Context: an optimization exercise on an open-source flow, tuned for small area, a short achievable clock period and few clock cycles. The choices shown serve that exercise and are no tape-out recipe.
The RTL was checked by simulation tests, not by an equivalence proof against the original design.
Not every run is shown, and edits may drop behaviour that the tests do not exercise.

Run 1, logic cells by family:
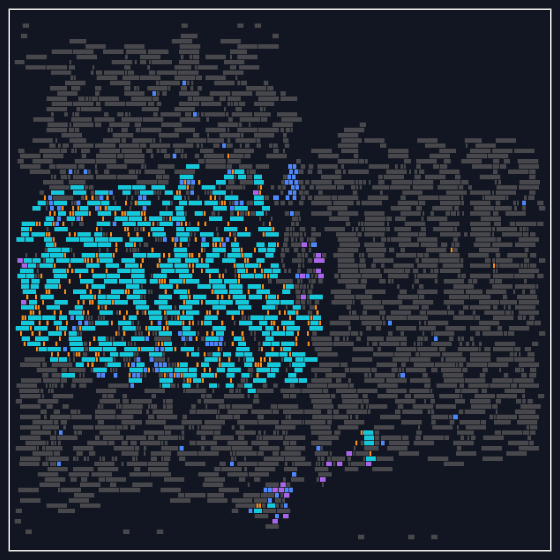
Run 1, signal wires on met3:
Cells faint in the background.
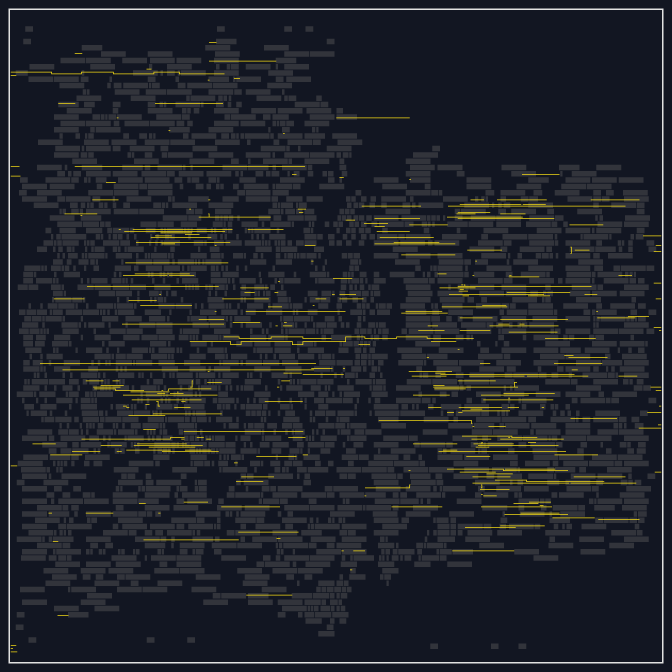
Run 1, placed cells, one colour a class:
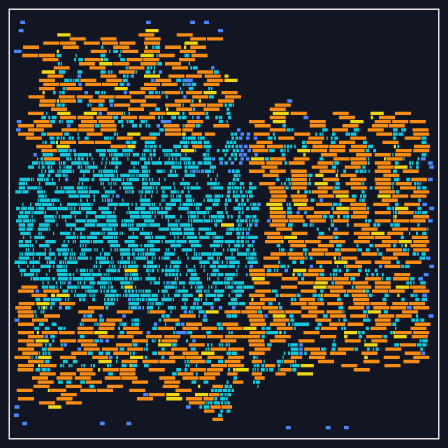
--- run.sh ---
#!/bin/bash
# synth_recipe.tcl (not shown) runs the flow's synth.tcl, then flattens the netlist and writes it again
# the make line also repeats each setting of config.mk as NAME=value (left out here)
make -C /OpenROAD-flow-scripts/flow DESIGN_CONFIG=/design/flow/config.mk WORK_HOME=/design/flow/orfs CLKGATE_MAP_FILE= SYNTH_SCRIPT=/design/flow/synth_recipe.tcl finish
--- config.mk ---
export PLATFORM = sky130hd
export DESIGN_NAME = MTX_MUL
export DESIGN_NICKNAME = MTX_MUL
export VERILOG_FILES = /design/flow/design.v
export SDC_FILE = /design/flow/constraint.sdc
export NUM_CORES = 4
export LEC_CHECK = 0
export CAP_MARGIN = 20
export CORE_MARGIN = 2
export CORE_UTILIZATION = 40
export SLEW_MARGIN = 20
--- constraint.sdc ---
create_clock -name core_clock -period 9.0 [get_ports {clk}]
set_input_delay 1.8000 -clock core_clock [delete_from_list [all_inputs] [get_ports {clk}]]
set_output_delay 1.8000 -clock core_clock [all_outputs]
set_load 0.01 [all_outputs]
--- design.v ---
`timescale 1ns / 1ps
module MTX_MUL( MP, ready, m1, m2, load, clk );
	input[7:0] m1, m2;
	input load, clk;
	output[17:0] MP;
	output ready;
	reg[1:0] current_state, current_col, current_row;
	reg[1:0] next_state;
	reg[127:0] A, B;
	reg[7:0] counter1, counter2;
	wire[7:0] row_1, row_2, row_3, row_4, col_1, col_2, col_3, col_4;
	reg[17:0] mp11, mp12, mp13, mp14, mp21, mp22, mp23, mp24;  
	reg[17:0] mp31, mp32, mp33, mp34, mp41, mp42, mp43, mp44;  
	reg[17:0] mp_sel;
	wire[17:0] rc_product;
	wire AB_load, mm_done, mp_sent;
	assign AB_load = ( counter1 == 8'h10 );
	assign mm_done = current_row[1] & current_row[0] & current_col[1] & current_col[0];
	assign mp_sent = ( counter2 == 8'h0F );
	always@( * )begin
		if( load ) next_state = 2'b00;
		else if( current_state == 2'b00 && AB_load ) next_state = 2'b01;
		else if( current_state == 2'b01 && mm_done ) next_state = 2'b10;
		else if( current_state == 2'b10 && mp_sent ) next_state = 2'b11;
		else next_state = current_state;
	end
	always@( posedge clk ) current_state <= next_state;
	always@( posedge clk )begin
		if( load ) begin  
			A <= { A[119:0], m1 };
			B <= { B[119:0], m2 };
			counter1 <= counter1 + 8'h01;
		end
		else begin
			counter1 <= 8'h00;
		end
	end
	always@( posedge clk )begin
		if( current_state != 2'b01 )begin
			current_row <= 2'b00;
			current_col <= 2'b00;
		end
		else begin
			current_col <= current_col + 2'b01;
			if( current_col == 2'b11 ) current_row <= current_row + 2'b01;
		end
	end
	assign row_1 = ( current_row == 2'b00 )? A[127:120] : ( current_row == 2'b01 )? A[95:88] :
	               ( current_row == 2'b10 )? A[63:56]   : A[31:24];
	assign row_2 = ( current_row == 2'b00 )? A[119:112] : ( current_row == 2'b01 )? A[87:80] :
	               ( current_row == 2'b10 )? A[55:48]   : A[23:16];
	assign row_3 = ( current_row == 2'b00 )? A[111:104] : ( current_row == 2'b01 )? A[79:72] :
	               ( current_row == 2'b10 )? A[47:40]   : A[15:8];
	assign row_4 = ( current_row == 2'b00 )? A[103:96]  : ( current_row == 2'b01 )? A[71:64] :
	               ( current_row == 2'b10 )? A[39:32]   : A[7:0];
	assign col_1 = ( current_col == 2'b00 )? B[127:120] : ( current_col == 2'b01 )? B[119:112] :
	               ( current_col == 2'b10 )? B[111:104] : B[103:96];
	assign col_2 = ( current_col == 2'b00 )? B[95:88]   : ( current_col == 2'b01 )? B[87:80] :
	               ( current_col == 2'b10 )? B[79:72]   : B[71:64];
	assign col_3 = ( current_col == 2'b00 )? B[63:56]   : ( current_col == 2'b01 )? B[55:48] :
	               ( current_col == 2'b10 )? B[47:40]   : B[39:32];
	assign col_4 = ( current_col == 2'b00 )? B[31:24]   : ( current_col == 2'b01 )? B[23:16] :
	               ( current_col == 2'b10 )? B[15:8]    : B[7:0];
	assign  rc_product = row_1*col_1 + row_2*col_2 + row_3*col_3 + row_4*col_4;
	always@( posedge clk )begin
		if( current_state == 2'b01 )begin
			case( { current_row, current_col } )
			4'b0000:  mp11 <= rc_product;
			4'b0001:  mp12 <= rc_product;
			4'b0010:  mp13 <= rc_product;
			4'b0011:  mp14 <= rc_product;
			4'b0100:  mp21 <= rc_product;
			4'b0101:  mp22 <= rc_product;
			4'b0110:  mp23 <= rc_product;
			4'b0111:  mp24 <= rc_product;
			4'b1000:  mp31 <= rc_product;
			4'b1001:  mp32 <= rc_product;
			4'b1010:  mp33 <= rc_product;
			4'b1011:  mp34 <= rc_product;
			4'b1100:  mp41 <= rc_product;
			4'b1101:  mp42 <= rc_product;
			4'b1110:  mp43 <= rc_product;
			default:  mp44 <= rc_product;
			endcase
		end
	end
	always@( posedge clk )begin
		if( current_state != 2'b10 ) counter2 <= 8'h00;
		else counter2 <= counter2 + 8'h01;
	end
	always@( * )begin
		case( counter2[3:0] )
		4'h0: mp_sel = mp11;
		4'h1: mp_sel = mp12;
		4'h2: mp_sel = mp13;
		4'h3: mp_sel = mp14;
		4'h4: mp_sel = mp21;
		4'h5: mp_sel = mp22;
		4'h6: mp_sel = mp23;
		4'h7: mp_sel = mp24;
		4'h8: mp_sel = mp31;
		4'h9: mp_sel = mp32;
		4'hA: mp_sel = mp33;
		4'hB: mp_sel = mp34;
		4'hC: mp_sel = mp41;
		4'hD: mp_sel = mp42;
		4'hE: mp_sel = mp43;
		default: mp_sel = mp44;
		endcase
	end
	assign ready = ( current_state == 2'b10 ) & ~load;
	assign MP = ready ? mp_sel : 18'h3FFFF;  
endmodule
==> run summary, run 1 <==
- Outcome: complete, no violations
- Across every metal layer, demand over resource in global routing totals between 10% and 20%.
- Yosys top cell area share: a little over half
- Main combinational cell family by area after synthesis: adder cells
- Counting instances, the worst hold path has a depth of 0.
- Based on the critical path, the design can be clocked at up to ~120 MHz.
- The number of global-route vias before repair is 19090.
* Die width: 281.5 um
* Post-synthesis simple-gate area fraction: approximately 8%
* Hold_sp: A[10]
- Clock buffers created by TritonCTS: 60
- There are about 570 flip-flops and latches.
* Worst R2R Start: current_col[0]
- The pre-antenna-repair detailed-routing pass consisted of 5 iterations.
- In the layout the commonest cells are edfxtp_1, inv_1, fa_1.
- Across the whole layout, storage elements make up about half of the cell area.
* PostCTS Resize Cnt: 0
- Multi-input logic cell count: around 1400
* Area added between synthesis and finish: 12.57%
* Met3 Wirelength: 4.415 mm
* Post-Syn Area: between 30000 and 40000 um2
- The die covers 79250 um2.
- edfxtp_1 is the most common cell in the netlist.
- In this run the deepest clock path goes through 3 buffers.
- After detailed routing, the number of vias per cell comes to 5.225.
- In this run the critical register-to-register path is captured at mp21[16].
- On the final layout, the worst clock skew is around 19 ps.
* Ant. Diodes: 0
- Layout buffer count excluding clock buffers: about 130
- Setup-violating endpoint count in the final report: 0
- Measured on the final layout, buffering overhead outside the clock network stands at about 3%.
- 37 I/O pins were placed.
* Critical path endpoint category: flop
* Cell accounting for the most synthesized area: edfxtp_1
* Sinks on Clock Net: 566
- Worst Setup EP: mp21[16]
- In this run the worst hold path is classified as flop to flop.
- In the final layout, clock buffers and inverters account for approximately 5.5% of the cell area.
* Registers with the most flip-flops: A (128), B (128)
- Vert. Die Dim: roughly 280 um
* Source of the critical timing path: current_col[0]
- Data on the critical path is required at its endpoint by between 9000 and 10000 ps.
- Entering global routing, the biggest net connects 86 pins.
* Portion of the clock cycle consumed by the worst path in the final layout: between 90% and 100%
* Number of violations of the max-capacitance limit: 0
- Clk Tree Root Cell: clkbuf_16
* CP startpoint kind: flop
- Each instance of the synthesized netlist takes up on average roughly 13 um2.
- Setup repair after global routing could not meet its margin everywhere.
- Portion of the post-synthesis area used by sequential elements: around 54%
- Total number of nets in the final design: ~2800
- Share of the core filled with cells: 45.58%
* Min Tclk post-route: between 8000 and 9000 ps
* PortBufs: 36
* GR Util met3: 2.768%
* Adder and majority gate portion of the synthesized area: 20.36%
* Total via count after detailed routing: between 15000 and 20000
- Main flop type after synthesis: edfxtp_1
* Leading post-synthesis cells by cell area: edfxtp_1, fa_1, ha_1
- For this configuration, the core starts out at a cell density of between 40% and 50%.
- After detailed routing, the average wire length per cell comes to 21.32 um.
- The number of hold violations in the final report is 0.
* Final Wtd Congestion: roughly 0.90
* Endpoint of the worst hold path: A[18]
- For the pin with the worst max-slew slack, the measured transition is ~1100 ps.
- After detailed routing, no signal wire sits above met4.
* 1st-iter DRT viols: 1637
Testbench counts for the RTL of run 1, summed over its fixed seeds: cycles 9,408.
Back to the opening pictures, 'logic cells by family':
XOR/XNOR gates: in purple, cells 22, most used xor2_1. adder and majority cells: in cyan, cells 367, most used fa_1. AND and OR gates: in blue, cells 110, most used or2_2. inverters: in orange, cells 306, most used inv_1.

Back to the opening pictures, 'signal wires on met3':
The layer holds 5.9% of the routed length. 157 nets have wire on it. The layer carries 4420 um of wire. The longest straight run is 119 um.

Back to the opening pictures, 'placed cells, one colour a class':
other buffers and delay cells: in blue, cells 125, share of their area 3.2%. flops: in orange, cells 566, share of their area 50%. clock drivers and dummy loads: in yellow, cells 111, share of their area 5.7%. combinational and other logic: in cyan, cells 1658, share of their area 41%.
Core Region: 76080 um2
final cell area excluding filler cells: 34680 um2

## run 1: critical path, stage by stage (launching register included)
cell	delay [ps]
dfxtp_1	360
inv_1	120
ha_2	670
buf_12	250
mux2i_1	850
nor2_1	150
fa_1	540
fa_1	570
inv_1	70
fa_1	500
fa_1	510
inv_1	50
fa_1	550
fa_1	430
fa_1	520
fa_1	410
ha_1	350
o21ai_0	110
o21ai_0	220
nand3_1	210
a221oi_1	320
nand2_1	400
## run 1: stage by stage
stage / hold WS, ps / setup slack, ps / setup TNS (ps) / std cells
after floorplan: 418.0 / 206.4 / 0 / 2310
after global placement: 427.3 / 435.0 / 0 / 3379
after detailed placement: 425.3 / 240.8 / 0 / 3379
after CTS: 435.7 / 197.1 / 0 / 3490
after global routing: 443.6 / -0.5365 / -0.8669 / 3490
final: 438.9 / 404.8 / 0 / 3490
--- run 2 (diff from run 1) ---
==> design.v (replaced) <==
`timescale 1ns / 1ps
module MTX_MUL( MP, ready, m1, m2, load, clk );
	input[7:0] m1, m2;
	input load, clk;
	output[17:0] MP;
	output ready;
	reg [4:0] cnt;
	reg pl, run, rdy;
	wire [4:0] idx = ( load & ~pl ) ? 5'd0 : cnt;
	always @( posedge clk ) begin
		pl  <= load;
		cnt <= idx + 5'd1;
		run <= load | ( run & ( idx != 5'd31 ) );
		rdy <= run & ( idx >= 5'd15 ) & ( idx != 5'd31 );
	end
	reg [7:0] a [0:13];
	integer k;
	always @( posedge clk ) begin
		a[0] <= m1;
		for( k = 1; k < 14; k = k + 1 ) a[k] <= a[k-1];
	end
	reg [7:0] ar0, ar1, ar2, ar3;
	always @( posedge clk ) if( idx[1:0] == 2'b10 ) begin
		ar0 <= a[13];
		ar1 <= a[12];
		ar2 <= a[11];
		ar3 <= a[10];
	end
	reg [7:0] b0 [0:3];
	reg [7:0] b1 [0:3];
	reg [7:0] b2 [0:3];
	reg [7:0] b3 [0:3];
	wire ld = load;
	always @( posedge clk ) begin
		b0[0] <= ( ld && idx[3:2] == 2'd0 ) ? m2 : b0[3];
		b1[0] <= ( ld && idx[3:2] == 2'd1 ) ? m2 : b1[3];
		b2[0] <= ( ld && idx[3:2] == 2'd2 ) ? m2 : b2[3];
		b3[0] <= ( ld && idx[3:2] == 2'd3 ) ? m2 : b3[3];
		for( k = 1; k < 4; k = k + 1 ) begin
			b0[k] <= b0[k-1];
			b1[k] <= b1[k-1];
			b2[k] <= b2[k-1];
			b3[k] <= b3[k-1];
		end
	end
	reg [17:0] mp;
	always @( posedge clk )
		mp <= ar0 * b0[2] + ar1 * b1[2] + ar2 * b2[2] + ar3 * b3[2];
	assign ready = rdy & ~load;
	assign MP = mp;
endmodule
==> run summary, run 2 <==
- Outcome: complete, no violations (unchanged).
- Final hold violation count: 0 (unchanged)
- Cell accounting for the most synthesized area: dfxtp_1 (was edfxtp_1)
- The die outline area is 41370 um2 (was 79250 um2).
* Die width: 203.4 um (was 281.5 um)
* Clock Network Area Fraction: 5.724% (was 5.473%)
* Most used cell, CP: fa_1 (unchanged)
- The number of global-route vias before repair is 9384 (was 19090).
- The weighted congestion at the end of routability-driven global placement came to 0.8368 (was 0.8964).
- The post-route fraction of the period consumed by the critical path came to 74.85% (was 95.50%).
- Cell at the slowest stage of the critical path: fa_1 (was mux2i_1)
- The area of the mapped netlist was 15900 um2 (was 30810 um2).
- The average routed wire per standard cell was 15.61 um (was 21.32 um).
* Largest net degree at the start of global routing: 33 (was 86)
- The shortest clock period the worst path allows after layout is 6736 ps (was 8595 ps).
- Tightest Hold Check Type: flop to flop (unchanged)
- 1st-iter DRT viols: 317 (was 1637)
- Number of buffers and inverters on the critical path: 3 (was 4)
* Critical path endpoint category: flop (unchanged)
* Smallest hold slack: 317.5 ps (was 438.9 ps)
* Row count: 73 (was 101)
* Ant. Diodes: 0 (unchanged)
- Number of warnings issued by yosys: 6 (was 1)
* Cell with the most instances after synthesis: inv_1 (was edfxtp_1)
- The delay of the slowest cell on the worst path is 610 ps (was 850 ps).
- The area added between synthesis and finish was 12.86% (was 12.57%).
- Portion of the post-synthesis area used by sequential elements: 39.53% (was 54.46%)
- The family with the most delay on the worst path was adder cells (unchanged).
- The root cell of the clock tree is clkbuf_16 (unchanged).
- The synthesized area per cell came to 11.83 um2 (was 13.34 um2).
- The depth of the CTS H-tree came to 1 (was 2).
- RSZ-0062 raised after global routing: no (was yes)
* Gate count of the mapped netlist: 1344 (was 2310)
- The highest clock frequency the design can meet was 148.5 MHz (was 116.3 MHz).
- Number of I/O pins: 37 (unchanged)
- Yosys top cell area share: 33.49% (was 53.03%)
- The detailed-router iteration count before antenna repair was 5 (unchanged).
- The dominant synthesized flop cell is dfxtp_1 (was edfxtp_1).
- The final-report setup violation count was 0 (unchanged).
- #FFs+latches synth: 298 (was 566)
- Share of async-settable or async-resettable flops after synthesis: 0% (unchanged)
- The count of flip-flops and latches is 298 (was 566).
- The number of violations of the max-capacitance limit came to 0 (unchanged).
- The count of plain and timing-repair buffers in the layout came to 37 (was 125).
- Pins over their slew limit: 0 (unchanged)
* PortBufs: 36 (unchanged)
- Clock-pin slew on the worst setup and hold paths: 60 ps (about the same)
- Most frequent cells in the layout: inv_1, dfxtp_1, fa_1 (was edfxtp_1, inv_1, fa_1).
* Clock buffers created by TritonCTS: 31 (was 60)
- Total number of nets in the final design: 1787 (was 2796)
* Leading post-synthesis cells by cell area: dfxtp_1, fa_1, ha_1 (was edfxtp_1, fa_1, ha_1)
- Largest clock skew in the final design: 14.41 ps (was 18.91 ps)
- Portion of the layout cell area used by non-clock buffers: 2.050% (was 3.088%)
- The wire length of the first global-routing pass was 50.51 mm (was 114.3 mm).
- Worst Tran Pin Value: 673.1 ps (was 1069 ps)
* GR Util met3: 2.365% (was 2.768%)
- Longest Clk Path Bufs: 3 (unchanged)
- The core area was 39460 um2 (was 76080 um2).
* Average via count per standard cell: 4.442 (was 5.225)
- Multi-input logic cell count: 740 (was 1352)
- The final sum of negative setup slack came to 0 ps (unchanged).
- The most heavily used metal layer in global routing was met2 (unchanged).
- Sequential share of cell area: 35.03% (was 48.38%)
- Sinks on Clock Net: 298 (was 566)
- The initial antenna violation count is 0 (unchanged).
* Total via count after detailed routing: 8716 (was 18240)
* Crit-path cells: nand2_1, fa_1, inv_1, fa_1, inv_1, fa_1, inv_1, fa_1, fa_1, fa_1, fa_1, fa_1, ha_1, o211ai_1, a21oi_1, nor2b_1, o21ai_0, nand3_1, a21oi_1 (was inv_1, ha_2, buf_12, mux2i_1, nor2_1, fa_1, fa_1, inv_1, fa_1, fa_1, inv_1, fa_1, fa_1, fa_1, fa_1, ha_1, o21ai_0, o21ai_0, nand3_1, a221oi_1, nand2_1)
- The total global-route track usage came to 15.79% (was 19.15%).
- The post-cts sizing count was 0 (unchanged).
* CP startpoint kind: flop (unchanged)
- Effective utilization at floorplan: 40.30% (was 40.49%)
- The worst endpoint required time came to 9490 ps (was 9230 ps).
- Vert. Die Dim: 203.4 um (was 281.5 um)
Testbench counts for the RTL of run 2, summed over its fixed seeds: cycles 6,144.
run 2: per-stage QoR:
step	worst slack (ps)	std cells	utilization, %	instance area [um2]
2_1_floorplan	2948	1344	-	15900
3_3_place_gp	2378	1904	42.88	16920
3_5_place_dp	2319	1904	42.88	16920
4_1_cts	2289	1962	45.48	17950
5_1_grt	1912	1962	45.48	17950
6_report	2264	1962	45.48	17950
run 2: cell families after synthesis:
kind of cell,count (synthesis),share of synthesized area (%)
AO/OA/AOI/OAI,35,1.361
XOR/XNOR,16,0.8812
adder cells (fa/ha/maj),357,38.67
buffers and inverters,306,7.223
flip-flops,298,39.53
multiplexers,32,2.266
AND/OR/NAND/NOR,300,10.07
run 2: per-layer routing:
metal / vias up / part of all wire, %
li1: 4168 / -
met1: 4371 / 44
met2: 139 / 50
met3: 38 / 3.9
met4: 0 / 2.4
met5: - / 0
run 2: path summary, 6_finish.rpt:
kind             from      end  slack [ps]  cells after the start
max          b3[2][3]   mp[17]        2260                     19
min           a[7][0]  a[8][0]         320                      0
max reg2reg  b3[2][3]   mp[17]        2260                     19
min reg2reg   a[7][0]  a[8][0]         320                      0
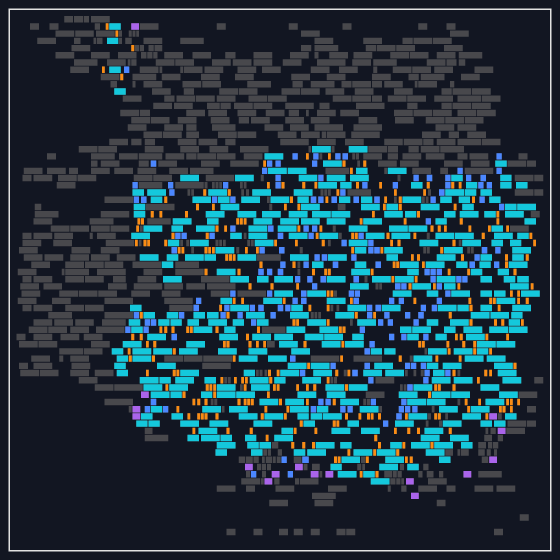
Run 2: logic cells by family
inverters: in orange, cells 304, most used inv_1. XOR/XNOR gates: in purple, cells 16, most used xnor2_1. adder and majority cells: in cyan, cells 357, most used fa_1. AND and OR gates: in blue, cells 170, most used and2_1.
most frequent standard cell in the layout excluding fill and tap cells: inv_1
non-filler cells in the finished layout: 1962
fraction of area in multi-input gates: 47.18%

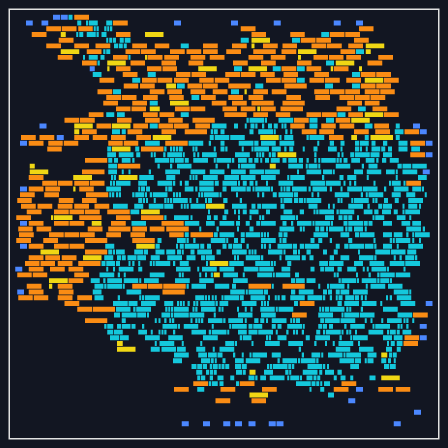
Run 2: placed cells, one colour a class
flops: in orange, cells 298, share of their area 36%. combinational and other logic: in cyan, cells 1044, share of their area 56%. clock drivers and dummy loads: in yellow, cells 58, share of their area 5.9%. other buffers and delay cells: in blue, cells 37, share of their area 2.1%.

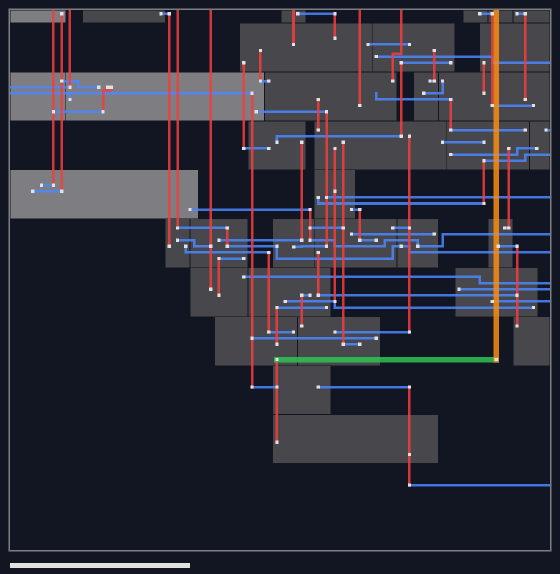
Run 2: layout detail
Bar = 10 um. Region (36, 36) to (66, 66) um. Cells in grey, sequential cells in the stronger grey; small squares are vias.
metal 4: in orange. metal 3: in green. metal 1: in blue. metal 2: in red.
Most frequent: ha_1 (7), fa_1 (5). Netlist names of flops here include ar0 (2). Sequential cells in the window: 2. 26 logic cells have their middle in the window.

--- run 3 (changed files replaced; the others as in run 2) ---
==> design.v <==
`timescale 1ns / 1ps
module MTX_MUL( MP, ready, m1, m2, load, clk );
	input[7:0] m1, m2;
	input load, clk;
	output[17:0] MP;
	output ready;
	reg [4:0] cnt;
	reg pl, run, rdy;
	wire [4:0] idx = ( load & ~pl ) ? 5'd0 : cnt;
	always @( posedge clk ) begin
		pl  <= load;
		cnt <= idx + 5'd1;
		run <= load | ( run & ( idx != 5'd31 ) );
		rdy <= run & ( idx >= 5'd15 ) & ( idx != 5'd31 );
	end
	reg [7:0] a [0:11];
	integer k;
	always @( posedge clk ) begin
		a[0] <= m1;
		for( k = 1; k < 12; k = k + 1 ) a[k] <= a[k-1];
	end
	reg [7:0] ar0, ar1, ar2, ar3;
	always @( posedge clk ) begin
		if( idx[1:0] == 2'b00 ) begin
			ar0 <= a[11];
			ar1 <= a[10];
		end
		if( idx[1:0] == 2'b01 ) begin
			ar2 <= a[10];
			ar3 <= a[9];
		end
	end
	reg [7:0] b0 [0:3];
	reg [7:0] b1 [0:3];
	reg [7:0] b2 [0:3];
	reg [7:0] b3 [0:3];
	always @( posedge clk ) begin
		b0[0] <= ( load && idx[3:2] == 2'd0 ) ? m2 : b0[3];
		b1[0] <= ( load && idx[3:2] == 2'd1 ) ? m2 : b1[3];
		b2[0] <= ( load && idx[3:2] == 2'd2 ) ? m2 : b2[3];
		b3[0] <= ( load && idx[3:2] == 2'd3 ) ? m2 : b3[3];
		for( k = 1; k < 4; k = k + 1 ) begin
			b0[k] <= b0[k-1];
			b1[k] <= b1[k-1];
			b2[k] <= b2[k-1];
			b3[k] <= b3[k-1];
		end
	end
	wire [7:0] b0t = b0[0];
	wire [7:0] b1t = b1[0];
	wire [7:0] b2t = b2[1];
	wire [7:0] b3t = b3[1];
	reg [16:0] cs1a, cs1b;
	reg [17:0] cs2a, cs2b;
	reg [17:0] mp;
	wire s1_1, s1_2, s1_3, s1_4, s1_5, s1_6, s1_7, s1_8, s1_9, s1_10, s1_11, s1_12, s1_13, s1_14, s1_15, s1_16, s1_17, s1_18, s1_19, s1_20, s1_21, s1_22, s1_23, s1_24, s1_25, s1_26, s1_27, s1_28, s1_29, s1_30, s1_31, s1_32, s1_33, s1_34, s1_35, s1_36, s1_37, s1_38, s1_39, s1_40, s1_41, s1_42, s1_43, s1_44, s1_45, s1_46, s1_47, s1_48, s1_49, s1_50, s1_51, s1_52, s1_53, s1_54, s1_55, s1_56, s1_57, s1_58, s1_59, s1_60, s1_61, s1_62, s1_63, s1_64, s1_65, s1_66, s1_67, s1_68, s1_69, s1_70, s1_71, s1_72, s1_73, s1_74, s1_75, s1_76, s1_77, s1_78, s1_79, s1_80, s1_81, s1_82, s1_83, s1_84, s1_85, s1_86, s1_87, s1_88, s1_89, s1_90, s1_91, s1_92, s1_93, s1_94, s1_95, s1_96, s1_97, s1_98, s1_99, s1_100, s1_101, s1_102, s1_103, s1_104, s1_105, s1_106, s1_107, s1_108, s1_109, s1_110, s1_111, s1_112, s1_113, s1_114, s1_115, s1_116, s1_117, s1_118, s1_119, s1_120, s1_121, s1_122, s1_123, s1_124, s1_125, s1_126, s1_127, s1_128, s1_129, s1_130, s1_131, s1_132, s1_133, s1_134, s1_135, s1_136, s1_137, s1_138, s1_139, s1_140, s1_141, s1_142, s1_143, s1_144, s1_145, s1_146, s1_147, s1_148, s1_149, s1_150, s1_151, s1_152, s1_153, s1_154, s1_155, s1_156, s1_157, s1_158, s1_159, s1_160, s1_161, s1_162, s1_163, s1_164, s1_165, s1_166, s1_167, s1_168, s1_169, s1_170, s1_171, s1_172, s1_173, s1_174, s1_175, s1_176, s1_177, s1_178, s1_179, s1_180, s1_181, s1_182, s1_183, s1_184, s1_185, s1_186, s1_187, s1_188, s1_189, s1_190, s1_191, s1_192, s1_193, s1_194, s1_195, s1_196, s1_197, s1_198, s1_199, s1_200, s1_201, s1_202, s1_203, s1_204, s1_205, s1_206, s1_207, s1_208, s1_209, s1_210;
	MTX_FA u_s1_1 ( .a( ~( ar0[0] & b0t[6] ) ), .b( ~( ar0[1] & b0t[5] ) ), .c( 1'b1 ), .s( s1_1 ), .co( s1_2 ) );
	MTX_FA u_s1_3 ( .a( ~( ar0[0] & b0t[7] ) ), .b( ~( ar0[1] & b0t[6] ) ), .c( ~( ar0[2] & b0t[5] ) ), .s( s1_3 ), .co( s1_4 ) );
	MTX_FA u_s1_5 ( .a( ~( ar0[3] & b0t[4] ) ), .b( ~( ar0[4] & b0t[3] ) ), .c( ~( ar0[5] & b0t[2] ) ), .s( s1_5 ), .co( s1_6 ) );
	MTX_FA u_s1_7 ( .a( ~( ar0[1] & b0t[7] ) ), .b( ~( ar0[2] & b0t[6] ) ), .c( ~( ar0[3] & b0t[5] ) ), .s( s1_7 ), .co( s1_8 ) );
	MTX_FA u_s1_9 ( .a( ~( ar0[4] & b0t[4] ) ), .b( ~( ar0[5] & b0t[3] ) ), .c( 1'b1 ), .s( s1_9 ), .co( s1_10 ) );
	MTX_FA u_s1_11 ( .a( ~( ar0[2] & b0t[7] ) ), .b( ~( ar0[3] & b0t[6] ) ), .c( 1'b1 ), .s( s1_11 ), .co( s1_12 ) );
	MTX_FA u_s1_13 ( .a( ~( ar0[0] & b0t[4] ) ), .b( ~( ar0[1] & b0t[3] ) ), .c( 1'b1 ), .s( s1_13 ), .co( s1_14 ) );
	MTX_FA u_s1_15 ( .a( ~( ar0[0] & b0t[5] ) ), .b( ~( ar0[1] & b0t[4] ) ), .c( ~( ar0[2] & b0t[3] ) ), .s( s1_15 ), .co( s1_16 ) );
	MTX_FA u_s1_17 ( .a( ~( ar0[3] & b0t[2] ) ), .b( ~( ar0[4] & b0t[1] ) ), .c( ~( ar0[5] & b0t[0] ) ), .s( s1_17 ), .co( s1_18 ) );
	MTX_FA u_s1_19 ( .a( ~( ar0[2] & b0t[4] ) ), .b( ~( ar0[3] & b0t[3] ) ), .c( ~( ar0[4] & b0t[2] ) ), .s( s1_19 ), .co( s1_20 ) );
	MTX_FA u_s1_21 ( .a( ~( ar0[5] & b0t[1] ) ), .b( ~( ar0[6] & b0t[0] ) ), .c( ~( ar1[0] & b1t[6] ) ), .s( s1_21 ), .co( s1_22 ) );
	MTX_FA u_s1_23 ( .a( ~( ar1[1] & b1t[5] ) ), .b( ~( ar1[2] & b1t[4] ) ), .c( ~( ar1[3] & b1t[3] ) ), .s( s1_23 ), .co( s1_24 ) );
	MTX_FA u_s1_25 ( .a( ~( ar0[6] & b0t[1] ) ), .b( ~( ar0[7] & b0t[0] ) ), .c( ~( ar1[0] & b1t[7] ) ), .s( s1_25 ), .co( s1_26 ) );
	MTX_FA u_s1_27 ( .a( ~( ar1[1] & b1t[6] ) ), .b( ~( ar1[2] & b1t[5] ) ), .c( ~( ar1[3] & b1t[4] ) ), .s( s1_27 ), .co( s1_28 ) );
	MTX_FA u_s1_29 ( .a( ~( ar1[4] & b1t[3] ) ), .b( ~( ar1[5] & b1t[2] ) ), .c( ~( ar1[6] & b1t[1] ) ), .s( s1_29 ), .co( s1_30 ) );
	MTX_FA u_s1_31 ( .a( ~( ar1[7] & b1t[0] ) ), .b( s1_2 ), .c( 1'b1 ), .s( s1_31 ), .co( s1_32 ) );
	MTX_FA u_s1_33 ( .a( ~( ar0[6] & b0t[2] ) ), .b( ~( ar0[7] & b0t[1] ) ), .c( ~( ar1[1] & b1t[7] ) ), .s( s1_33 ), .co( s1_34 ) );
	MTX_FA u_s1_35 ( .a( ~( ar1[2] & b1t[6] ) ), .b( ~( ar1[3] & b1t[5] ) ), .c( ~( ar1[4] & b1t[4] ) ), .s( s1_35 ), .co( s1_36 ) );
	MTX_FA u_s1_37 ( .a( ~( ar1[5] & b1t[3] ) ), .b( ~( ar1[6] & b1t[2] ) ), .c( ~( ar1[7] & b1t[1] ) ), .s( s1_37 ), .co( s1_38 ) );
	MTX_FA u_s1_39 ( .a( s1_4 ), .b( s1_6 ), .c( s1_7 ), .s( s1_39 ), .co( s1_40 ) );
	MTX_FA u_s1_41 ( .a( ~( ar0[4] & b0t[5] ) ), .b( ~( ar0[5] & b0t[4] ) ), .c( ~( ar0[6] & b0t[3] ) ), .s( s1_41 ), .co( s1_42 ) );
	MTX_FA u_s1_43 ( .a( ~( ar0[7] & b0t[2] ) ), .b( ~( ar1[2] & b1t[7] ) ), .c( ~( ar1[3] & b1t[6] ) ), .s( s1_43 ), .co( s1_44 ) );
	MTX_FA u_s1_45 ( .a( ~( ar1[4] & b1t[5] ) ), .b( ~( ar1[5] & b1t[4] ) ), .c( ~( ar1[6] & b1t[3] ) ), .s( s1_45 ), .co( s1_46 ) );
	MTX_FA u_s1_47 ( .a( ~( ar1[7] & b1t[2] ) ), .b( s1_10 ), .c( s1_11 ), .s( s1_47 ), .co( s1_48 ) );
	MTX_FA u_s1_49 ( .a( ~( ar0[3] & b0t[7] ) ), .b( ~( ar0[4] & b0t[6] ) ), .c( ~( ar0[5] & b0t[5] ) ), .s( s1_49 ), .co( s1_50 ) );
	MTX_FA u_s1_51 ( .a( ~( ar0[6] & b0t[4] ) ), .b( ~( ar0[7] & b0t[3] ) ), .c( ~( ar1[3] & b1t[7] ) ), .s( s1_51 ), .co( s1_52 ) );
	MTX_FA u_s1_53 ( .a( ~( ar1[4] & b1t[6] ) ), .b( ~( ar1[5] & b1t[5] ) ), .c( ~( ar1[6] & b1t[4] ) ), .s( s1_53 ), .co( s1_54 ) );
	MTX_FA u_s1_55 ( .a( ~( ar0[4] & b0t[7] ) ), .b( ~( ar0[5] & b0t[6] ) ), .c( ~( ar0[6] & b0t[5] ) ), .s( s1_55 ), .co( s1_56 ) );
	MTX_FA u_s1_57 ( .a( ~( ar0[0] & b0t[3] ) ), .b( ~( ar0[1] & b0t[2] ) ), .c( ~( ar0[2] & b0t[1] ) ), .s( s1_57 ), .co( s1_58 ) );
	MTX_FA u_s1_59 ( .a( ~( ar0[2] & b0t[2] ) ), .b( ~( ar0[3] & b0t[1] ) ), .c( ~( ar0[4] & b0t[0] ) ), .s( s1_59 ), .co( s1_60 ) );
	MTX_FA u_s1_61 ( .a( ~( ar1[0] & b1t[4] ) ), .b( ~( ar1[1] & b1t[3] ) ), .c( ~( ar1[2] & b1t[2] ) ), .s( s1_61 ), .co( s1_62 ) );
	MTX_FA u_s1_63 ( .a( ~( ar1[0] & b1t[5] ) ), .b( ~( ar1[1] & b1t[4] ) ), .c( ~( ar1[2] & b1t[3] ) ), .s( s1_63 ), .co( s1_64 ) );
	MTX_FA u_s1_65 ( .a( ~( ar1[3] & b1t[2] ) ), .b( ~( ar1[4] & b1t[1] ) ), .c( ~( ar1[5] & b1t[0] ) ), .s( s1_65 ), .co( s1_66 ) );
	MTX_FA u_s1_67 ( .a( s1_14 ), .b( s1_15 ), .c( 1'b1 ), .s( s1_67 ), .co( s1_68 ) );
	MTX_FA u_s1_69 ( .a( ~( ar1[4] & b1t[2] ) ), .b( ~( ar1[5] & b1t[1] ) ), .c( ~( ar1[6] & b1t[0] ) ), .s( s1_69 ), .co( s1_70 ) );
	MTX_FA u_s1_71 ( .a( s1_1 ), .b( s1_16 ), .c( s1_18 ), .s( s1_71 ), .co( s1_72 ) );
	MTX_FA u_s1_73 ( .a( s1_19 ), .b( s1_21 ), .c( s1_23 ), .s( s1_73 ), .co( s1_74 ) );
	MTX_FA u_s1_75 ( .a( s1_20 ), .b( s1_22 ), .c( s1_24 ), .s( s1_75 ), .co( s1_76 ) );
	MTX_FA u_s1_77 ( .a( s1_25 ), .b( s1_27 ), .c( s1_29 ), .s( s1_77 ), .co( s1_78 ) );
	MTX_FA u_s1_79 ( .a( s1_3 ), .b( s1_5 ), .c( s1_31 ), .s( s1_79 ), .co( s1_80 ) );
	MTX_FA u_s1_81 ( .a( s1_26 ), .b( s1_28 ), .c( s1_30 ), .s( s1_81 ), .co( s1_82 ) );
	MTX_FA u_s1_83 ( .a( s1_33 ), .b( s1_35 ), .c( s1_37 ), .s( s1_83 ), .co( s1_84 ) );
	MTX_FA u_s1_85 ( .a( s1_9 ), .b( s1_32 ), .c( s1_39 ), .s( s1_85 ), .co( s1_86 ) );
	MTX_FA u_s1_87 ( .a( s1_34 ), .b( s1_36 ), .c( s1_38 ), .s( s1_87 ), .co( s1_88 ) );
	MTX_FA u_s1_89 ( .a( s1_41 ), .b( s1_43 ), .c( s1_45 ), .s( s1_89 ), .co( s1_90 ) );
	MTX_FA u_s1_91 ( .a( s1_8 ), .b( s1_40 ), .c( s1_47 ), .s( s1_91 ), .co( s1_92 ) );
	MTX_FA u_s1_93 ( .a( ~( ar1[7] & b1t[3] ) ), .b( s1_12 ), .c( s1_42 ), .s( s1_93 ), .co( s1_94 ) );
	MTX_FA u_s1_95 ( .a( s1_44 ), .b( s1_46 ), .c( s1_49 ), .s( s1_95 ), .co( s1_96 ) );
	MTX_FA u_s1_97 ( .a( s1_51 ), .b( s1_53 ), .c( s1_48 ), .s( s1_97 ), .co( s1_98 ) );
	MTX_FA u_s1_99 ( .a( ~( ar0[7] & b0t[4] ) ), .b( ~( ar1[4] & b1t[7] ) ), .c( ~( ar1[5] & b1t[6] ) ), .s( s1_99 ), .co( s1_100 ) );
	MTX_FA u_s1_101 ( .a( ~( ar1[6] & b1t[5] ) ), .b( ~( ar1[7] & b1t[4] ) ), .c( s1_50 ), .s( s1_101 ), .co( s1_102 ) );
	MTX_FA u_s1_103 ( .a( s1_52 ), .b( s1_54 ), .c( s1_55 ), .s( s1_103 ), .co( s1_104 ) );
	MTX_FA u_s1_105 ( .a( ~( ar0[5] & b0t[7] ) ), .b( ~( ar0[6] & b0t[6] ) ), .c( ~( ar0[7] & b0t[5] ) ), .s( s1_105 ), .co( s1_106 ) );
	MTX_FA u_s1_107 ( .a( ~( ar1[5] & b1t[7] ) ), .b( ~( ar1[6] & b1t[6] ) ), .c( ~( ar1[7] & b1t[5] ) ), .s( s1_107 ), .co( s1_108 ) );
	MTX_FA u_s1_109 ( .a( ~( ar0[0] & b0t[2] ) ), .b( ~( ar0[1] & b0t[1] ) ), .c( ~( ar0[2] & b0t[0] ) ), .s( s1_109 ), .co( s1_110 ) );
	MTX_FA u_s1_111 ( .a( ~( ar0[3] & b0t[0] ) ), .b( ~( ar1[0] & b1t[3] ) ), .c( ~( ar1[1] & b1t[2] ) ), .s( s1_111 ), .co( s1_112 ) );
	MTX_FA u_s1_113 ( .a( ~( ar1[2] & b1t[1] ) ), .b( ~( ar1[3] & b1t[0] ) ), .c( 1'b1 ), .s( s1_113 ), .co( s1_114 ) );
	MTX_FA u_s1_115 ( .a( ~( ar1[3] & b1t[1] ) ), .b( ~( ar1[4] & b1t[0] ) ), .c( s1_13 ), .s( s1_115 ), .co( s1_116 ) );
	MTX_FA u_s1_117 ( .a( s1_58 ), .b( s1_59 ), .c( s1_61 ), .s( s1_117 ), .co( s1_118 ) );
	MTX_FA u_s1_119 ( .a( s1_17 ), .b( s1_60 ), .c( s1_62 ), .s( s1_119 ), .co( s1_120 ) );
	MTX_FA u_s1_121 ( .a( s1_63 ), .b( s1_65 ), .c( s1_67 ), .s( s1_121 ), .co( s1_122 ) );
	MTX_FA u_s1_123 ( .a( s1_64 ), .b( s1_66 ), .c( s1_69 ), .s( s1_123 ), .co( s1_124 ) );
	MTX_FA u_s1_125 ( .a( s1_68 ), .b( s1_71 ), .c( s1_73 ), .s( s1_125 ), .co( s1_126 ) );
	MTX_FA u_s1_127 ( .a( s1_70 ), .b( s1_72 ), .c( s1_74 ), .s( s1_127 ), .co( s1_128 ) );
	MTX_FA u_s1_129 ( .a( s1_75 ), .b( s1_77 ), .c( s1_79 ), .s( s1_129 ), .co( s1_130 ) );
	MTX_FA u_s1_131 ( .a( s1_76 ), .b( s1_78 ), .c( s1_81 ), .s( s1_131 ), .co( s1_132 ) );
	MTX_FA u_s1_133 ( .a( s1_83 ), .b( s1_80 ), .c( s1_85 ), .s( s1_133 ), .co( s1_134 ) );
	MTX_FA u_s1_135 ( .a( s1_82 ), .b( s1_84 ), .c( s1_87 ), .s( s1_135 ), .co( s1_136 ) );
	MTX_FA u_s1_137 ( .a( s1_89 ), .b( s1_86 ), .c( s1_91 ), .s( s1_137 ), .co( s1_138 ) );
	MTX_FA u_s1_139 ( .a( s1_88 ), .b( s1_90 ), .c( s1_93 ), .s( s1_139 ), .co( s1_140 ) );
	MTX_FA u_s1_141 ( .a( s1_95 ), .b( s1_92 ), .c( s1_97 ), .s( s1_141 ), .co( s1_142 ) );
	MTX_FA u_s1_143 ( .a( s1_99 ), .b( s1_101 ), .c( s1_103 ), .s( s1_143 ), .co( s1_144 ) );
	MTX_FA u_s1_145 ( .a( s1_94 ), .b( s1_96 ), .c( s1_98 ), .s( s1_145 ), .co( s1_146 ) );
	MTX_FA u_s1_147 ( .a( s1_100 ), .b( s1_105 ), .c( s1_107 ), .s( s1_147 ), .co( s1_148 ) );
	MTX_FA u_s1_149 ( .a( s1_56 ), .b( s1_102 ), .c( s1_104 ), .s( s1_149 ), .co( s1_150 ) );
	MTX_FA u_s1_151 ( .a( ~( ar0[6] & b0t[7] ) ), .b( ~( ar0[7] & b0t[6] ) ), .c( ~( ar1[6] & b1t[7] ) ), .s( s1_151 ), .co( s1_152 ) );
	MTX_FA u_s1_153 ( .a( ~( ar1[7] & b1t[6] ) ), .b( s1_106 ), .c( s1_108 ), .s( s1_153 ), .co( s1_154 ) );
	MTX_FA u_s1_155 ( .a( ~( ar0[0] & b0t[1] ) ), .b( ~( ar0[1] & b0t[0] ) ), .c( 1'b1 ), .s( s1_155 ), .co( s1_156 ) );
	MTX_FA u_s1_157 ( .a( ~( ar1[0] & b1t[2] ) ), .b( ~( ar1[1] & b1t[1] ) ), .c( ~( ar1[2] & b1t[0] ) ), .s( s1_157 ), .co( s1_158 ) );
	MTX_FA u_s1_159 ( .a( s1_110 ), .b( s1_111 ), .c( s1_113 ), .s( s1_159 ), .co( s1_160 ) );
	MTX_FA u_s1_161 ( .a( s1_112 ), .b( s1_114 ), .c( s1_115 ), .s( s1_161 ), .co( s1_162 ) );
	MTX_FA u_s1_163 ( .a( s1_116 ), .b( s1_118 ), .c( s1_119 ), .s( s1_163 ), .co( s1_164 ) );
	MTX_FA u_s1_165 ( .a( s1_120 ), .b( s1_123 ), .c( s1_122 ), .s( s1_165 ), .co( s1_166 ) );
	MTX_FA u_s1_167 ( .a( s1_124 ), .b( s1_126 ), .c( s1_127 ), .s( s1_167 ), .co( s1_168 ) );
	MTX_FA u_s1_169 ( .a( s1_128 ), .b( s1_131 ), .c( s1_130 ), .s( s1_169 ), .co( s1_170 ) );
	MTX_FA u_s1_171 ( .a( s1_132 ), .b( s1_135 ), .c( s1_134 ), .s( s1_171 ), .co( s1_172 ) );
	MTX_FA u_s1_173 ( .a( s1_136 ), .b( s1_139 ), .c( s1_138 ), .s( s1_173 ), .co( s1_174 ) );
	MTX_FA u_s1_175 ( .a( s1_140 ), .b( s1_143 ), .c( s1_142 ), .s( s1_175 ), .co( s1_176 ) );
	MTX_FA u_s1_177 ( .a( s1_147 ), .b( s1_144 ), .c( s1_149 ), .s( s1_177 ), .co( s1_178 ) );
	MTX_FA u_s1_179 ( .a( s1_151 ), .b( s1_148 ), .c( s1_153 ), .s( s1_179 ), .co( s1_180 ) );
	MTX_FA u_s1_181 ( .a( ~( ar0[7] & b0t[7] ) ), .b( ~( ar1[7] & b1t[7] ) ), .c( s1_152 ), .s( s1_181 ), .co( s1_182 ) );
	MTX_FA u_s1_183 ( .a( ~( ar1[0] & b1t[1] ) ), .b( ~( ar1[1] & b1t[0] ) ), .c( 1'b1 ), .s( s1_183 ), .co( s1_184 ) );
	MTX_FA u_s1_185 ( .a( s1_109 ), .b( s1_156 ), .c( s1_157 ), .s( s1_185 ), .co( s1_186 ) );
	MTX_FA u_s1_187 ( .a( s1_158 ), .b( s1_57 ), .c( s1_159 ), .s( s1_187 ), .co( s1_188 ) );
	MTX_FA u_s1_189 ( .a( s1_117 ), .b( s1_160 ), .c( s1_161 ), .s( s1_189 ), .co( s1_190 ) );
	MTX_FA u_s1_191 ( .a( s1_121 ), .b( s1_162 ), .c( s1_163 ), .s( s1_191 ), .co( s1_192 ) );
	MTX_FA u_s1_193 ( .a( s1_125 ), .b( s1_164 ), .c( s1_165 ), .s( s1_193 ), .co( s1_194 ) );
	MTX_FA u_s1_195 ( .a( s1_129 ), .b( s1_166 ), .c( s1_167 ), .s( s1_195 ), .co( s1_196 ) );
	MTX_FA u_s1_197 ( .a( s1_133 ), .b( s1_168 ), .c( s1_169 ), .s( s1_197 ), .co( s1_198 ) );
	MTX_FA u_s1_199 ( .a( s1_137 ), .b( s1_170 ), .c( s1_171 ), .s( s1_199 ), .co( s1_200 ) );
	MTX_FA u_s1_201 ( .a( s1_141 ), .b( s1_172 ), .c( s1_173 ), .s( s1_201 ), .co( s1_202 ) );
	MTX_FA u_s1_203 ( .a( s1_145 ), .b( s1_174 ), .c( s1_175 ), .s( s1_203 ), .co( s1_204 ) );
	MTX_FA u_s1_205 ( .a( s1_146 ), .b( s1_177 ), .c( s1_176 ), .s( s1_205 ), .co( s1_206 ) );
	MTX_FA u_s1_207 ( .a( s1_150 ), .b( s1_179 ), .c( s1_178 ), .s( s1_207 ), .co( s1_208 ) );
	MTX_FA u_s1_209 ( .a( s1_154 ), .b( s1_181 ), .c( s1_180 ), .s( s1_209 ), .co( s1_210 ) );
	wire [16:0] s1a = { 1'b1, s1_182, s1_209, s1_207, s1_205, s1_203, s1_201, s1_199, s1_197, s1_195, s1_193, s1_191, s1_189, s1_187, s1_185, s1_155, ~( ar0[0] & b0t[0] ) };
	wire [16:0] s1b = { 1'b1, s1_210, s1_208, s1_206, s1_204, s1_202, s1_200, s1_198, s1_196, s1_194, s1_192, s1_190, s1_188, s1_186, s1_184, s1_183, ~( ar1[0] & b1t[0] ) };
	wire s2_1, s2_2, s2_3, s2_4, s2_5, s2_6, s2_7, s2_8, s2_9, s2_10, s2_11, s2_12, s2_13, s2_14, s2_15, s2_16, s2_17, s2_18, s2_19, s2_20, s2_21, s2_22, s2_23, s2_24, s2_25, s2_26, s2_27, s2_28, s2_29, s2_30, s2_31, s2_32, s2_33, s2_34, s2_35, s2_36, s2_37, s2_38, s2_39, s2_40, s2_41, s2_42, s2_43, s2_44, s2_45, s2_46, s2_47, s2_48, s2_49, s2_50, s2_51, s2_52, s2_53, s2_54, s2_55, s2_56, s2_57, s2_58, s2_59, s2_60, s2_61, s2_62, s2_63, s2_64, s2_65, s2_66, s2_67, s2_68, s2_69, s2_70, s2_71, s2_72, s2_73, s2_74, s2_75, s2_76, s2_77, s2_78, s2_79, s2_80, s2_81, s2_82, s2_83, s2_84, s2_85, s2_86, s2_87, s2_88, s2_89, s2_90, s2_91, s2_92, s2_93, s2_94, s2_95, s2_96, s2_97, s2_98, s2_99, s2_100, s2_101, s2_102, s2_103, s2_104, s2_105, s2_106, s2_107, s2_108, s2_109, s2_110, s2_111, s2_112, s2_113, s2_114, s2_115, s2_116, s2_117, s2_118, s2_119, s2_120, s2_121, s2_122, s2_123, s2_124, s2_125, s2_126, s2_127, s2_128, s2_129, s2_130, s2_131, s2_132, s2_133, s2_134, s2_135, s2_136, s2_137, s2_138, s2_139, s2_140, s2_141, s2_142, s2_143, s2_144, s2_145, s2_146, s2_147, s2_148, s2_149, s2_150, s2_151, s2_152, s2_153, s2_154, s2_155, s2_156, s2_157, s2_158, s2_159, s2_160, s2_161, s2_162, s2_163, s2_164, s2_165, s2_166, s2_167, s2_168, s2_169, s2_170, s2_171, s2_172, s2_173, s2_174, s2_175, s2_176, s2_177, s2_178, s2_179, s2_180, s2_181, s2_182, s2_183, s2_184, s2_185, s2_186, s2_187, s2_188, s2_189, s2_190, s2_191, s2_192, s2_193, s2_194, s2_195, s2_196, s2_197, s2_198, s2_199, s2_200, s2_201, s2_202, s2_203, s2_204, s2_205, s2_206, s2_207, s2_208, s2_209, s2_210, s2_211, s2_212, s2_213, s2_214, s2_215, s2_216, s2_217, s2_218, s2_219, s2_220, s2_221, s2_222, s2_223, s2_224, s2_225, s2_226, s2_227, s2_228, s2_229, s2_230, s2_231, s2_232, s2_233, s2_234, s2_235, s2_236, s2_237, s2_238, s2_239, s2_240, s2_241, s2_242, s2_243, s2_244, s2_245, s2_246, s2_247, s2_248, s2_249, s2_250, s2_251, s2_252, s2_253, s2_254, s2_255, s2_256, s2_257, s2_258, s2_259, s2_260, s2_261, s2_262, s2_263, s2_264, s2_265, s2_266, s2_267, s2_268, s2_269, s2_270, s2_271, s2_272, s2_273, s2_274;
	MTX_FA u_s2_1 ( .a( cs1a[5] ), .b( cs1b[5] ), .c( 1'b1 ), .s( s2_1 ), .co( s2_2 ) );
	MTX_FA u_s2_3 ( .a( cs1a[6] ), .b( cs1b[6] ), .c( ~( ar2[0] & b2t[6] ) ), .s( s2_3 ), .co( s2_4 ) );
	MTX_FA u_s2_5 ( .a( ~( ar2[1] & b2t[5] ) ), .b( ~( ar2[2] & b2t[4] ) ), .c( ~( ar2[3] & b2t[3] ) ), .s( s2_5 ), .co( s2_6 ) );
	MTX_FA u_s2_7 ( .a( cs1a[7] ), .b( cs1b[7] ), .c( ~( ar2[0] & b2t[7] ) ), .s( s2_7 ), .co( s2_8 ) );
	MTX_FA u_s2_9 ( .a( ~( ar2[1] & b2t[6] ) ), .b( ~( ar2[2] & b2t[5] ) ), .c( ~( ar2[3] & b2t[4] ) ), .s( s2_9 ), .co( s2_10 ) );
	MTX_FA u_s2_11 ( .a( ~( ar2[4] & b2t[3] ) ), .b( ~( ar2[5] & b2t[2] ) ), .c( ~( ar2[6] & b2t[1] ) ), .s( s2_11 ), .co( s2_12 ) );
	MTX_FA u_s2_13 ( .a( ~( ar2[7] & b2t[0] ) ), .b( ~( ar3[0] & b3t[7] ) ), .c( 1'b1 ), .s( s2_13 ), .co( s2_14 ) );
	MTX_FA u_s2_15 ( .a( cs1a[8] ), .b( cs1b[8] ), .c( ~( ar2[1] & b2t[7] ) ), .s( s2_15 ), .co( s2_16 ) );
	MTX_FA u_s2_17 ( .a( ~( ar2[2] & b2t[6] ) ), .b( ~( ar2[3] & b2t[5] ) ), .c( ~( ar2[4] & b2t[4] ) ), .s( s2_17 ), .co( s2_18 ) );
	MTX_FA u_s2_19 ( .a( ~( ar2[5] & b2t[3] ) ), .b( ~( ar2[6] & b2t[2] ) ), .c( ~( ar2[7] & b2t[1] ) ), .s( s2_19 ), .co( s2_20 ) );
	MTX_FA u_s2_21 ( .a( ~( ar3[1] & b3t[7] ) ), .b( ~( ar3[2] & b3t[6] ) ), .c( 1'b1 ), .s( s2_21 ), .co( s2_22 ) );
	MTX_FA u_s2_23 ( .a( cs1a[9] ), .b( cs1b[9] ), .c( ~( ar2[2] & b2t[7] ) ), .s( s2_23 ), .co( s2_24 ) );
	MTX_FA u_s2_25 ( .a( ~( ar2[3] & b2t[6] ) ), .b( ~( ar2[4] & b2t[5] ) ), .c( ~( ar2[5] & b2t[4] ) ), .s( s2_25 ), .co( s2_26 ) );
	MTX_FA u_s2_27 ( .a( ~( ar2[6] & b2t[3] ) ), .b( ~( ar2[7] & b2t[2] ) ), .c( 1'b1 ), .s( s2_27 ), .co( s2_28 ) );
	MTX_FA u_s2_29 ( .a( cs1a[10] ), .b( cs1b[10] ), .c( ~( ar2[3] & b2t[7] ) ), .s( s2_29 ), .co( s2_30 ) );
	MTX_FA u_s2_31 ( .a( cs1a[3] ), .b( cs1b[3] ), .c( 1'b1 ), .s( s2_31 ), .co( s2_32 ) );
	MTX_FA u_s2_33 ( .a( cs1a[4] ), .b( cs1b[4] ), .c( ~( ar2[0] & b2t[4] ) ), .s( s2_33 ), .co( s2_34 ) );
	MTX_FA u_s2_35 ( .a( ~( ar2[1] & b2t[3] ) ), .b( ~( ar2[2] & b2t[2] ) ), .c( ~( ar2[3] & b2t[1] ) ), .s( s2_35 ), .co( s2_36 ) );
	MTX_FA u_s2_37 ( .a( ~( ar2[0] & b2t[5] ) ), .b( ~( ar2[1] & b2t[4] ) ), .c( ~( ar2[2] & b2t[3] ) ), .s( s2_37 ), .co( s2_38 ) );
	MTX_FA u_s2_39 ( .a( ~( ar2[3] & b2t[2] ) ), .b( ~( ar2[4] & b2t[1] ) ), .c( ~( ar2[5] & b2t[0] ) ), .s( s2_39 ), .co( s2_40 ) );
	MTX_FA u_s2_41 ( .a( ~( ar3[0] & b3t[5] ) ), .b( ~( ar3[1] & b3t[4] ) ), .c( ~( ar3[2] & b3t[3] ) ), .s( s2_41 ), .co( s2_42 ) );
	MTX_FA u_s2_43 ( .a( ~( ar2[4] & b2t[2] ) ), .b( ~( ar2[5] & b2t[1] ) ), .c( ~( ar2[6] & b2t[0] ) ), .s( s2_43 ), .co( s2_44 ) );
	MTX_FA u_s2_45 ( .a( ~( ar3[0] & b3t[6] ) ), .b( ~( ar3[1] & b3t[5] ) ), .c( ~( ar3[2] & b3t[4] ) ), .s( s2_45 ), .co( s2_46 ) );
	MTX_FA u_s2_47 ( .a( ~( ar3[3] & b3t[3] ) ), .b( ~( ar3[4] & b3t[2] ) ), .c( ~( ar3[5] & b3t[1] ) ), .s( s2_47 ), .co( s2_48 ) );
	MTX_FA u_s2_49 ( .a( ~( ar3[6] & b3t[0] ) ), .b( s2_2 ), .c( 1'b1 ), .s( s2_49 ), .co( s2_50 ) );
	MTX_FA u_s2_51 ( .a( ~( ar3[1] & b3t[6] ) ), .b( ~( ar3[2] & b3t[5] ) ), .c( ~( ar3[3] & b3t[4] ) ), .s( s2_51 ), .co( s2_52 ) );
	MTX_FA u_s2_53 ( .a( ~( ar3[4] & b3t[3] ) ), .b( ~( ar3[5] & b3t[2] ) ), .c( ~( ar3[6] & b3t[1] ) ), .s( s2_53 ), .co( s2_54 ) );
	MTX_FA u_s2_55 ( .a( ~( ar3[7] & b3t[0] ) ), .b( s2_11 ), .c( s2_13 ), .s( s2_55 ), .co( s2_56 ) );
	MTX_FA u_s2_57 ( .a( s2_4 ), .b( s2_6 ), .c( s2_7 ), .s( s2_57 ), .co( s2_58 ) );
	MTX_FA u_s2_59 ( .a( ~( ar3[3] & b3t[5] ) ), .b( ~( ar3[4] & b3t[4] ) ), .c( ~( ar3[5] & b3t[3] ) ), .s( s2_59 ), .co( s2_60 ) );
	MTX_FA u_s2_61 ( .a( ~( ar3[6] & b3t[2] ) ), .b( ~( ar3[7] & b3t[1] ) ), .c( s2_10 ), .s( s2_61 ), .co( s2_62 ) );
	MTX_FA u_s2_63 ( .a( s2_12 ), .b( s2_14 ), .c( s2_15 ), .s( s2_63 ), .co( s2_64 ) );
	MTX_FA u_s2_65 ( .a( s2_17 ), .b( s2_19 ), .c( s2_21 ), .s( s2_65 ), .co( s2_66 ) );
	MTX_FA u_s2_67 ( .a( ~( ar3[2] & b3t[7] ) ), .b( ~( ar3[3] & b3t[6] ) ), .c( ~( ar3[4] & b3t[5] ) ), .s( s2_67 ), .co( s2_68 ) );
	MTX_FA u_s2_69 ( .a( ~( ar3[5] & b3t[4] ) ), .b( ~( ar3[6] & b3t[3] ) ), .c( ~( ar3[7] & b3t[2] ) ), .s( s2_69 ), .co( s2_70 ) );
	MTX_FA u_s2_71 ( .a( s2_16 ), .b( s2_18 ), .c( s2_20 ), .s( s2_71 ), .co( s2_72 ) );
	MTX_FA u_s2_73 ( .a( s2_22 ), .b( s2_23 ), .c( s2_25 ), .s( s2_73 ), .co( s2_74 ) );
	MTX_FA u_s2_75 ( .a( ~( ar2[4] & b2t[6] ) ), .b( ~( ar2[5] & b2t[5] ) ), .c( ~( ar2[6] & b2t[4] ) ), .s( s2_75 ), .co( s2_76 ) );
	MTX_FA u_s2_77 ( .a( ~( ar2[7] & b2t[3] ) ), .b( ~( ar3[3] & b3t[7] ) ), .c( ~( ar3[4] & b3t[6] ) ), .s( s2_77 ), .co( s2_78 ) );
	MTX_FA u_s2_79 ( .a( ~( ar3[5] & b3t[5] ) ), .b( ~( ar3[6] & b3t[4] ) ), .c( ~( ar3[7] & b3t[3] ) ), .s( s2_79 ), .co( s2_80 ) );
	MTX_FA u_s2_81 ( .a( s2_24 ), .b( s2_26 ), .c( s2_28 ), .s( s2_81 ), .co( s2_82 ) );
	MTX_FA u_s2_83 ( .a( cs1a[11] ), .b( cs1b[11] ), .c( ~( ar2[4] & b2t[7] ) ), .s( s2_83 ), .co( s2_84 ) );
	MTX_FA u_s2_85 ( .a( ~( ar2[5] & b2t[6] ) ), .b( ~( ar2[6] & b2t[5] ) ), .c( ~( ar2[7] & b2t[4] ) ), .s( s2_85 ), .co( s2_86 ) );
	MTX_FA u_s2_87 ( .a( ~( ar3[4] & b3t[7] ) ), .b( ~( ar3[5] & b3t[6] ) ), .c( ~( ar3[6] & b3t[5] ) ), .s( s2_87 ), .co( s2_88 ) );
	MTX_FA u_s2_89 ( .a( cs1a[12] ), .b( cs1b[12] ), .c( ~( ar2[5] & b2t[7] ) ), .s( s2_89 ), .co( s2_90 ) );
	MTX_FA u_s2_91 ( .a( cs1a[2] ), .b( cs1b[2] ), .c( ~( ar2[0] & b2t[2] ) ), .s( s2_91 ), .co( s2_92 ) );
	MTX_FA u_s2_93 ( .a( ~( ar2[0] & b2t[3] ) ), .b( ~( ar2[1] & b2t[2] ) ), .c( ~( ar2[2] & b2t[1] ) ), .s( s2_93 ), .co( s2_94 ) );
	MTX_FA u_s2_95 ( .a( ~( ar2[3] & b2t[0] ) ), .b( ~( ar3[0] & b3t[3] ) ), .c( ~( ar3[1] & b3t[2] ) ), .s( s2_95 ), .co( s2_96 ) );
	MTX_FA u_s2_97 ( .a( ~( ar2[4] & b2t[0] ) ), .b( ~( ar3[0] & b3t[4] ) ), .c( ~( ar3[1] & b3t[3] ) ), .s( s2_97 ), .co( s2_98 ) );
	MTX_FA u_s2_99 ( .a( ~( ar3[2] & b3t[2] ) ), .b( ~( ar3[3] & b3t[1] ) ), .c( ~( ar3[4] & b3t[0] ) ), .s( s2_99 ), .co( s2_100 ) );
	MTX_FA u_s2_101 ( .a( s2_32 ), .b( s2_33 ), .c( 1'b1 ), .s( s2_101 ), .co( s2_102 ) );
	MTX_FA u_s2_103 ( .a( ~( ar3[3] & b3t[2] ) ), .b( ~( ar3[4] & b3t[1] ) ), .c( ~( ar3[5] & b3t[0] ) ), .s( s2_103 ), .co( s2_104 ) );
	MTX_FA u_s2_105 ( .a( s2_1 ), .b( s2_34 ), .c( s2_36 ), .s( s2_105 ), .co( s2_106 ) );
	MTX_FA u_s2_107 ( .a( s2_37 ), .b( s2_39 ), .c( s2_41 ), .s( s2_107 ), .co( s2_108 ) );
	MTX_FA u_s2_109 ( .a( s2_3 ), .b( s2_38 ), .c( s2_40 ), .s( s2_109 ), .co( s2_110 ) );
	MTX_FA u_s2_111 ( .a( s2_42 ), .b( s2_43 ), .c( s2_45 ), .s( s2_111 ), .co( s2_112 ) );
	MTX_FA u_s2_113 ( .a( s2_47 ), .b( s2_5 ), .c( s2_49 ), .s( s2_113 ), .co( s2_114 ) );
	MTX_FA u_s2_115 ( .a( s2_44 ), .b( s2_46 ), .c( s2_48 ), .s( s2_115 ), .co( s2_116 ) );
	MTX_FA u_s2_117 ( .a( s2_51 ), .b( s2_53 ), .c( s2_9 ), .s( s2_117 ), .co( s2_118 ) );
	MTX_FA u_s2_119 ( .a( s2_50 ), .b( s2_55 ), .c( s2_57 ), .s( s2_119 ), .co( s2_120 ) );
	MTX_FA u_s2_121 ( .a( s2_52 ), .b( s2_54 ), .c( s2_59 ), .s( s2_121 ), .co( s2_122 ) );
	MTX_FA u_s2_123 ( .a( s2_8 ), .b( s2_56 ), .c( s2_58 ), .s( s2_123 ), .co( s2_124 ) );
	MTX_FA u_s2_125 ( .a( s2_61 ), .b( s2_63 ), .c( s2_65 ), .s( s2_125 ), .co( s2_126 ) );
	MTX_FA u_s2_127 ( .a( s2_27 ), .b( s2_60 ), .c( s2_67 ), .s( s2_127 ), .co( s2_128 ) );
	MTX_FA u_s2_129 ( .a( s2_69 ), .b( s2_62 ), .c( s2_64 ), .s( s2_129 ), .co( s2_130 ) );
	MTX_FA u_s2_131 ( .a( s2_66 ), .b( s2_71 ), .c( s2_73 ), .s( s2_131 ), .co( s2_132 ) );
	MTX_FA u_s2_133 ( .a( s2_29 ), .b( s2_68 ), .c( s2_70 ), .s( s2_133 ), .co( s2_134 ) );
	MTX_FA u_s2_135 ( .a( s2_75 ), .b( s2_77 ), .c( s2_79 ), .s( s2_135 ), .co( s2_136 ) );
	MTX_FA u_s2_137 ( .a( s2_72 ), .b( s2_74 ), .c( s2_81 ), .s( s2_137 ), .co( s2_138 ) );
	MTX_FA u_s2_139 ( .a( ~( ar3[7] & b3t[4] ) ), .b( s2_30 ), .c( s2_76 ), .s( s2_139 ), .co( s2_140 ) );
	MTX_FA u_s2_141 ( .a( s2_78 ), .b( s2_80 ), .c( s2_83 ), .s( s2_141 ), .co( s2_142 ) );
	MTX_FA u_s2_143 ( .a( s2_85 ), .b( s2_87 ), .c( s2_82 ), .s( s2_143 ), .co( s2_144 ) );
	MTX_FA u_s2_145 ( .a( ~( ar2[6] & b2t[6] ) ), .b( ~( ar2[7] & b2t[5] ) ), .c( ~( ar3[5] & b3t[7] ) ), .s( s2_145 ), .co( s2_146 ) );
	MTX_FA u_s2_147 ( .a( ~( ar3[6] & b3t[6] ) ), .b( ~( ar3[7] & b3t[5] ) ), .c( s2_84 ), .s( s2_147 ), .co( s2_148 ) );
	MTX_FA u_s2_149 ( .a( s2_86 ), .b( s2_88 ), .c( s2_89 ), .s( s2_149 ), .co( s2_150 ) );
	MTX_FA u_s2_151 ( .a( cs1a[13] ), .b( cs1b[13] ), .c( ~( ar2[6] & b2t[7] ) ), .s( s2_151 ), .co( s2_152 ) );
	MTX_FA u_s2_153 ( .a( ~( ar2[7] & b2t[6] ) ), .b( ~( ar3[6] & b3t[7] ) ), .c( ~( ar3[7] & b3t[6] ) ), .s( s2_153 ), .co( s2_154 ) );
	MTX_FA u_s2_155 ( .a( cs1a[1] ), .b( cs1b[1] ), .c( ~( ar2[0] & b2t[1] ) ), .s( s2_155 ), .co( s2_156 ) );
	MTX_FA u_s2_157 ( .a( ~( ar2[1] & b2t[1] ) ), .b( ~( ar2[2] & b2t[0] ) ), .c( ~( ar3[0] & b3t[2] ) ), .s( s2_157 ), .co( s2_158 ) );
	MTX_FA u_s2_159 ( .a( ~( ar3[1] & b3t[1] ) ), .b( ~( ar3[2] & b3t[0] ) ), .c( 1'b1 ), .s( s2_159 ), .co( s2_160 ) );
	MTX_FA u_s2_161 ( .a( ~( ar3[2] & b3t[1] ) ), .b( ~( ar3[3] & b3t[0] ) ), .c( s2_31 ), .s( s2_161 ), .co( s2_162 ) );
	MTX_FA u_s2_163 ( .a( s2_92 ), .b( s2_93 ), .c( s2_95 ), .s( s2_163 ), .co( s2_164 ) );
	MTX_FA u_s2_165 ( .a( s2_35 ), .b( s2_94 ), .c( s2_96 ), .s( s2_165 ), .co( s2_166 ) );
	MTX_FA u_s2_167 ( .a( s2_97 ), .b( s2_99 ), .c( s2_101 ), .s( s2_167 ), .co( s2_168 ) );
	MTX_FA u_s2_169 ( .a( s2_100 ), .b( s2_103 ), .c( s2_98 ), .s( s2_169 ), .co( s2_170 ) );
	MTX_FA u_s2_171 ( .a( s2_102 ), .b( s2_105 ), .c( s2_107 ), .s( s2_171 ), .co( s2_172 ) );
	MTX_FA u_s2_173 ( .a( s2_104 ), .b( s2_106 ), .c( s2_108 ), .s( s2_173 ), .co( s2_174 ) );
	MTX_FA u_s2_175 ( .a( s2_109 ), .b( s2_111 ), .c( s2_113 ), .s( s2_175 ), .co( s2_176 ) );
	MTX_FA u_s2_177 ( .a( s2_110 ), .b( s2_112 ), .c( s2_115 ), .s( s2_177 ), .co( s2_178 ) );
	MTX_FA u_s2_179 ( .a( s2_117 ), .b( s2_114 ), .c( s2_119 ), .s( s2_179 ), .co( s2_180 ) );
	MTX_FA u_s2_181 ( .a( s2_116 ), .b( s2_118 ), .c( s2_121 ), .s( s2_181 ), .co( s2_182 ) );
	MTX_FA u_s2_183 ( .a( s2_120 ), .b( s2_123 ), .c( s2_125 ), .s( s2_183 ), .co( s2_184 ) );
	MTX_FA u_s2_185 ( .a( s2_122 ), .b( s2_127 ), .c( s2_124 ), .s( s2_185 ), .co( s2_186 ) );
	MTX_FA u_s2_187 ( .a( s2_126 ), .b( s2_129 ), .c( s2_131 ), .s( s2_187 ), .co( s2_188 ) );
	MTX_FA u_s2_189 ( .a( s2_128 ), .b( s2_133 ), .c( s2_135 ), .s( s2_189 ), .co( s2_190 ) );
	MTX_FA u_s2_191 ( .a( s2_130 ), .b( s2_132 ), .c( s2_137 ), .s( s2_191 ), .co( s2_192 ) );
	MTX_FA u_s2_193 ( .a( s2_134 ), .b( s2_136 ), .c( s2_139 ), .s( s2_193 ), .co( s2_194 ) );
	MTX_FA u_s2_195 ( .a( s2_141 ), .b( s2_138 ), .c( s2_143 ), .s( s2_195 ), .co( s2_196 ) );
	MTX_FA u_s2_197 ( .a( s2_145 ), .b( s2_140 ), .c( s2_142 ), .s( s2_197 ), .co( s2_198 ) );
	MTX_FA u_s2_199 ( .a( s2_147 ), .b( s2_149 ), .c( s2_144 ), .s( s2_199 ), .co( s2_200 ) );
	MTX_FA u_s2_201 ( .a( s2_146 ), .b( s2_151 ), .c( s2_153 ), .s( s2_201 ), .co( s2_202 ) );
	MTX_FA u_s2_203 ( .a( s2_90 ), .b( s2_148 ), .c( s2_150 ), .s( s2_203 ), .co( s2_204 ) );
	MTX_FA u_s2_205 ( .a( cs1a[14] ), .b( cs1b[14] ), .c( ~( ar2[7] & b2t[7] ) ), .s( s2_205 ), .co( s2_206 ) );
	MTX_FA u_s2_207 ( .a( ~( ar3[7] & b3t[7] ) ), .b( s2_152 ), .c( s2_154 ), .s( s2_207 ), .co( s2_208 ) );
	MTX_FA u_s2_209 ( .a( cs1a[0] ), .b( cs1b[0] ), .c( 1'b1 ), .s( s2_209 ), .co( s2_210 ) );
	MTX_FA u_s2_211 ( .a( ~( ar2[1] & b2t[0] ) ), .b( ~( ar3[0] & b3t[1] ) ), .c( ~( ar3[1] & b3t[0] ) ), .s( s2_211 ), .co( s2_212 ) );
	MTX_FA u_s2_213 ( .a( s2_156 ), .b( s2_157 ), .c( s2_159 ), .s( s2_213 ), .co( s2_214 ) );
	MTX_FA u_s2_215 ( .a( s2_158 ), .b( s2_160 ), .c( s2_161 ), .s( s2_215 ), .co( s2_216 ) );
	MTX_FA u_s2_217 ( .a( s2_162 ), .b( s2_164 ), .c( s2_165 ), .s( s2_217 ), .co( s2_218 ) );
	MTX_FA u_s2_219 ( .a( s2_166 ), .b( s2_169 ), .c( s2_168 ), .s( s2_219 ), .co( s2_220 ) );
	MTX_FA u_s2_221 ( .a( s2_170 ), .b( s2_172 ), .c( s2_173 ), .s( s2_221 ), .co( s2_222 ) );
	MTX_FA u_s2_223 ( .a( s2_174 ), .b( s2_177 ), .c( s2_176 ), .s( s2_223 ), .co( s2_224 ) );
	MTX_FA u_s2_225 ( .a( s2_178 ), .b( s2_181 ), .c( s2_180 ), .s( s2_225 ), .co( s2_226 ) );
	MTX_FA u_s2_227 ( .a( s2_182 ), .b( s2_184 ), .c( s2_185 ), .s( s2_227 ), .co( s2_228 ) );
	MTX_FA u_s2_229 ( .a( s2_189 ), .b( s2_186 ), .c( s2_188 ), .s( s2_229 ), .co( s2_230 ) );
	MTX_FA u_s2_231 ( .a( s2_190 ), .b( s2_193 ), .c( s2_192 ), .s( s2_231 ), .co( s2_232 ) );
	MTX_FA u_s2_233 ( .a( s2_194 ), .b( s2_197 ), .c( s2_196 ), .s( s2_233 ), .co( s2_234 ) );
	MTX_FA u_s2_235 ( .a( s2_201 ), .b( s2_198 ), .c( s2_203 ), .s( s2_235 ), .co( s2_236 ) );
	MTX_FA u_s2_237 ( .a( s2_205 ), .b( s2_202 ), .c( s2_207 ), .s( s2_237 ), .co( s2_238 ) );
	MTX_FA u_s2_239 ( .a( cs1a[15] ), .b( cs1b[15] ), .c( s2_206 ), .s( s2_239 ), .co( s2_240 ) );
	MTX_FA u_s2_241 ( .a( ~( ar2[0] & b2t[0] ) ), .b( ~( ar3[0] & b3t[0] ) ), .c( 1'b1 ), .s( s2_241 ), .co( s2_242 ) );
	MTX_FA u_s2_243 ( .a( s2_155 ), .b( s2_210 ), .c( s2_211 ), .s( s2_243 ), .co( s2_244 ) );
	MTX_FA u_s2_245 ( .a( s2_212 ), .b( s2_91 ), .c( s2_213 ), .s( s2_245 ), .co( s2_246 ) );
	MTX_FA u_s2_247 ( .a( s2_163 ), .b( s2_214 ), .c( s2_215 ), .s( s2_247 ), .co( s2_248 ) );
	MTX_FA u_s2_249 ( .a( s2_167 ), .b( s2_216 ), .c( s2_217 ), .s( s2_249 ), .co( s2_250 ) );
	MTX_FA u_s2_251 ( .a( s2_171 ), .b( s2_218 ), .c( s2_219 ), .s( s2_251 ), .co( s2_252 ) );
	MTX_FA u_s2_253 ( .a( s2_175 ), .b( s2_220 ), .c( s2_221 ), .s( s2_253 ), .co( s2_254 ) );
	MTX_FA u_s2_255 ( .a( s2_179 ), .b( s2_222 ), .c( s2_223 ), .s( s2_255 ), .co( s2_256 ) );
	MTX_FA u_s2_257 ( .a( s2_183 ), .b( s2_224 ), .c( s2_225 ), .s( s2_257 ), .co( s2_258 ) );
	MTX_FA u_s2_259 ( .a( s2_187 ), .b( s2_226 ), .c( s2_227 ), .s( s2_259 ), .co( s2_260 ) );
	MTX_FA u_s2_261 ( .a( s2_191 ), .b( s2_228 ), .c( s2_229 ), .s( s2_261 ), .co( s2_262 ) );
	MTX_FA u_s2_263 ( .a( s2_195 ), .b( s2_230 ), .c( s2_231 ), .s( s2_263 ), .co( s2_264 ) );
	MTX_FA u_s2_265 ( .a( s2_199 ), .b( s2_232 ), .c( s2_233 ), .s( s2_265 ), .co( s2_266 ) );
	MTX_FA u_s2_267 ( .a( s2_200 ), .b( s2_235 ), .c( s2_234 ), .s( s2_267 ), .co( s2_268 ) );
	MTX_FA u_s2_269 ( .a( s2_204 ), .b( s2_237 ), .c( s2_236 ), .s( s2_269 ), .co( s2_270 ) );
	MTX_FA u_s2_271 ( .a( s2_208 ), .b( s2_239 ), .c( s2_238 ), .s( s2_271 ), .co( s2_272 ) );
	MTX_FA u_s2_273 ( .a( cs1a[16] ), .b( cs1b[16] ), .c( s2_240 ), .s( s2_273 ), .co( s2_274 ) );
	wire [17:0] s2a = { s2_274, s2_273, s2_271, s2_269, s2_267, s2_265, s2_263, s2_261, s2_259, s2_257, s2_255, s2_253, s2_251, s2_249, s2_247, s2_245, s2_243, s2_209 };
	wire [17:0] s2b = { 1'b1, s2_272, s2_270, s2_268, s2_266, s2_264, s2_262, s2_260, s2_258, s2_256, s2_254, s2_252, s2_250, s2_248, s2_246, s2_244, s2_242, s2_241 };
	always @( posedge clk ) begin
		cs1a <= s1a;
		cs1b <= s1b;
		cs2a <= s2a;
		cs2b <= s2b;
		mp <= ~( cs2a + cs2b + 18'd1 );
	end
	assign ready = rdy & ~load;
	assign MP = mp;
endmodule
module MTX_FA( a, b, c, s, co );
	input a, b, c;
	output s, co;
	assign s = a ^ b ^ c;
	assign co = ( a & b ) | ( a & c ) | ( b & c );
endmodule
module MTX_HAN( a, b, s, co );
	input a, b;
	output s, co;
	assign s = ~( a ^ b );
	assign co = a | b;
endmodule
==> config.mk <==
export PLATFORM = sky130hd
export DESIGN_NAME = MTX_MUL
export DESIGN_NICKNAME = MTX_MUL
export VERILOG_FILES = /design/flow/design.v
export SDC_FILE = /design/flow/constraint.sdc
export NUM_CORES = 4
export LEC_CHECK = 0
export ABC_CLOCK_PERIOD_IN_PS = 4000
export CAP_MARGIN = 20
export CORE_MARGIN = 2
export CORE_UTILIZATION = 65
export SETUP_SLACK_MARGIN = 4.9
export SLEW_MARGIN = 20
export SYNTH_HIERARCHICAL = 1
export SYNTH_MINIMUM_KEEP_SIZE = 0
==> run summary, run 3 <==
- Required time reported for the critical path endpoint: 7200 ps (was 9490 ps)
- The worst hold slack after final layout was 319.2 ps (was 317.5 ps).
- The layout net count was 1393 (was 1787).
- The count of plain and timing-repair buffers in the layout was 36 (was 37).
- Portion of the clock cycle consumed by the worst path in the final layout: 44.12% (was 74.85%)
- Clk Tree Root Cell: clkbuf_16 (unchanged)
- The multi-input combinational gate total is 679 (was 740).
- Sinks on Clock Net: 349 (was 298)
* Crit-path cells: buf_2, nor2b_1, buf_2 (was nand2_1, fa_1, inv_1, fa_1, inv_1, fa_1, inv_1, fa_1, fa_1, fa_1, fa_1, fa_1, ha_1, o211ai_1, a21oi_1, nor2b_1, o21ai_0, nand3_1, a21oi_1)
- The quantity of I/O buffers inserted on ports came to 36 (unchanged).
- Worst Tran Pin Value: 866.5 ps (was 673.1 ps)
* Endpoint of the worst hold path: b3[1][3] (was a[8][0])
- R2R Path End: cs2a[9] (was mp[17])
- Area added between synthesis and finish: 11.29% (was 12.86%)
- The met3 wire length came to 1.398 mm (was 1.183 mm).
* Clock Network Area Fraction: 6.980% (was 5.724%)
- Portion of the post-synthesis area used by sequential elements: 49.47% (was 39.53%)
- Critical path endpoint category: primary output (was flop)
- The met1 wire length was 10.80 mm (was 13.40 mm).
- Number of buffers and inverters on the critical path: 2 (was 3)
* Routed wire length per instance: 19.15 um (was 15.61 um)
- The headroom to the max-slew limit is 41.93% (was 54.99%).
- The cell accounting for the most synthesized area was dfxtp_1 (unchanged).
* Largest net degree at the start of global routing: 18 (was 33)
- Overall fraction of global-route tracks in use: 24.82% (was 15.79%)
* Setup-violating endpoint count in the final report: 0 (unchanged)
- The utilization of the core after routing is 73.05% (was 45.48%).
* Initial antenna violation count: 0 (unchanged)
* Final Wtd Congestion: 0.8962 (was 0.8368)
- The setup skew after layout came to 26.01 ps (was 14.41 ps).
- Final hold violation count: 0 (unchanged)
* Drt first pass iters: 5 (unchanged)
* Worst slack at placement: 4171 ps (was 2319 ps)
- Number of I/O pins: 37 (unchanged)
- Most frequent cells in the layout: dfxtp_1, nand2_1, fa_1 (was inv_1, dfxtp_1, fa_1).
* Highest achievable clock rate: 251.9 MHz (was 148.5 MHz)
* Placed Cells incl. Taps: 1359 (was 1904)
- Cell at the slowest stage of the critical path: buf_2 (was fa_1)
- Routing layer with the top usage in global route: met2 (unchanged)
- The die outline height came to 154.7 um (was 203.4 um).
* Outcome: complete, no violations (unchanged)
* Most used cell, CP: buf_2 (was fa_1)
- The initial core utilization is 65.64% (was 40.30%).
- Top routing layer in use: met4 (unchanged)
- The worst-case setup margin in the final layout was 5030 ps (was 2264 ps).
- The core area is 22500 um2 (was 39460 um2).
- Gate count of the mapped netlist: 1087 (was 1344)
- RSZ-0062 raised after global routing: no (unchanged).
- The class of the most critical hold timing path is flop to flop (unchanged).
* Ant. Diodes: 0 (unchanged)
* Non-filler cells in the finished layout: 1419 (was 1962)
- The area fraction of the dominant cell type after synthesis is 42.96% (was 33.49%).
- The area of the mapped netlist is 14770 um2 (was 15900 um2).
- The shortest clock period the worst path allows after layout is 3970 ps (was 6736 ps).
* Hold_sp: b3[0][3] (was a[7][0])
* Via count of the first global-routing pass: 8611 (was 9384)
- The die outline area was 23950 um2 (was 41370 um2).
- The number of instances on the worst hold path was 0 (unchanged).
* PostCTS Resize Cnt: 7 (was 0)
- The iteration-0 DRC count of the detailed router came to 368 (was 317).
- Cell family contributing the most delay on the critical path: buffers and inverters (was adder cells)
* Met2 Wirelength: 14.03 mm (was 15.31 mm)
- The placed instance area is 15300 um2 (was 16920 um2).
- The reg2reg setup slack is 5210 ps (was 2260 ps).
* Clock H-tree levels: 2 (was 1)
* Die width: 154.7 um (was 203.4 um)
* CP startpoint kind: input pin (was flop)
* Number of warnings issued by yosys: 12 (was 6)
* Slowest cell delay on critical path: 140 ps (was 610 ps)
- Source of the critical timing path: load (was b3[2][3])
* Average footprint of a synthesized cell: 13.59 um2 (was 11.83 um2)
* Clock-pin slew on the worst setup and hold paths: 60 ps (about the same)
- Fraction of area in multi-input gates: 44.04% (was 47.18%)
- Row count: 55 (was 73)
* Leading post-synthesis cells by cell area: dfxtp_1, fa_1, nand2_1 (was dfxtp_1, fa_1, ha_1)
- FF+latch count: 349 (was 298)
* Clock buffers created by TritonCTS: 34 (was 31)
* Most frequent standard cell in the layout excluding fill and tap cells: dfxtp_1 (was inv_1)
- Average via count per standard cell: 5.438 (was 4.442)
- The fraction of registers with async set/reset came to 0% (unchanged).
Testbench counts for the RTL of run 3, summed over its fixed seeds: cycles 6,144.
## run 3: changes by cell type after synthesis, sizes merged, moves of 3 or more
cell | before | now
a21o | 3 | 8
inv | 304 | 10
clkbuf | 2 | 67
a21oi | 15 | 11
ha | 133 | 22
dfxtp | 266 | 317
nand2 | 103 | 268
fa | 224 | 243
nand3 | 3 | 6
and2 | 166 | 1
nor2b | 4 | 1
a211o | 0 | 3
nor2 | 8 | 5
## run 3: cell families (layout without fill, tap and decap cells)
kind of cell	after synthesis	after routing	share of synthesized area [%]
AOI/OAI and AO/OA	46	46	2.253
xor gates and xnor gates	15	15	0.8895
adders and majority gates	265	265	34.80
buffers and inverters	79	106	2.025
DFF	349	349	49.47
muxes	33	33	2.507
other	1	21	0.02539
and+or+nand+nor	299	299	8.031
## run 3: worst max path at each step
stage,endpoint,slack [ps],depth (start not counted)
6_report,ready,5030,3
5_1_grt,ready,4960,3
4_1_cts,ready,4920,3
3_5_place_dp,ready,4170,3
3_3_place_gp,ready,4200,3
2_1_floorplan,ready,5060,2
## run 3: modules after synthesis, one instance, submodules excluded
module   copies in the design  cell area [um2]
MTX_MUL                     1             9926
MTX_FA                    242            20.02
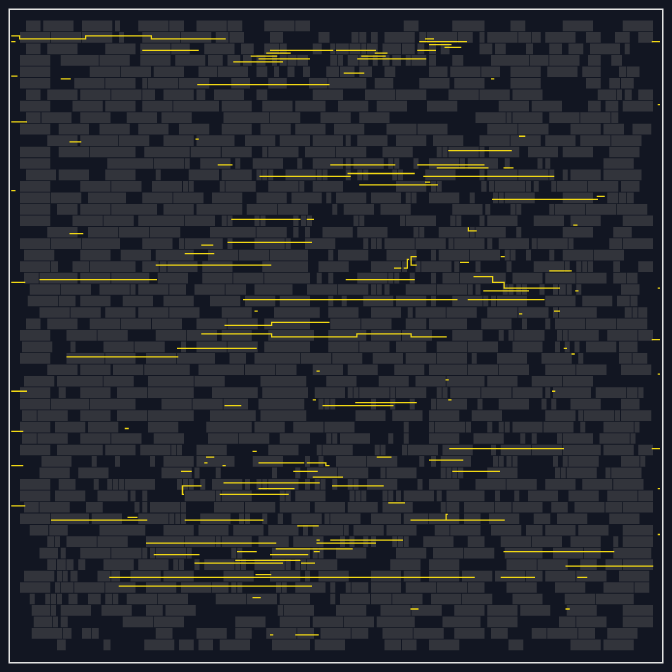
Run 3: signal wires on met3
Cells faint in the background.
The wires run mostly horizontal. The layer carries 1400 um of wire.
GR Util met3: 4.119%
total via count after detailed routing: 7717
Final Routed Wirelength: 27.18 mm

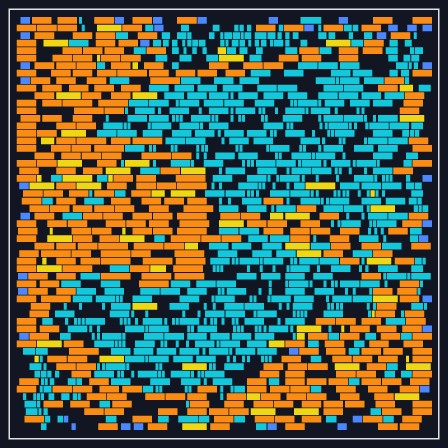
Run 3: placed cells, one colour a class
other buffers and delay cells: in blue, cells 36, share of their area 2.2%. flops: in orange, cells 349, share of their area 45%. clock drivers and dummy loads: in yellow, cells 60, share of their area 7.1%. combinational and other logic: in cyan, cells 689, share of their area 45%.
sequential share of cell area: 44.45%
final cell area excluding filler cells: 16440 um2

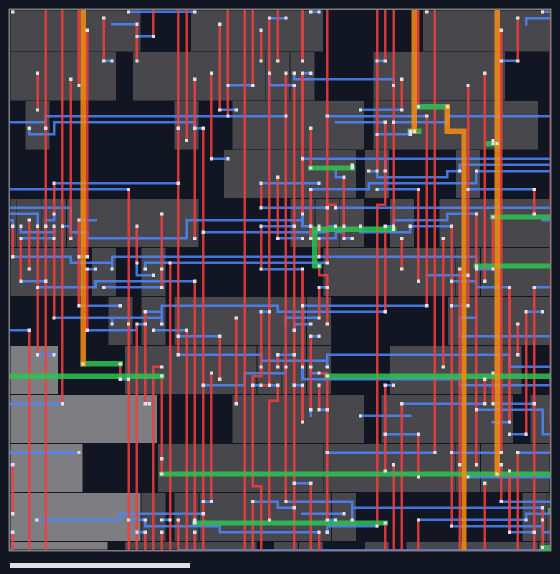
Run 3: layout detail
Bar = 10 um. Region (24, 24) to (54, 54) um. Cells in grey, sequential cells in the stronger grey; small squares are vias.
metal 2: in red. metal 1: in blue. metal 3: in green. metal 4: in orange.
53 logic cells have their middle in the window. Sequential cells in the window: 3. Most frequent: nand2_1 (26), fa_1 (22).

--- run 4 (diff from run 3) ---
--- a/config.mk
+++ b/config.mk
@@ -9,5 +9,5 @@
 export CAP_MARGIN = 20
 export CORE_MARGIN = 2
-export CORE_UTILIZATION = 65
+export CORE_UTILIZATION = 40
 export SETUP_SLACK_MARGIN = 4.9
 export SLEW_MARGIN = 20
==> run summary, run 4 <==
- The detailed route wirelength on metal2 is 14.55 mm (was 14.03 mm).
* Number of buffers and inverters on the critical path: 2 (unchanged)
- The depth of the CTS H-tree was 2 (unchanged).
- Top routing layer in use: met4 (unchanged)
- Average via count per standard cell: 4.805 (was 5.438)
- Residual DRC: 0 (unchanged)
- The root cell of the clock tree is clkbuf_16 (unchanged).
* Met1 layer usage reported by global route: 18.65% (was 31.30%)
- Wire length of the first global-routing pass: 46.41 mm (was 44.99 mm)
* Register with the most flip-flops: a (unchanged)
* Final Wtd Congestion: 0.8430 (was 0.8962)
* Via count of the first global-routing pass: 8907 (was 8611)
* Number of warnings issued by yosys: 12 (unchanged)
- #FFs+latches synth: 349 (unchanged)
- Worst Tran Pin Value: 957.0 ps (was 866.5 ps)
- The area fraction of the dominant cell type after synthesis was 42.96% (unchanged).
* Clock buffers created by TritonCTS: 37 (was 34)
- Placed Cells incl. Taps: 1542 (was 1359)
- Average footprint of a synthesized cell: 13.59 um2 (unchanged)
* Worst endpoint data arrival time: 2180 ps (was 2170 ps)
- The count of different cell masters after synthesis was 43 (unchanged).
- The commonest non-fill, non-tap cell in the layout is dfxtp_1 (unchanged).
* Met2 Use GR: 28.42% (was 43.56%)
- Area added between synthesis and finish: 13.84% (was 11.29%)
- The final HPWL from detailed placement was 20.60 mm (was 19.75 mm).
- Top cells by instance count after synthesis: dfxtp_1, nand2_1, fa_1 (unchanged).
- RSZ-0062 raised after global routing: no (unchanged)
- Clock-pin slew on the worst setup and hold paths: 60 ps (about the same)
- The final number of max-transition violations came to 0 (unchanged).
- The worst-case setup margin in the final layout came to 5022 ps (was 5030 ps).
- Die width: 196.2 um (was 154.7 um)
- The number of diodes added for antenna fixing is 0 (unchanged).
- The flip-flop count of the largest register after layout was 96 (unchanged).
- 1st-iter DRT viols: 302 (was 368)
- Main flop type after synthesis: dfxtp_1 (unchanged)
- Sinks on Clock Net: 349 (unchanged)
* Setup-violating endpoint count in the final report: 0 (unchanged)
- Routing layer with the top usage in global route: met2 (unchanged)
* Die area: 38480 um2 (was 23950 um2)
* Most used cell, CP: buf_2 (unchanged)
* Outcome: complete, no violations (unchanged)
* Slowest cell delay on critical path: 140 ps (about the same)
- Portion of the clock cycle consumed by the worst path in the final layout: 44.20% (was 44.12%)
- The fraction of registers with async set/reset is 0% (unchanged).
- Initial antenna violation count: 0 (unchanged)
* Number of violations of the max-capacitance limit: 0 (unchanged)
* Total number of nets in the final design: 1396 (was 1393)
- The share of post-route cells with drive strength above 1 is 8.764% (was 8.289%).
* Most frequent cells in the layout: dfxtp_1, nand2_1, fa_1 (unchanged)
* Non-filler cells in the finished layout: 1609 (was 1419)
- Max-slew headroom: 36.01% (was 41.93%)
- Largest clock skew in the final design: 19.83 ps (was 26.01 ps)
- Portion of the post-synthesis area used by sequential elements: 49.47% (unchanged)
* Antenna-violating nets left: 0 (unchanged)
* Highest achievable clock rate: 251.4 MHz (was 251.9 MHz)
- The detailed-router iteration count before antenna repair was 5 (unchanged).
* Final hold violation count: 0 (unchanged)
- The hold buffer count at CTS is 0 (unchanged).
- The cell accounting for the most synthesized area is dfxtp_1 (unchanged).
* Min Tclk post-route: 3978 ps (was 3970 ps)
- The placed instance area was 15530 um2 (was 15300 um2).
* Cell at the slowest stage of the critical path: buf_2 (unchanged)
- Maximum net fanout on the critical path: 8 (unchanged)
- The quantity of I/O buffers inserted on ports came to 36 (unchanged).
* Worst slack at placement: 4169 ps (was 4171 ps)
* Overall fraction of global-route tracks in use: 15.80% (was 24.82%)
- Leading post-synthesis cells by cell area: dfxtp_1, fa_1, nand2_1 (unchanged).
- The synthesized instance count came to 1087 (unchanged).
- The worst hold slack after final layout came to 322.6 ps (was 319.2 ps).
- Core Region: 36520 um2 (was 22500 um2)
- The element type at the critical path end was a primary output (unchanged).
- The class of the most critical hold timing path is flop to flop (unchanged).
- Metal1 wirelength: 11.24 mm (was 10.80 mm)
- TritonCTS clock tree: done (unchanged)
- Largest net degree at the start of global routing: 17 (was 18)
- The start-to-end type of the worst setup path was input pin to primary output (unchanged).
- The met3 wire length is 1.339 mm (was 1.398 mm).
* Longest Clk Path Bufs: 3 (unchanged)
* Number of flops mapped to enable cells by yosys: 32 (unchanged)
- Worst-skew pair later-pin latency: 530 ps (was 520 ps)
* Final TNS setup: 0 ps (unchanged)
- The worst endpoint required time is 7200 ps (about the same).
- The total congestion overflow is 0 (unchanged).
- The number of top-level design ports came to 37 (unchanged).
- Crit-path cells: buf_2, nor2b_1, buf_2 (unchanged).
* Cell with the most instances after synthesis: dfxtp_1 (unchanged)
- Routed wire length per instance: 17.34 um (was 19.15 um)
- The initial core utilization is 40.44% (was 65.64%).
- The die outline height is 196.2 um (was 154.7 um).
- Register-to-register setup slack: 5200 ps (was 5210 ps)
- The startpoint type of the worst setup path is an input pin (unchanged).
- The family with the most delay on the worst path was buffers and inverters (unchanged).
* Post-Syn Area: 14770 um2 (unchanged)
-- run 4: cell counts after synthesis --
Identical to the previous run, type by type.
-- run 4: layout make-up --
class / count / area [um2]
Clock buffer: 49 / 1055
Clock inverter: 18 / 240.2
Fill cell: 3236 / 19710
Inverter: 10 / 37.54
Multi-Input combinational cell: 679 / 7239
Sequential cell: 349 / 7307
Tap cell: 468 / 585.6
Timing Repair Buffer: 36 / 350.3
-- run 4: worst paths after layout --
check	from	end	cells past startpoint
worst max-delay path	load	ready	3
worst min-delay path	a[3][2]	a[4][2]	0
worst max register to register	b3[1][6]	cs2a[9]	7
worst min register to register	a[3][2]	a[4][2]	0
-- run 4: cell families (layout without fill, tap and decap cells) --
family          Yosys count  after routing  synth area share, %
buf+inv                  79            113                2.025
compound gates           46             46                2.253
fa+ha+maj               265            265                34.80
flops                   349            349                49.47
simple gates            299            299                8.031
other cells               1             21              0.02539
xor+xnor                 15             15               0.8895
mux                      33             33                2.507
-- run 4: repair_timing --
item / 4_1_cts / 5_1_grt
setup endpoints to repair: 1 / 1
cloned: 0 / 0
gates resized for setup: 7 / 1
hold endpoints to repair: 0 / 0
buffers inserted: 0 / 0
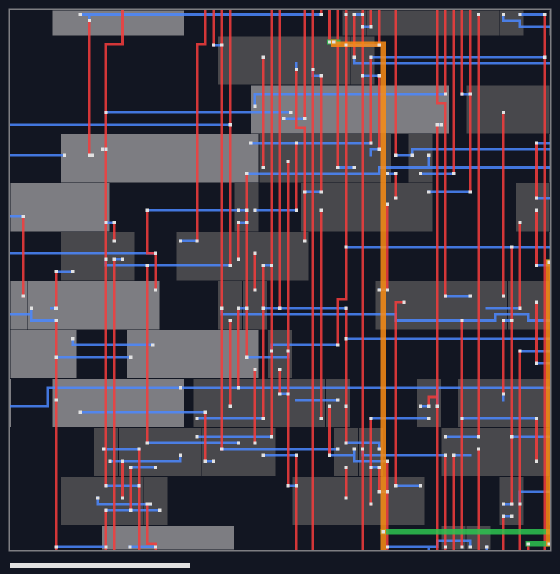
Run 4: layout detail
Bar = 10 um. Region (34, 34) to (64, 64) um. Cells in grey, sequential cells in the stronger grey; small squares are vias.
metal 3: in green. metal 2: in red. metal 4: in orange. metal 1: in blue.
Netlist names of flops here include b0 (3), b1 (2). Most frequent: nand2_1 (15), fa_1 (11), dfxtp_1 (7). 41 logic cells have their middle in the window. Sequential cells in the window: 9.

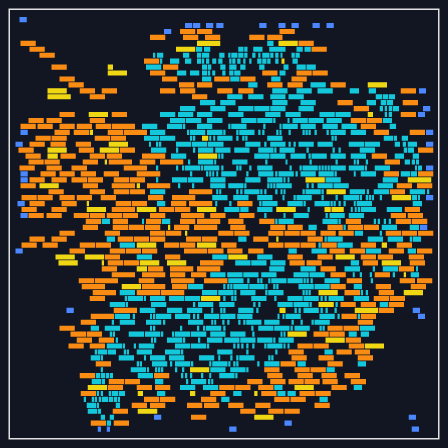
Run 4: placed cells, one colour a class
combinational and other logic: in cyan, cells 689, share of their area 45%. clock drivers and dummy loads: in yellow, cells 67, share of their area 8.0%. flops: in orange, cells 349, share of their area 45%. other buffers and delay cells: in blue, cells 36, share of their area 2.2%.
final cell area excluding filler cells: 16810 um2
row count: 70
share of the core filled with cells: 46.04%
sequential share of cell area: 43.46%

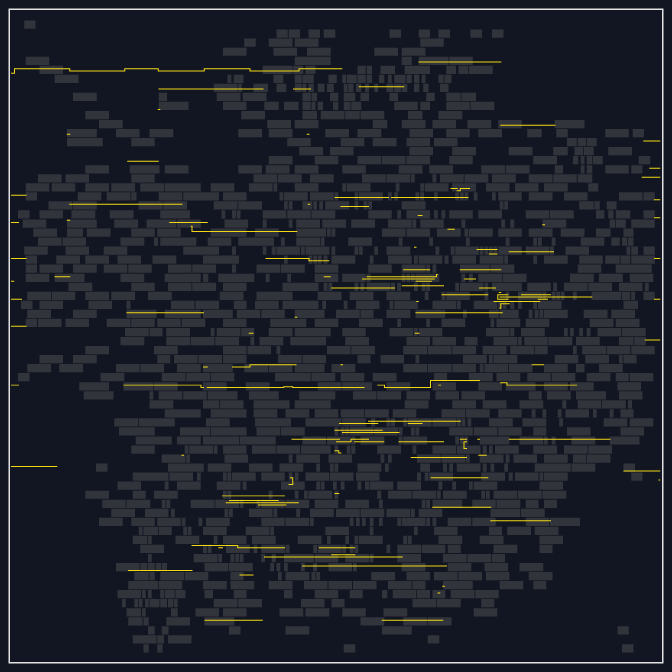
Run 4: signal wires on met3
Cells faint in the background.
The longest straight run is 43.2 um. 75 nets have wire on it.
Final Routed Wirelength: 27.91 mm
GR Util met3: 3.283%
total via count after detailed routing: 7732

--- run 5 (diff from run 4) ---
--- a/config.mk
+++ b/config.mk
@@ -9,5 +9,7 @@
 export CAP_MARGIN = 20
 export CORE_MARGIN = 2
-export CORE_UTILIZATION = 40
+export CORE_UTILIZATION = 75
+export CTS_BUF_LIST = sky130_fd_sc_hd__clkbuf_4 sky130_fd_sc_hd__clkbuf_8 sky130_fd_sc_hd__clkbuf_16
+export CTS_CLUSTER_SIZE = 16
 export SETUP_SLACK_MARGIN = 4.9
 export SLEW_MARGIN = 20
==> run summary, run 5 <==
* Smallest hold slack: 322.5 ps (was 322.6 ps)
- The area of the mapped netlist is 14770 um2 (unchanged).
- Effective utilization at floorplan: 76.14% (was 40.44%)
- Share of async-settable or async-resettable flops after synthesis: 0% (unchanged)
* Setup-violating endpoint count in the final report: 0 (unchanged)
* Most frequent cells in the layout: dfxtp_1, nand2_1, fa_1 (unchanged)
- Postcts setup bufs: 0 (unchanged)
- Average footprint of a synthesized cell: 13.59 um2 (unchanged)
- PortBufs: 36 (unchanged)
- Largest net degree at the start of global routing: 18 (was 17)
- Largest clock skew in the final design: 14.39 ps (was 19.83 ps)
* Maximum net fanout on the critical path: 8 (unchanged)
- RSZ-0062 raised after global routing: no (unchanged).
* Fraction of area in multi-input gates: 44.23% (was 43.05%)
- The number of hold violations in the final report was 0 (unchanged).
- Met2 Wirelength: 15.39 mm (was 14.55 mm)
* Cell accounting for the most synthesized area: dfxtp_1 (unchanged)
- Multi-input logic cell count: 679 (unchanged)
- Hold Buf Count CTS: 0 (unchanged)
- The largest register by flop count was a (unchanged).
- Met3 Wirelength: 1.873 mm (was 1.339 mm)
- Die width: 144.3 um (was 196.2 um)
- The data arrival at the endpoint of the critical path was 2190 ps (was 2180 ps).
* Die area: 20830 um2 (was 38480 um2)
- Number of clock buffers in the layout: 44 (was 49)
- Met2 Use GR: 54.15% (was 28.42%)
* Portion of the post-synthesis area used by sequential elements: 49.47% (unchanged)
* Most frequent standard cell in the layout excluding fill and tap cells: dfxtp_1 (unchanged)
- Share of the core filled with cells: 84.37% (was 46.04%)
- The cell with the most instances after synthesis is dfxtp_1 (unchanged).
* Number of violations of the max-capacitance limit: 0 (unchanged)
- The area of the multi-input gates is 7239 um2 (unchanged).
- The number of non-clock inverters in the layout is 10 (unchanged).
- The iteration-0 DRC count of the detailed router was 537 (was 302).
- Initial antenna violation count: 0 (unchanged)
- TritonCTS clock tree: done (unchanged)
* Routing layer with the top usage in global route: met2 (unchanged)
* Vert. Die Dim: 144.3 um (was 196.2 um)
- Overall fraction of global-route tracks in use: 30.96% (was 15.80%)
- The placed instance area was 15280 um2 (was 15530 um2).
- Pins over their slew limit: 0 (unchanged)
* Critical path endpoint category: primary output (unchanged)
- Via count of the first global-routing pass: 8985 (was 8907)
- The total congestion overflow was 0 (unchanged).
* Average via count per standard cell: 5.763 (was 4.805)
- Number of warnings issued by yosys: 12 (unchanged)
* Tightest Hold Check Type: flop to flop (unchanged)
* Number of flops mapped to enable cells by yosys: 32 (unchanged)
* Area added between synthesis and finish: 10.81% (was 13.84%)
- The number of diodes added for antenna fixing came to 0 (unchanged).
* Worst Tran Pin Value: 831.0 ps (was 957.0 ps)
- Metal1 wirelength: 10.75 mm (was 11.24 mm)
* Count of fill cells added during filler insertion: 990 (was 3236)
- The inserted tap cell count came to 265 (was 468).
- Type of the worst setup path: input pin to primary output (unchanged)
- Total number of nets in the final design: 1389 (was 1396)
- The count of flip-flops and latches came to 349 (unchanged).
- The synthesized instance count came to 1087 (unchanged).
- Storage element area: 7307 um2 (unchanged)
- Sinks on Clock Net: 349 (unchanged)
- The minimum setup slack after placement is 4179 ps (was 4169 ps).
- Post-DP HPWL: 21.13 mm (was 20.60 mm)
- The headroom to the max-slew limit is 44.60% (was 36.01%).
* Highest achievable clock rate: 250.5 MHz (was 251.4 MHz)
- Main flop type after synthesis: dfxtp_1 (unchanged)
* Worst-skew pair later-pin latency: 560 ps (was 530 ps)
* Number of flip-flops in the largest register: 96 (unchanged)
- The wire length of the first global-routing pass is 47.09 mm (was 46.41 mm).
- Non-filler cells in the finished layout: 1395 (was 1609)
- Final setup slack of the worst path: 5008 ps (was 5022 ps)
- Layout buffer count excluding clock buffers: 36 (unchanged)
- Outcome: complete, no violations (unchanged)
* Clock Network Area Fraction: 6.727% (was 7.701%)
- The clock-pin slew of the registers on the worst-case setup and hold paths was 70 ps (was 60 ps).
* Distinct cells, synth: 43 (unchanged)
- Top cells by instance count after synthesis: dfxtp_1, nand2_1, fa_1 (unchanged).
* Final Wtd Congestion: 0.8887 (was 0.8430)
- The final sum of negative setup slack was 0 ps (unchanged).
- Placed Cells incl. Taps: 1339 (was 1542)
- Required time reported for the critical path endpoint: 7200 ps (about the same)
* Antenna-violating nets left: 0 (unchanged)
- Register-to-register setup slack: 5210 ps (was 5200 ps)
- The top routing layer in use is met4 (unchanged).
* Min Tclk post-route: 3992 ps (was 3978 ps)
- CP startpoint kind: input pin (unchanged)
- The average routed wire per standard cell was 21.30 um (was 17.34 um).
* Drt first pass iters: 5 (unchanged)
* Yosys top cell area share: 42.96% (unchanged)
- Clk Tree Root Cell: clkbuf_16 (unchanged)
- The number of top-level design ports came to 37 (unchanged).
* Portion of the clock cycle consumed by the worst path in the final layout: 44.36% (was 44.20%)
- Longest Clk Path Bufs: 3 (unchanged)
* Leading post-synthesis cells by cell area: dfxtp_1, fa_1, nand2_1 (unchanged)
- The depth of the CTS H-tree came to 1 (was 2).
* #FFs+latches synth: 349 (unchanged)
* Portion of the layout cell area used by non-clock buffers: 2.141% (was 2.083%)
- Residual DRC: 0 (unchanged)
* Met1 layer usage reported by global route: 37.26% (was 18.65%)
* Clock buffers created by TritonCTS: 30 (was 37)
- Share of final-layout standard cells stronger than drive strength 1: 8.496% (was 8.764%)
- The leading cell category by total area was flip-flops and latches (unchanged).
==> run 5: kinds of logic after synthesis <==
logic type      share of synthesized area [%]
compound gates                          2.253
mux                                     2.507
other cells                           0.02539
flops                                   49.47
buf+inv                                 2.025
fa+ha+maj                               34.80
simple gates                            8.031
xor+xnor                               0.8895
==> run 5: worst paths after layout <==
| check | startpoint | to | depth (start not counted) |
|---|---|---|---|
| setup / recovery | load | ready | 3 |
| hold / removal | a[7][4] | a[8][4] | 0 |
| setup reg to reg | b2[1][5] | cs2a[9] | 7 |
| hold reg to reg | a[7][4] | a[8][4] | 0 |
==> run 5: what timing repair did <==
action                                  4_1_cts  5_1_grt
gates resized for setup                       7        1
pin swaps                                     0        0
endpoints found under the setup margin        1        1
==> run 5: critical path, cell delays in order <==
cell     delay, ps
buf_2          150
nor2b_1        110
buf_2          130
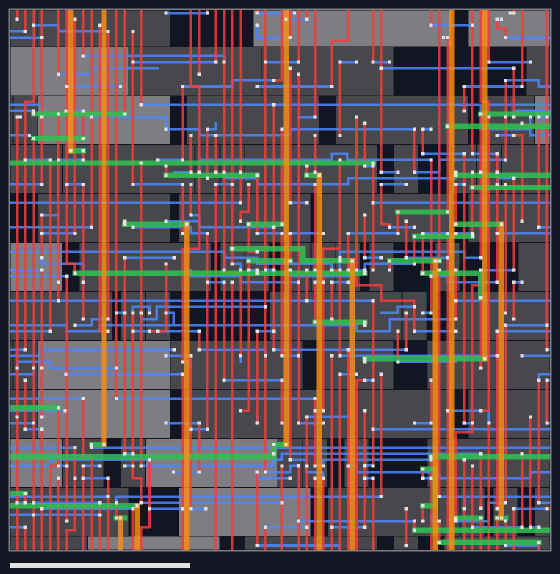
Run 5: layout detail
Bar = 10 um. Region (21, 21) to (51, 51) um. Cells in grey, sequential cells in the stronger grey; small squares are vias.
metal 2: in red. metal 4: in orange. metal 3: in green. metal 1: in blue.
Most frequent: nand2_1 (24), fa_1 (22), dfxtp_1 (5). Netlist names of flops here include b1 (3), b2 (2). 58 logic cells have their middle in the window. Sequential cells in the window: 7.

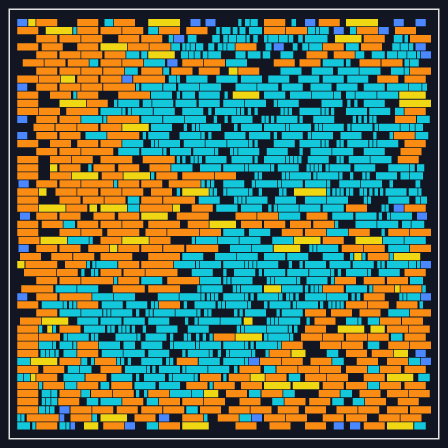
Run 5: placed cells, one colour a class
combinational and other logic: in cyan, cells 689, share of their area 45%. other buffers and delay cells: in blue, cells 36, share of their area 2.2%. flops: in orange, cells 349, share of their area 46%. clock drivers and dummy loads: in yellow, cells 56, share of their area 6.9%.
row count: 51
final cell area excluding filler cells: 16370 um2
Core Region: 19400 um2
sequential share of cell area: 44.65%

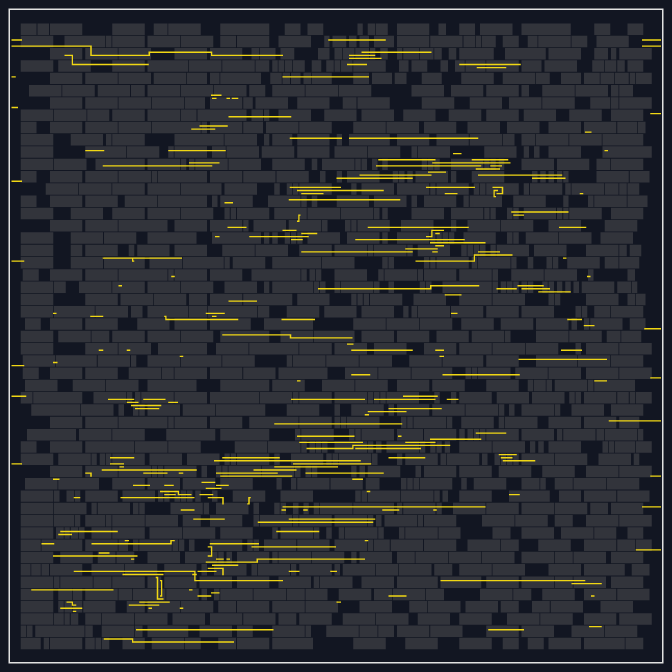
Run 5: signal wires on met3
Cells faint in the background.
The layer carries 1870 um of wire. The layer holds 6.3% of the routed length. 135 nets have wire on it. The wires run mostly horizontal. The longest straight run is 44.6 um.
GR Util met3: 5.331%
total via count after detailed routing: 8040
Final Routed Wirelength: 29.72 mm

--- run 6 (diff from run 5) ---
--- a/config.mk
+++ b/config.mk
@@ -10,6 +10,7 @@
 export CORE_MARGIN = 2
 export CORE_UTILIZATION = 75
-export CTS_BUF_LIST = sky130_fd_sc_hd__clkbuf_4 sky130_fd_sc_hd__clkbuf_8 sky130_fd_sc_hd__clkbuf_16
-export CTS_CLUSTER_SIZE = 16
+export CTS_BUF_LIST = sky130_fd_sc_hd__clkbuf_8
+export CTS_CLUSTER_DIAMETER = 50
+export CTS_CLUSTER_SIZE = 20
 export SETUP_SLACK_MARGIN = 4.9
 export SLEW_MARGIN = 20
==> run summary, run 6 <==
- Outcome: complete, no violations (unchanged).
- Share of the core filled with cells: 81.66% (was 84.37%)
* Die width: 144.3 um (unchanged)
* Met1 layer usage reported by global route: 35.76% (was 37.26%)
* Endpoint of the worst hold path: b0[3][1] (was a[8][4])
* Main combinational cell family by area after synthesis: adder cells (unchanged)
* Number of flip-flops in the largest register: 96 (unchanged)
- Slowest cell delay on critical path: 220 ps (was 150 ps)
* Clock-pin slew on the worst setup and hold paths: 110 ps (was 70 ps)
* Distinct cells, synth: 43 (unchanged)
* Share of async-settable or async-resettable flops after synthesis: 0% (unchanged)
* Worst slack at placement: 4179 ps (unchanged)
* Number of violations of the max-capacitance limit: 0 (unchanged)
- Synth Area in Compound Gates: 2.253% (unchanged)
- Smallest hold slack: 312.6 ps (was 322.5 ps)
- The setup skew after layout was 49.95 ps (was 14.39 ps).
- Die area: 20830 um2 (unchanged)
- Cell with the most instances after synthesis: dfxtp_1 (unchanged)
- The largest register by flop count is a (unchanged).
* Worst R2R Start: b2[1][5] (unchanged)
* Clock buffers created by TritonCTS: 27 (was 30)
- The post-synthesis xor/xnor area fraction was 0.8895% (unchanged).
- The dominant synthesized flop cell is dfxtp_1 (unchanged).
- The actual slew at the worst max-slew pin came to 833.2 ps (was 831.0 ps).
- Cell at the slowest stage of the critical path: clkdlybuf4s15_2 (was buf_2)
- The cell accounting for the most synthesized area is dfxtp_1 (unchanged).
* Drt first pass iters: 6 (was 5)
- RSZ-0062 raised after global routing: no (unchanged)
* Hold Path Cell Cnt: 0 (unchanged)
- Met3 Wirelength: 1.579 mm (was 1.873 mm)
* Top cells by instance count after synthesis: dfxtp_1, nand2_1, fa_1 (unchanged)
* Longest Clk Path Bufs: 3 (unchanged)
- Final setup slack of the worst path: 4930 ps (was 5008 ps)
* Area added between synthesis and finish: 7.243% (was 10.81%)
- Tightest Hold Check Type: flop to flop (unchanged)
- The initial antenna violation count is 0 (unchanged).
- The flop and latch count out of synthesis was 349 (unchanged).
* Source of the critical timing path: load (unchanged)
- GR Util met3: 4.801% (was 5.331%)
- Crit-path cells: buf_2, nor2b_1, clkdlybuf4s15_2 (was buf_2, nor2b_1, buf_2)
- Antenna-violating nets left: 0 (unchanged)
* Sinks on Clock Net: 349 (unchanged)
- The startpoint type of the worst setup path was an input pin (unchanged).
- Register-to-register setup slack: 5200 ps (was 5210 ps)
- Met2 Use GR: 49.39% (was 54.15%)
- The final HPWL from detailed placement is 21.13 mm (unchanged).
- Post-Syn Area: 14770 um2 (unchanged)
- The highest clock frequency the design can meet was 245.7 MHz (was 250.5 MHz).
- TritonCTS clock tree: done (unchanged)
- Final TNS setup: 0 ps (unchanged)
- Final cell area excluding filler cells: 15840 um2 (was 16370 um2)
* Clk Tree Root Cell: clkbuf_8 (was clkbuf_16)
- Worst Setup EP: ready (unchanged)
- 1st-iter DRT viols: 583 (was 537)
- The via density per instance came to 5.679 (was 5.763).
* Type of the worst setup path: input pin to primary output (unchanged)
- Leading post-synthesis cells by cell area: dfxtp_1, fa_1, nand2_1 (unchanged).
- The core area was 19400 um2 (unchanged).
- The number of diodes added for antenna fixing is 0 (unchanged).
- The depth of the CTS H-tree came to 1 (unchanged).
- Residual DRC: 0 (unchanged)
- PortBufs: 36 (unchanged)
- The final-report setup violation count was 0 (unchanged).
- Min Tclk post-route: 4070 ps (was 3992 ps)
- Overall fraction of global-route tracks in use: 28.95% (was 30.96%)
* Yosys top cell area share: 42.96% (unchanged)
- Routed wire length per instance: 20.02 um (was 21.30 um)
- Portion of the clock cycle consumed by the worst path in the final layout: 45.22% (was 44.36%)
- The number of vias in the routed layout was 7871 (was 8040).
* R2R Path End: cs2a[9] (unchanged)
- Adder and majority gate portion of the synthesized area: 34.80% (unchanged)
* Average footprint of a synthesized cell: 13.59 um2 (unchanged)
- The number of hold violations in the final report was 0 (unchanged).
- Gate count of the mapped netlist: 1087 (unchanged)
* Top routing layer in use: met4 (unchanged)
- The origin of the worst min-delay path is b0[2][1] (was a[7][4]).
* Standard cell area after detailed placement: 15280 um2 (unchanged)
- Post-synthesis mux area share: 2.507% (unchanged)
* Effective utilization at floorplan: 76.14% (unchanged)
- Routing layer with the top usage in global route: met2 (unchanged)
- Pins over their slew limit: 0 (unchanged)
* Number of flops mapped to enable cells by yosys: 32 (unchanged)
- The detailed route wirelength on metal2 is 14.10 mm (was 15.39 mm).
- The headroom to the max-slew limit was 44.45% (was 44.60%).
* Number of I/O pins: 37 (unchanged)
- The overall routed net length came to 27.75 mm (was 29.72 mm).
- The wire length of the first global-routing pass was 44.46 mm (was 47.09 mm).
- The met1 wire length came to 10.36 mm (was 10.75 mm).
- The share of post-route cells with drive strength above 1 was 7.226% (was 8.496%).
* Placed Cells incl. Taps: 1339 (unchanged)
- Required time reported for the critical path endpoint: 7200 ps (about the same)
- Row count: 51 (unchanged)
* Total congestion overflow after global routing: 0 (unchanged)
* Portion of the post-synthesis area used by sequential elements: 49.47% (unchanged)
- The number of global-route vias before repair was 8685 (was 8985).
- Number of warnings issued by yosys: 12 (unchanged)
* Number of cells on the worst reg-to-reg path: 7 (unchanged)
- The synthesized-area fraction occupied by and/or/nand/nor cells was 8.030% (unchanged).
- Worst-skew pair later-pin latency: 620 ps (was 560 ps)
* Largest net degree at the start of global routing: 22 (was 18)
- The layout net count was 1386 (was 1389).
- Most frequent cells in the layout: dfxtp_1, nand2_1, fa_1 (unchanged).
run 6: cell counts after synthesis:
Identical to the previous run, type by type.
run 6: Yosys stat by module (local to each module, per instance):
module / area, um2 / flip-flops and latches / cells inside
MTX_FA: 20.02 / 0 / 1
MTX_MUL: 9926 / 349 / 845
run 6: what timing repair did:
action / in CTS / in global routing
hold endpoints to repair: 0 / 0
resized for setup: 7 / 0
hold buffers: 0 / 0
endpoints found under the setup margin: 1 / 0
buffers inserted: 0 / 0
run 6: layout make-up:
type	instances	area, um2
inverters	10	37.54
clock inverters	19	182.7
clock buffers	28	385.4
well taps	265	331.6
fillers	1115	3558
flip-flops and latches	349	7307
multi-input cells	679	7239
repair buffers	36	356.6
run 6: critical path, delay by kind of cell:
kind / cells / cell delay (ps)
buffers and inverters: 2 / 360
and+or+nand+nor: 1 / 110
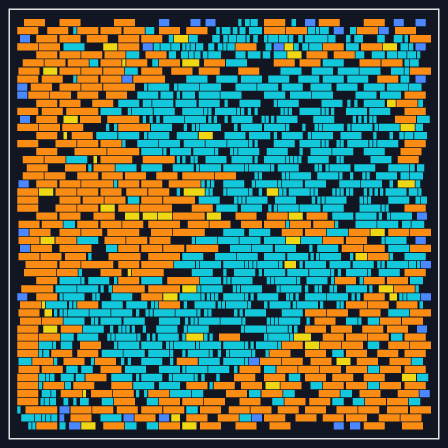
Run 6: placed cells, one colour a class
other buffers and delay cells: in blue, cells 36, share of their area 2.3%. combinational and other logic: in cyan, cells 689, share of their area 47%. flops: in orange, cells 349, share of their area 47%. clock drivers and dummy loads: in yellow, cells 47, share of their area 3.7%.

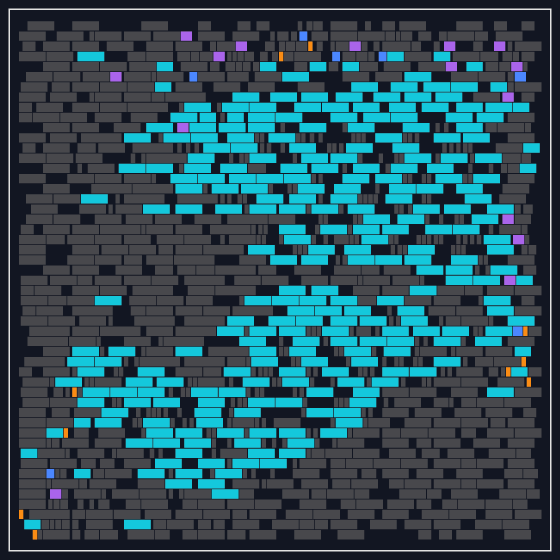
Run 6: logic cells by family
XOR/XNOR gates: in purple, cells 15, most used xnor2_1. inverters: in orange, cells 10, most used inv_1, where all over the die. AND and OR gates: in blue, cells 7, most used and3_1, where all over the die. adder and majority cells: in cyan, cells 265, most used fa_1.
fraction of area in multi-input gates: 45.70%
most frequent standard cell in the layout excluding fill and tap cells: dfxtp_1
non-filler cells in the finished layout: 1386

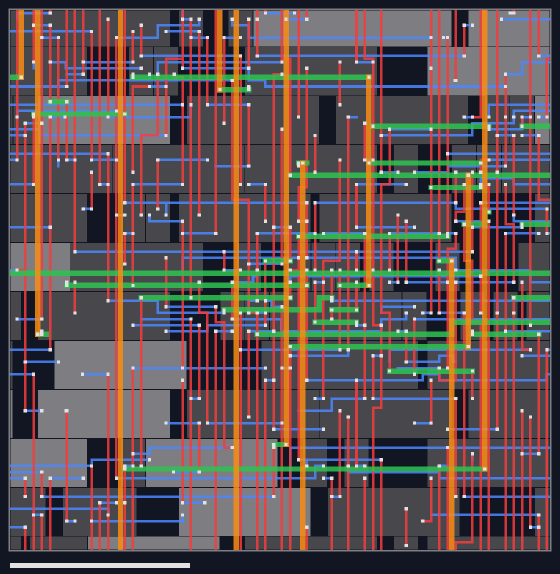
Run 6: layout detail
Bar = 10 um. Region (21, 21) to (51, 51) um. Cells in grey, sequential cells in the stronger grey; small squares are vias.
metal 2: in red. metal 1: in blue. metal 4: in orange. metal 3: in green.
Netlist names of flops here include b2 (4), b1 (3). Most frequent: nand2_1 (27), fa_1 (21), dfxtp_1 (7). Sequential cells in the window: 8. 57 logic cells have their middle in the window.


==> notes/layouts.md <==
Pictures saved along the way, in no particular order.

Logic cells by family.
panel A
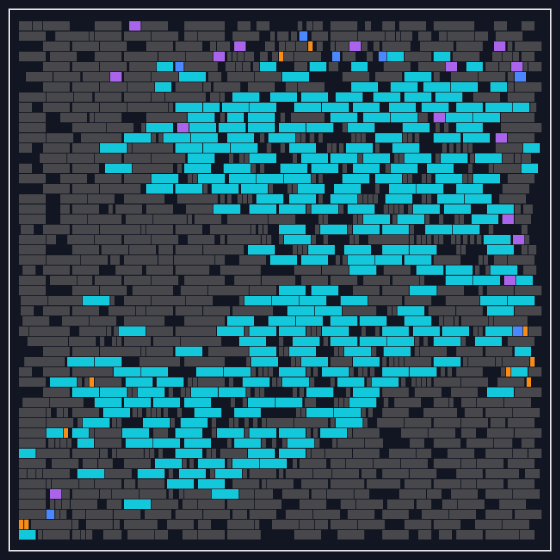
panel B
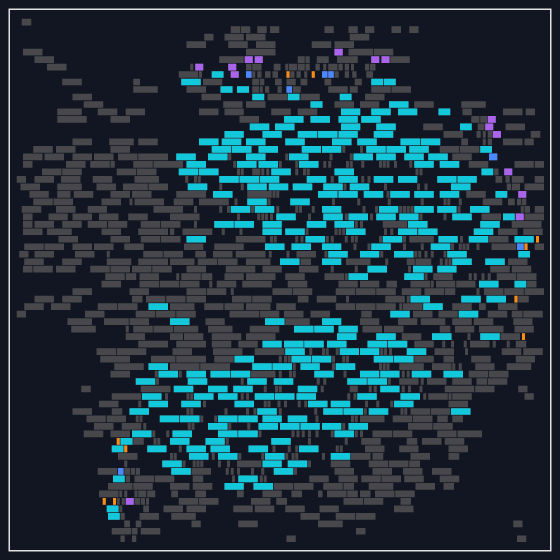
- most cells: panel B
Panel A comes from run 5.
Panel B comes from run 4.

Key to panel A:
XOR/XNOR gates: in purple, cells 15, most used xnor2_1. AND and OR gates: in blue, cells 7, most used and3_1, where all over the die. adder and majority cells: in cyan, cells 265, most used fa_1. inverters: in orange, cells 10, most used inv_1, where all over the die.


==> gallery <==
The whole layout, all layers.
(a)
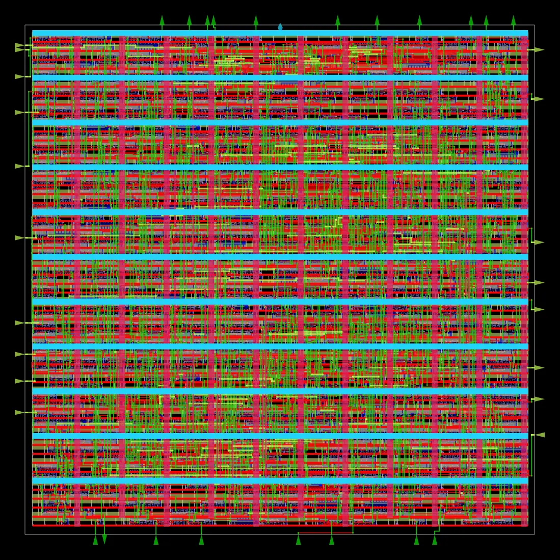
(b)
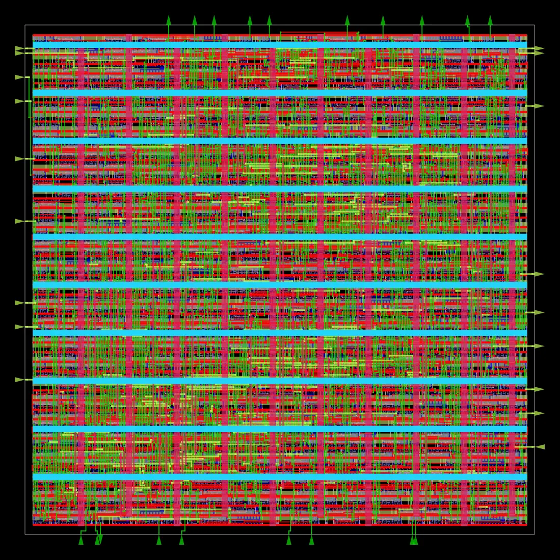
(c)
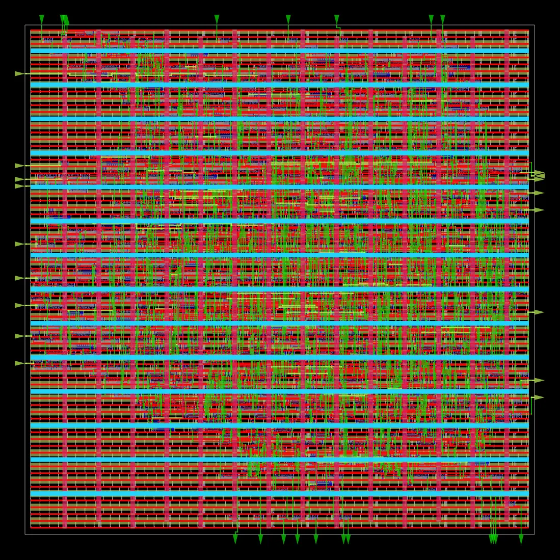
(d)
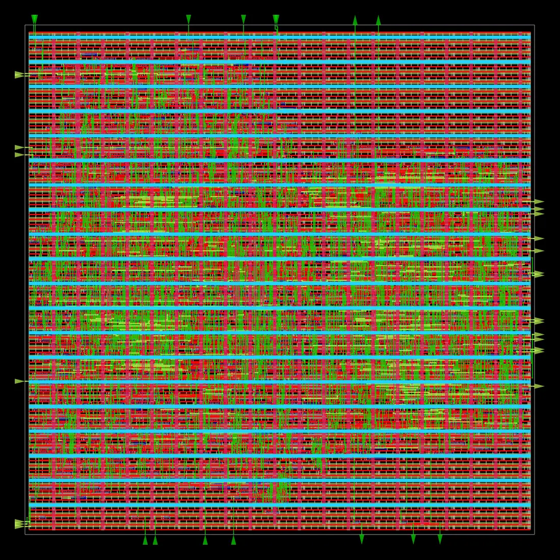
run 2 -> (c)
run 3 -> (a)
run 5 -> (b)
run 1 -> (d)
The one with the most cells is (d).

==> separate check: timing with driven ports <==
Ports are ideal in the flow. The routed layouts listed here were re-timed in OpenROAD. Step 1: set_driving_cell puts a clkbuf_16 on clk and a buf_2 on each other input, an assumption about the parent block. Step 2 adds t to the input delays and takes it off the output delays; t is the mean of the earliest and latest rising clock arrival at the registers after step 1. Input paths then give back, and output paths get back, about the clock's delay inside the block. a / b / c = no drivers / after step 1 / after step 2; a / b = the first two.
run	t, ns	setup WS [ns]	hold slack, ns	worst setup path at the end
run 1	0.688	0.405 / 0.405 / 0.405	0.439 / 0.439 / 0.439	register to register
run 2	0.611	2.264 / 2.264 / 2.264	0.318 / 0.318 / 0.318	register to register
run 3	0.558	5.030 / 5.011 / 5.011	0.319 / 0.319 / 0.319	input to output
run 4	0.577	5.022 / 5.003 / 5.003	0.323 / 0.323 / 0.323	input to output
run 5	0.596	5.008 / 4.987 / 4.987	0.323 / 0.323 / 0.323	input to output
run 6	0.633	4.930 / 4.909 / 4.909	0.313 / 0.313 / 0.313	input to output
After both steps setup and hold are still met in every run listed.
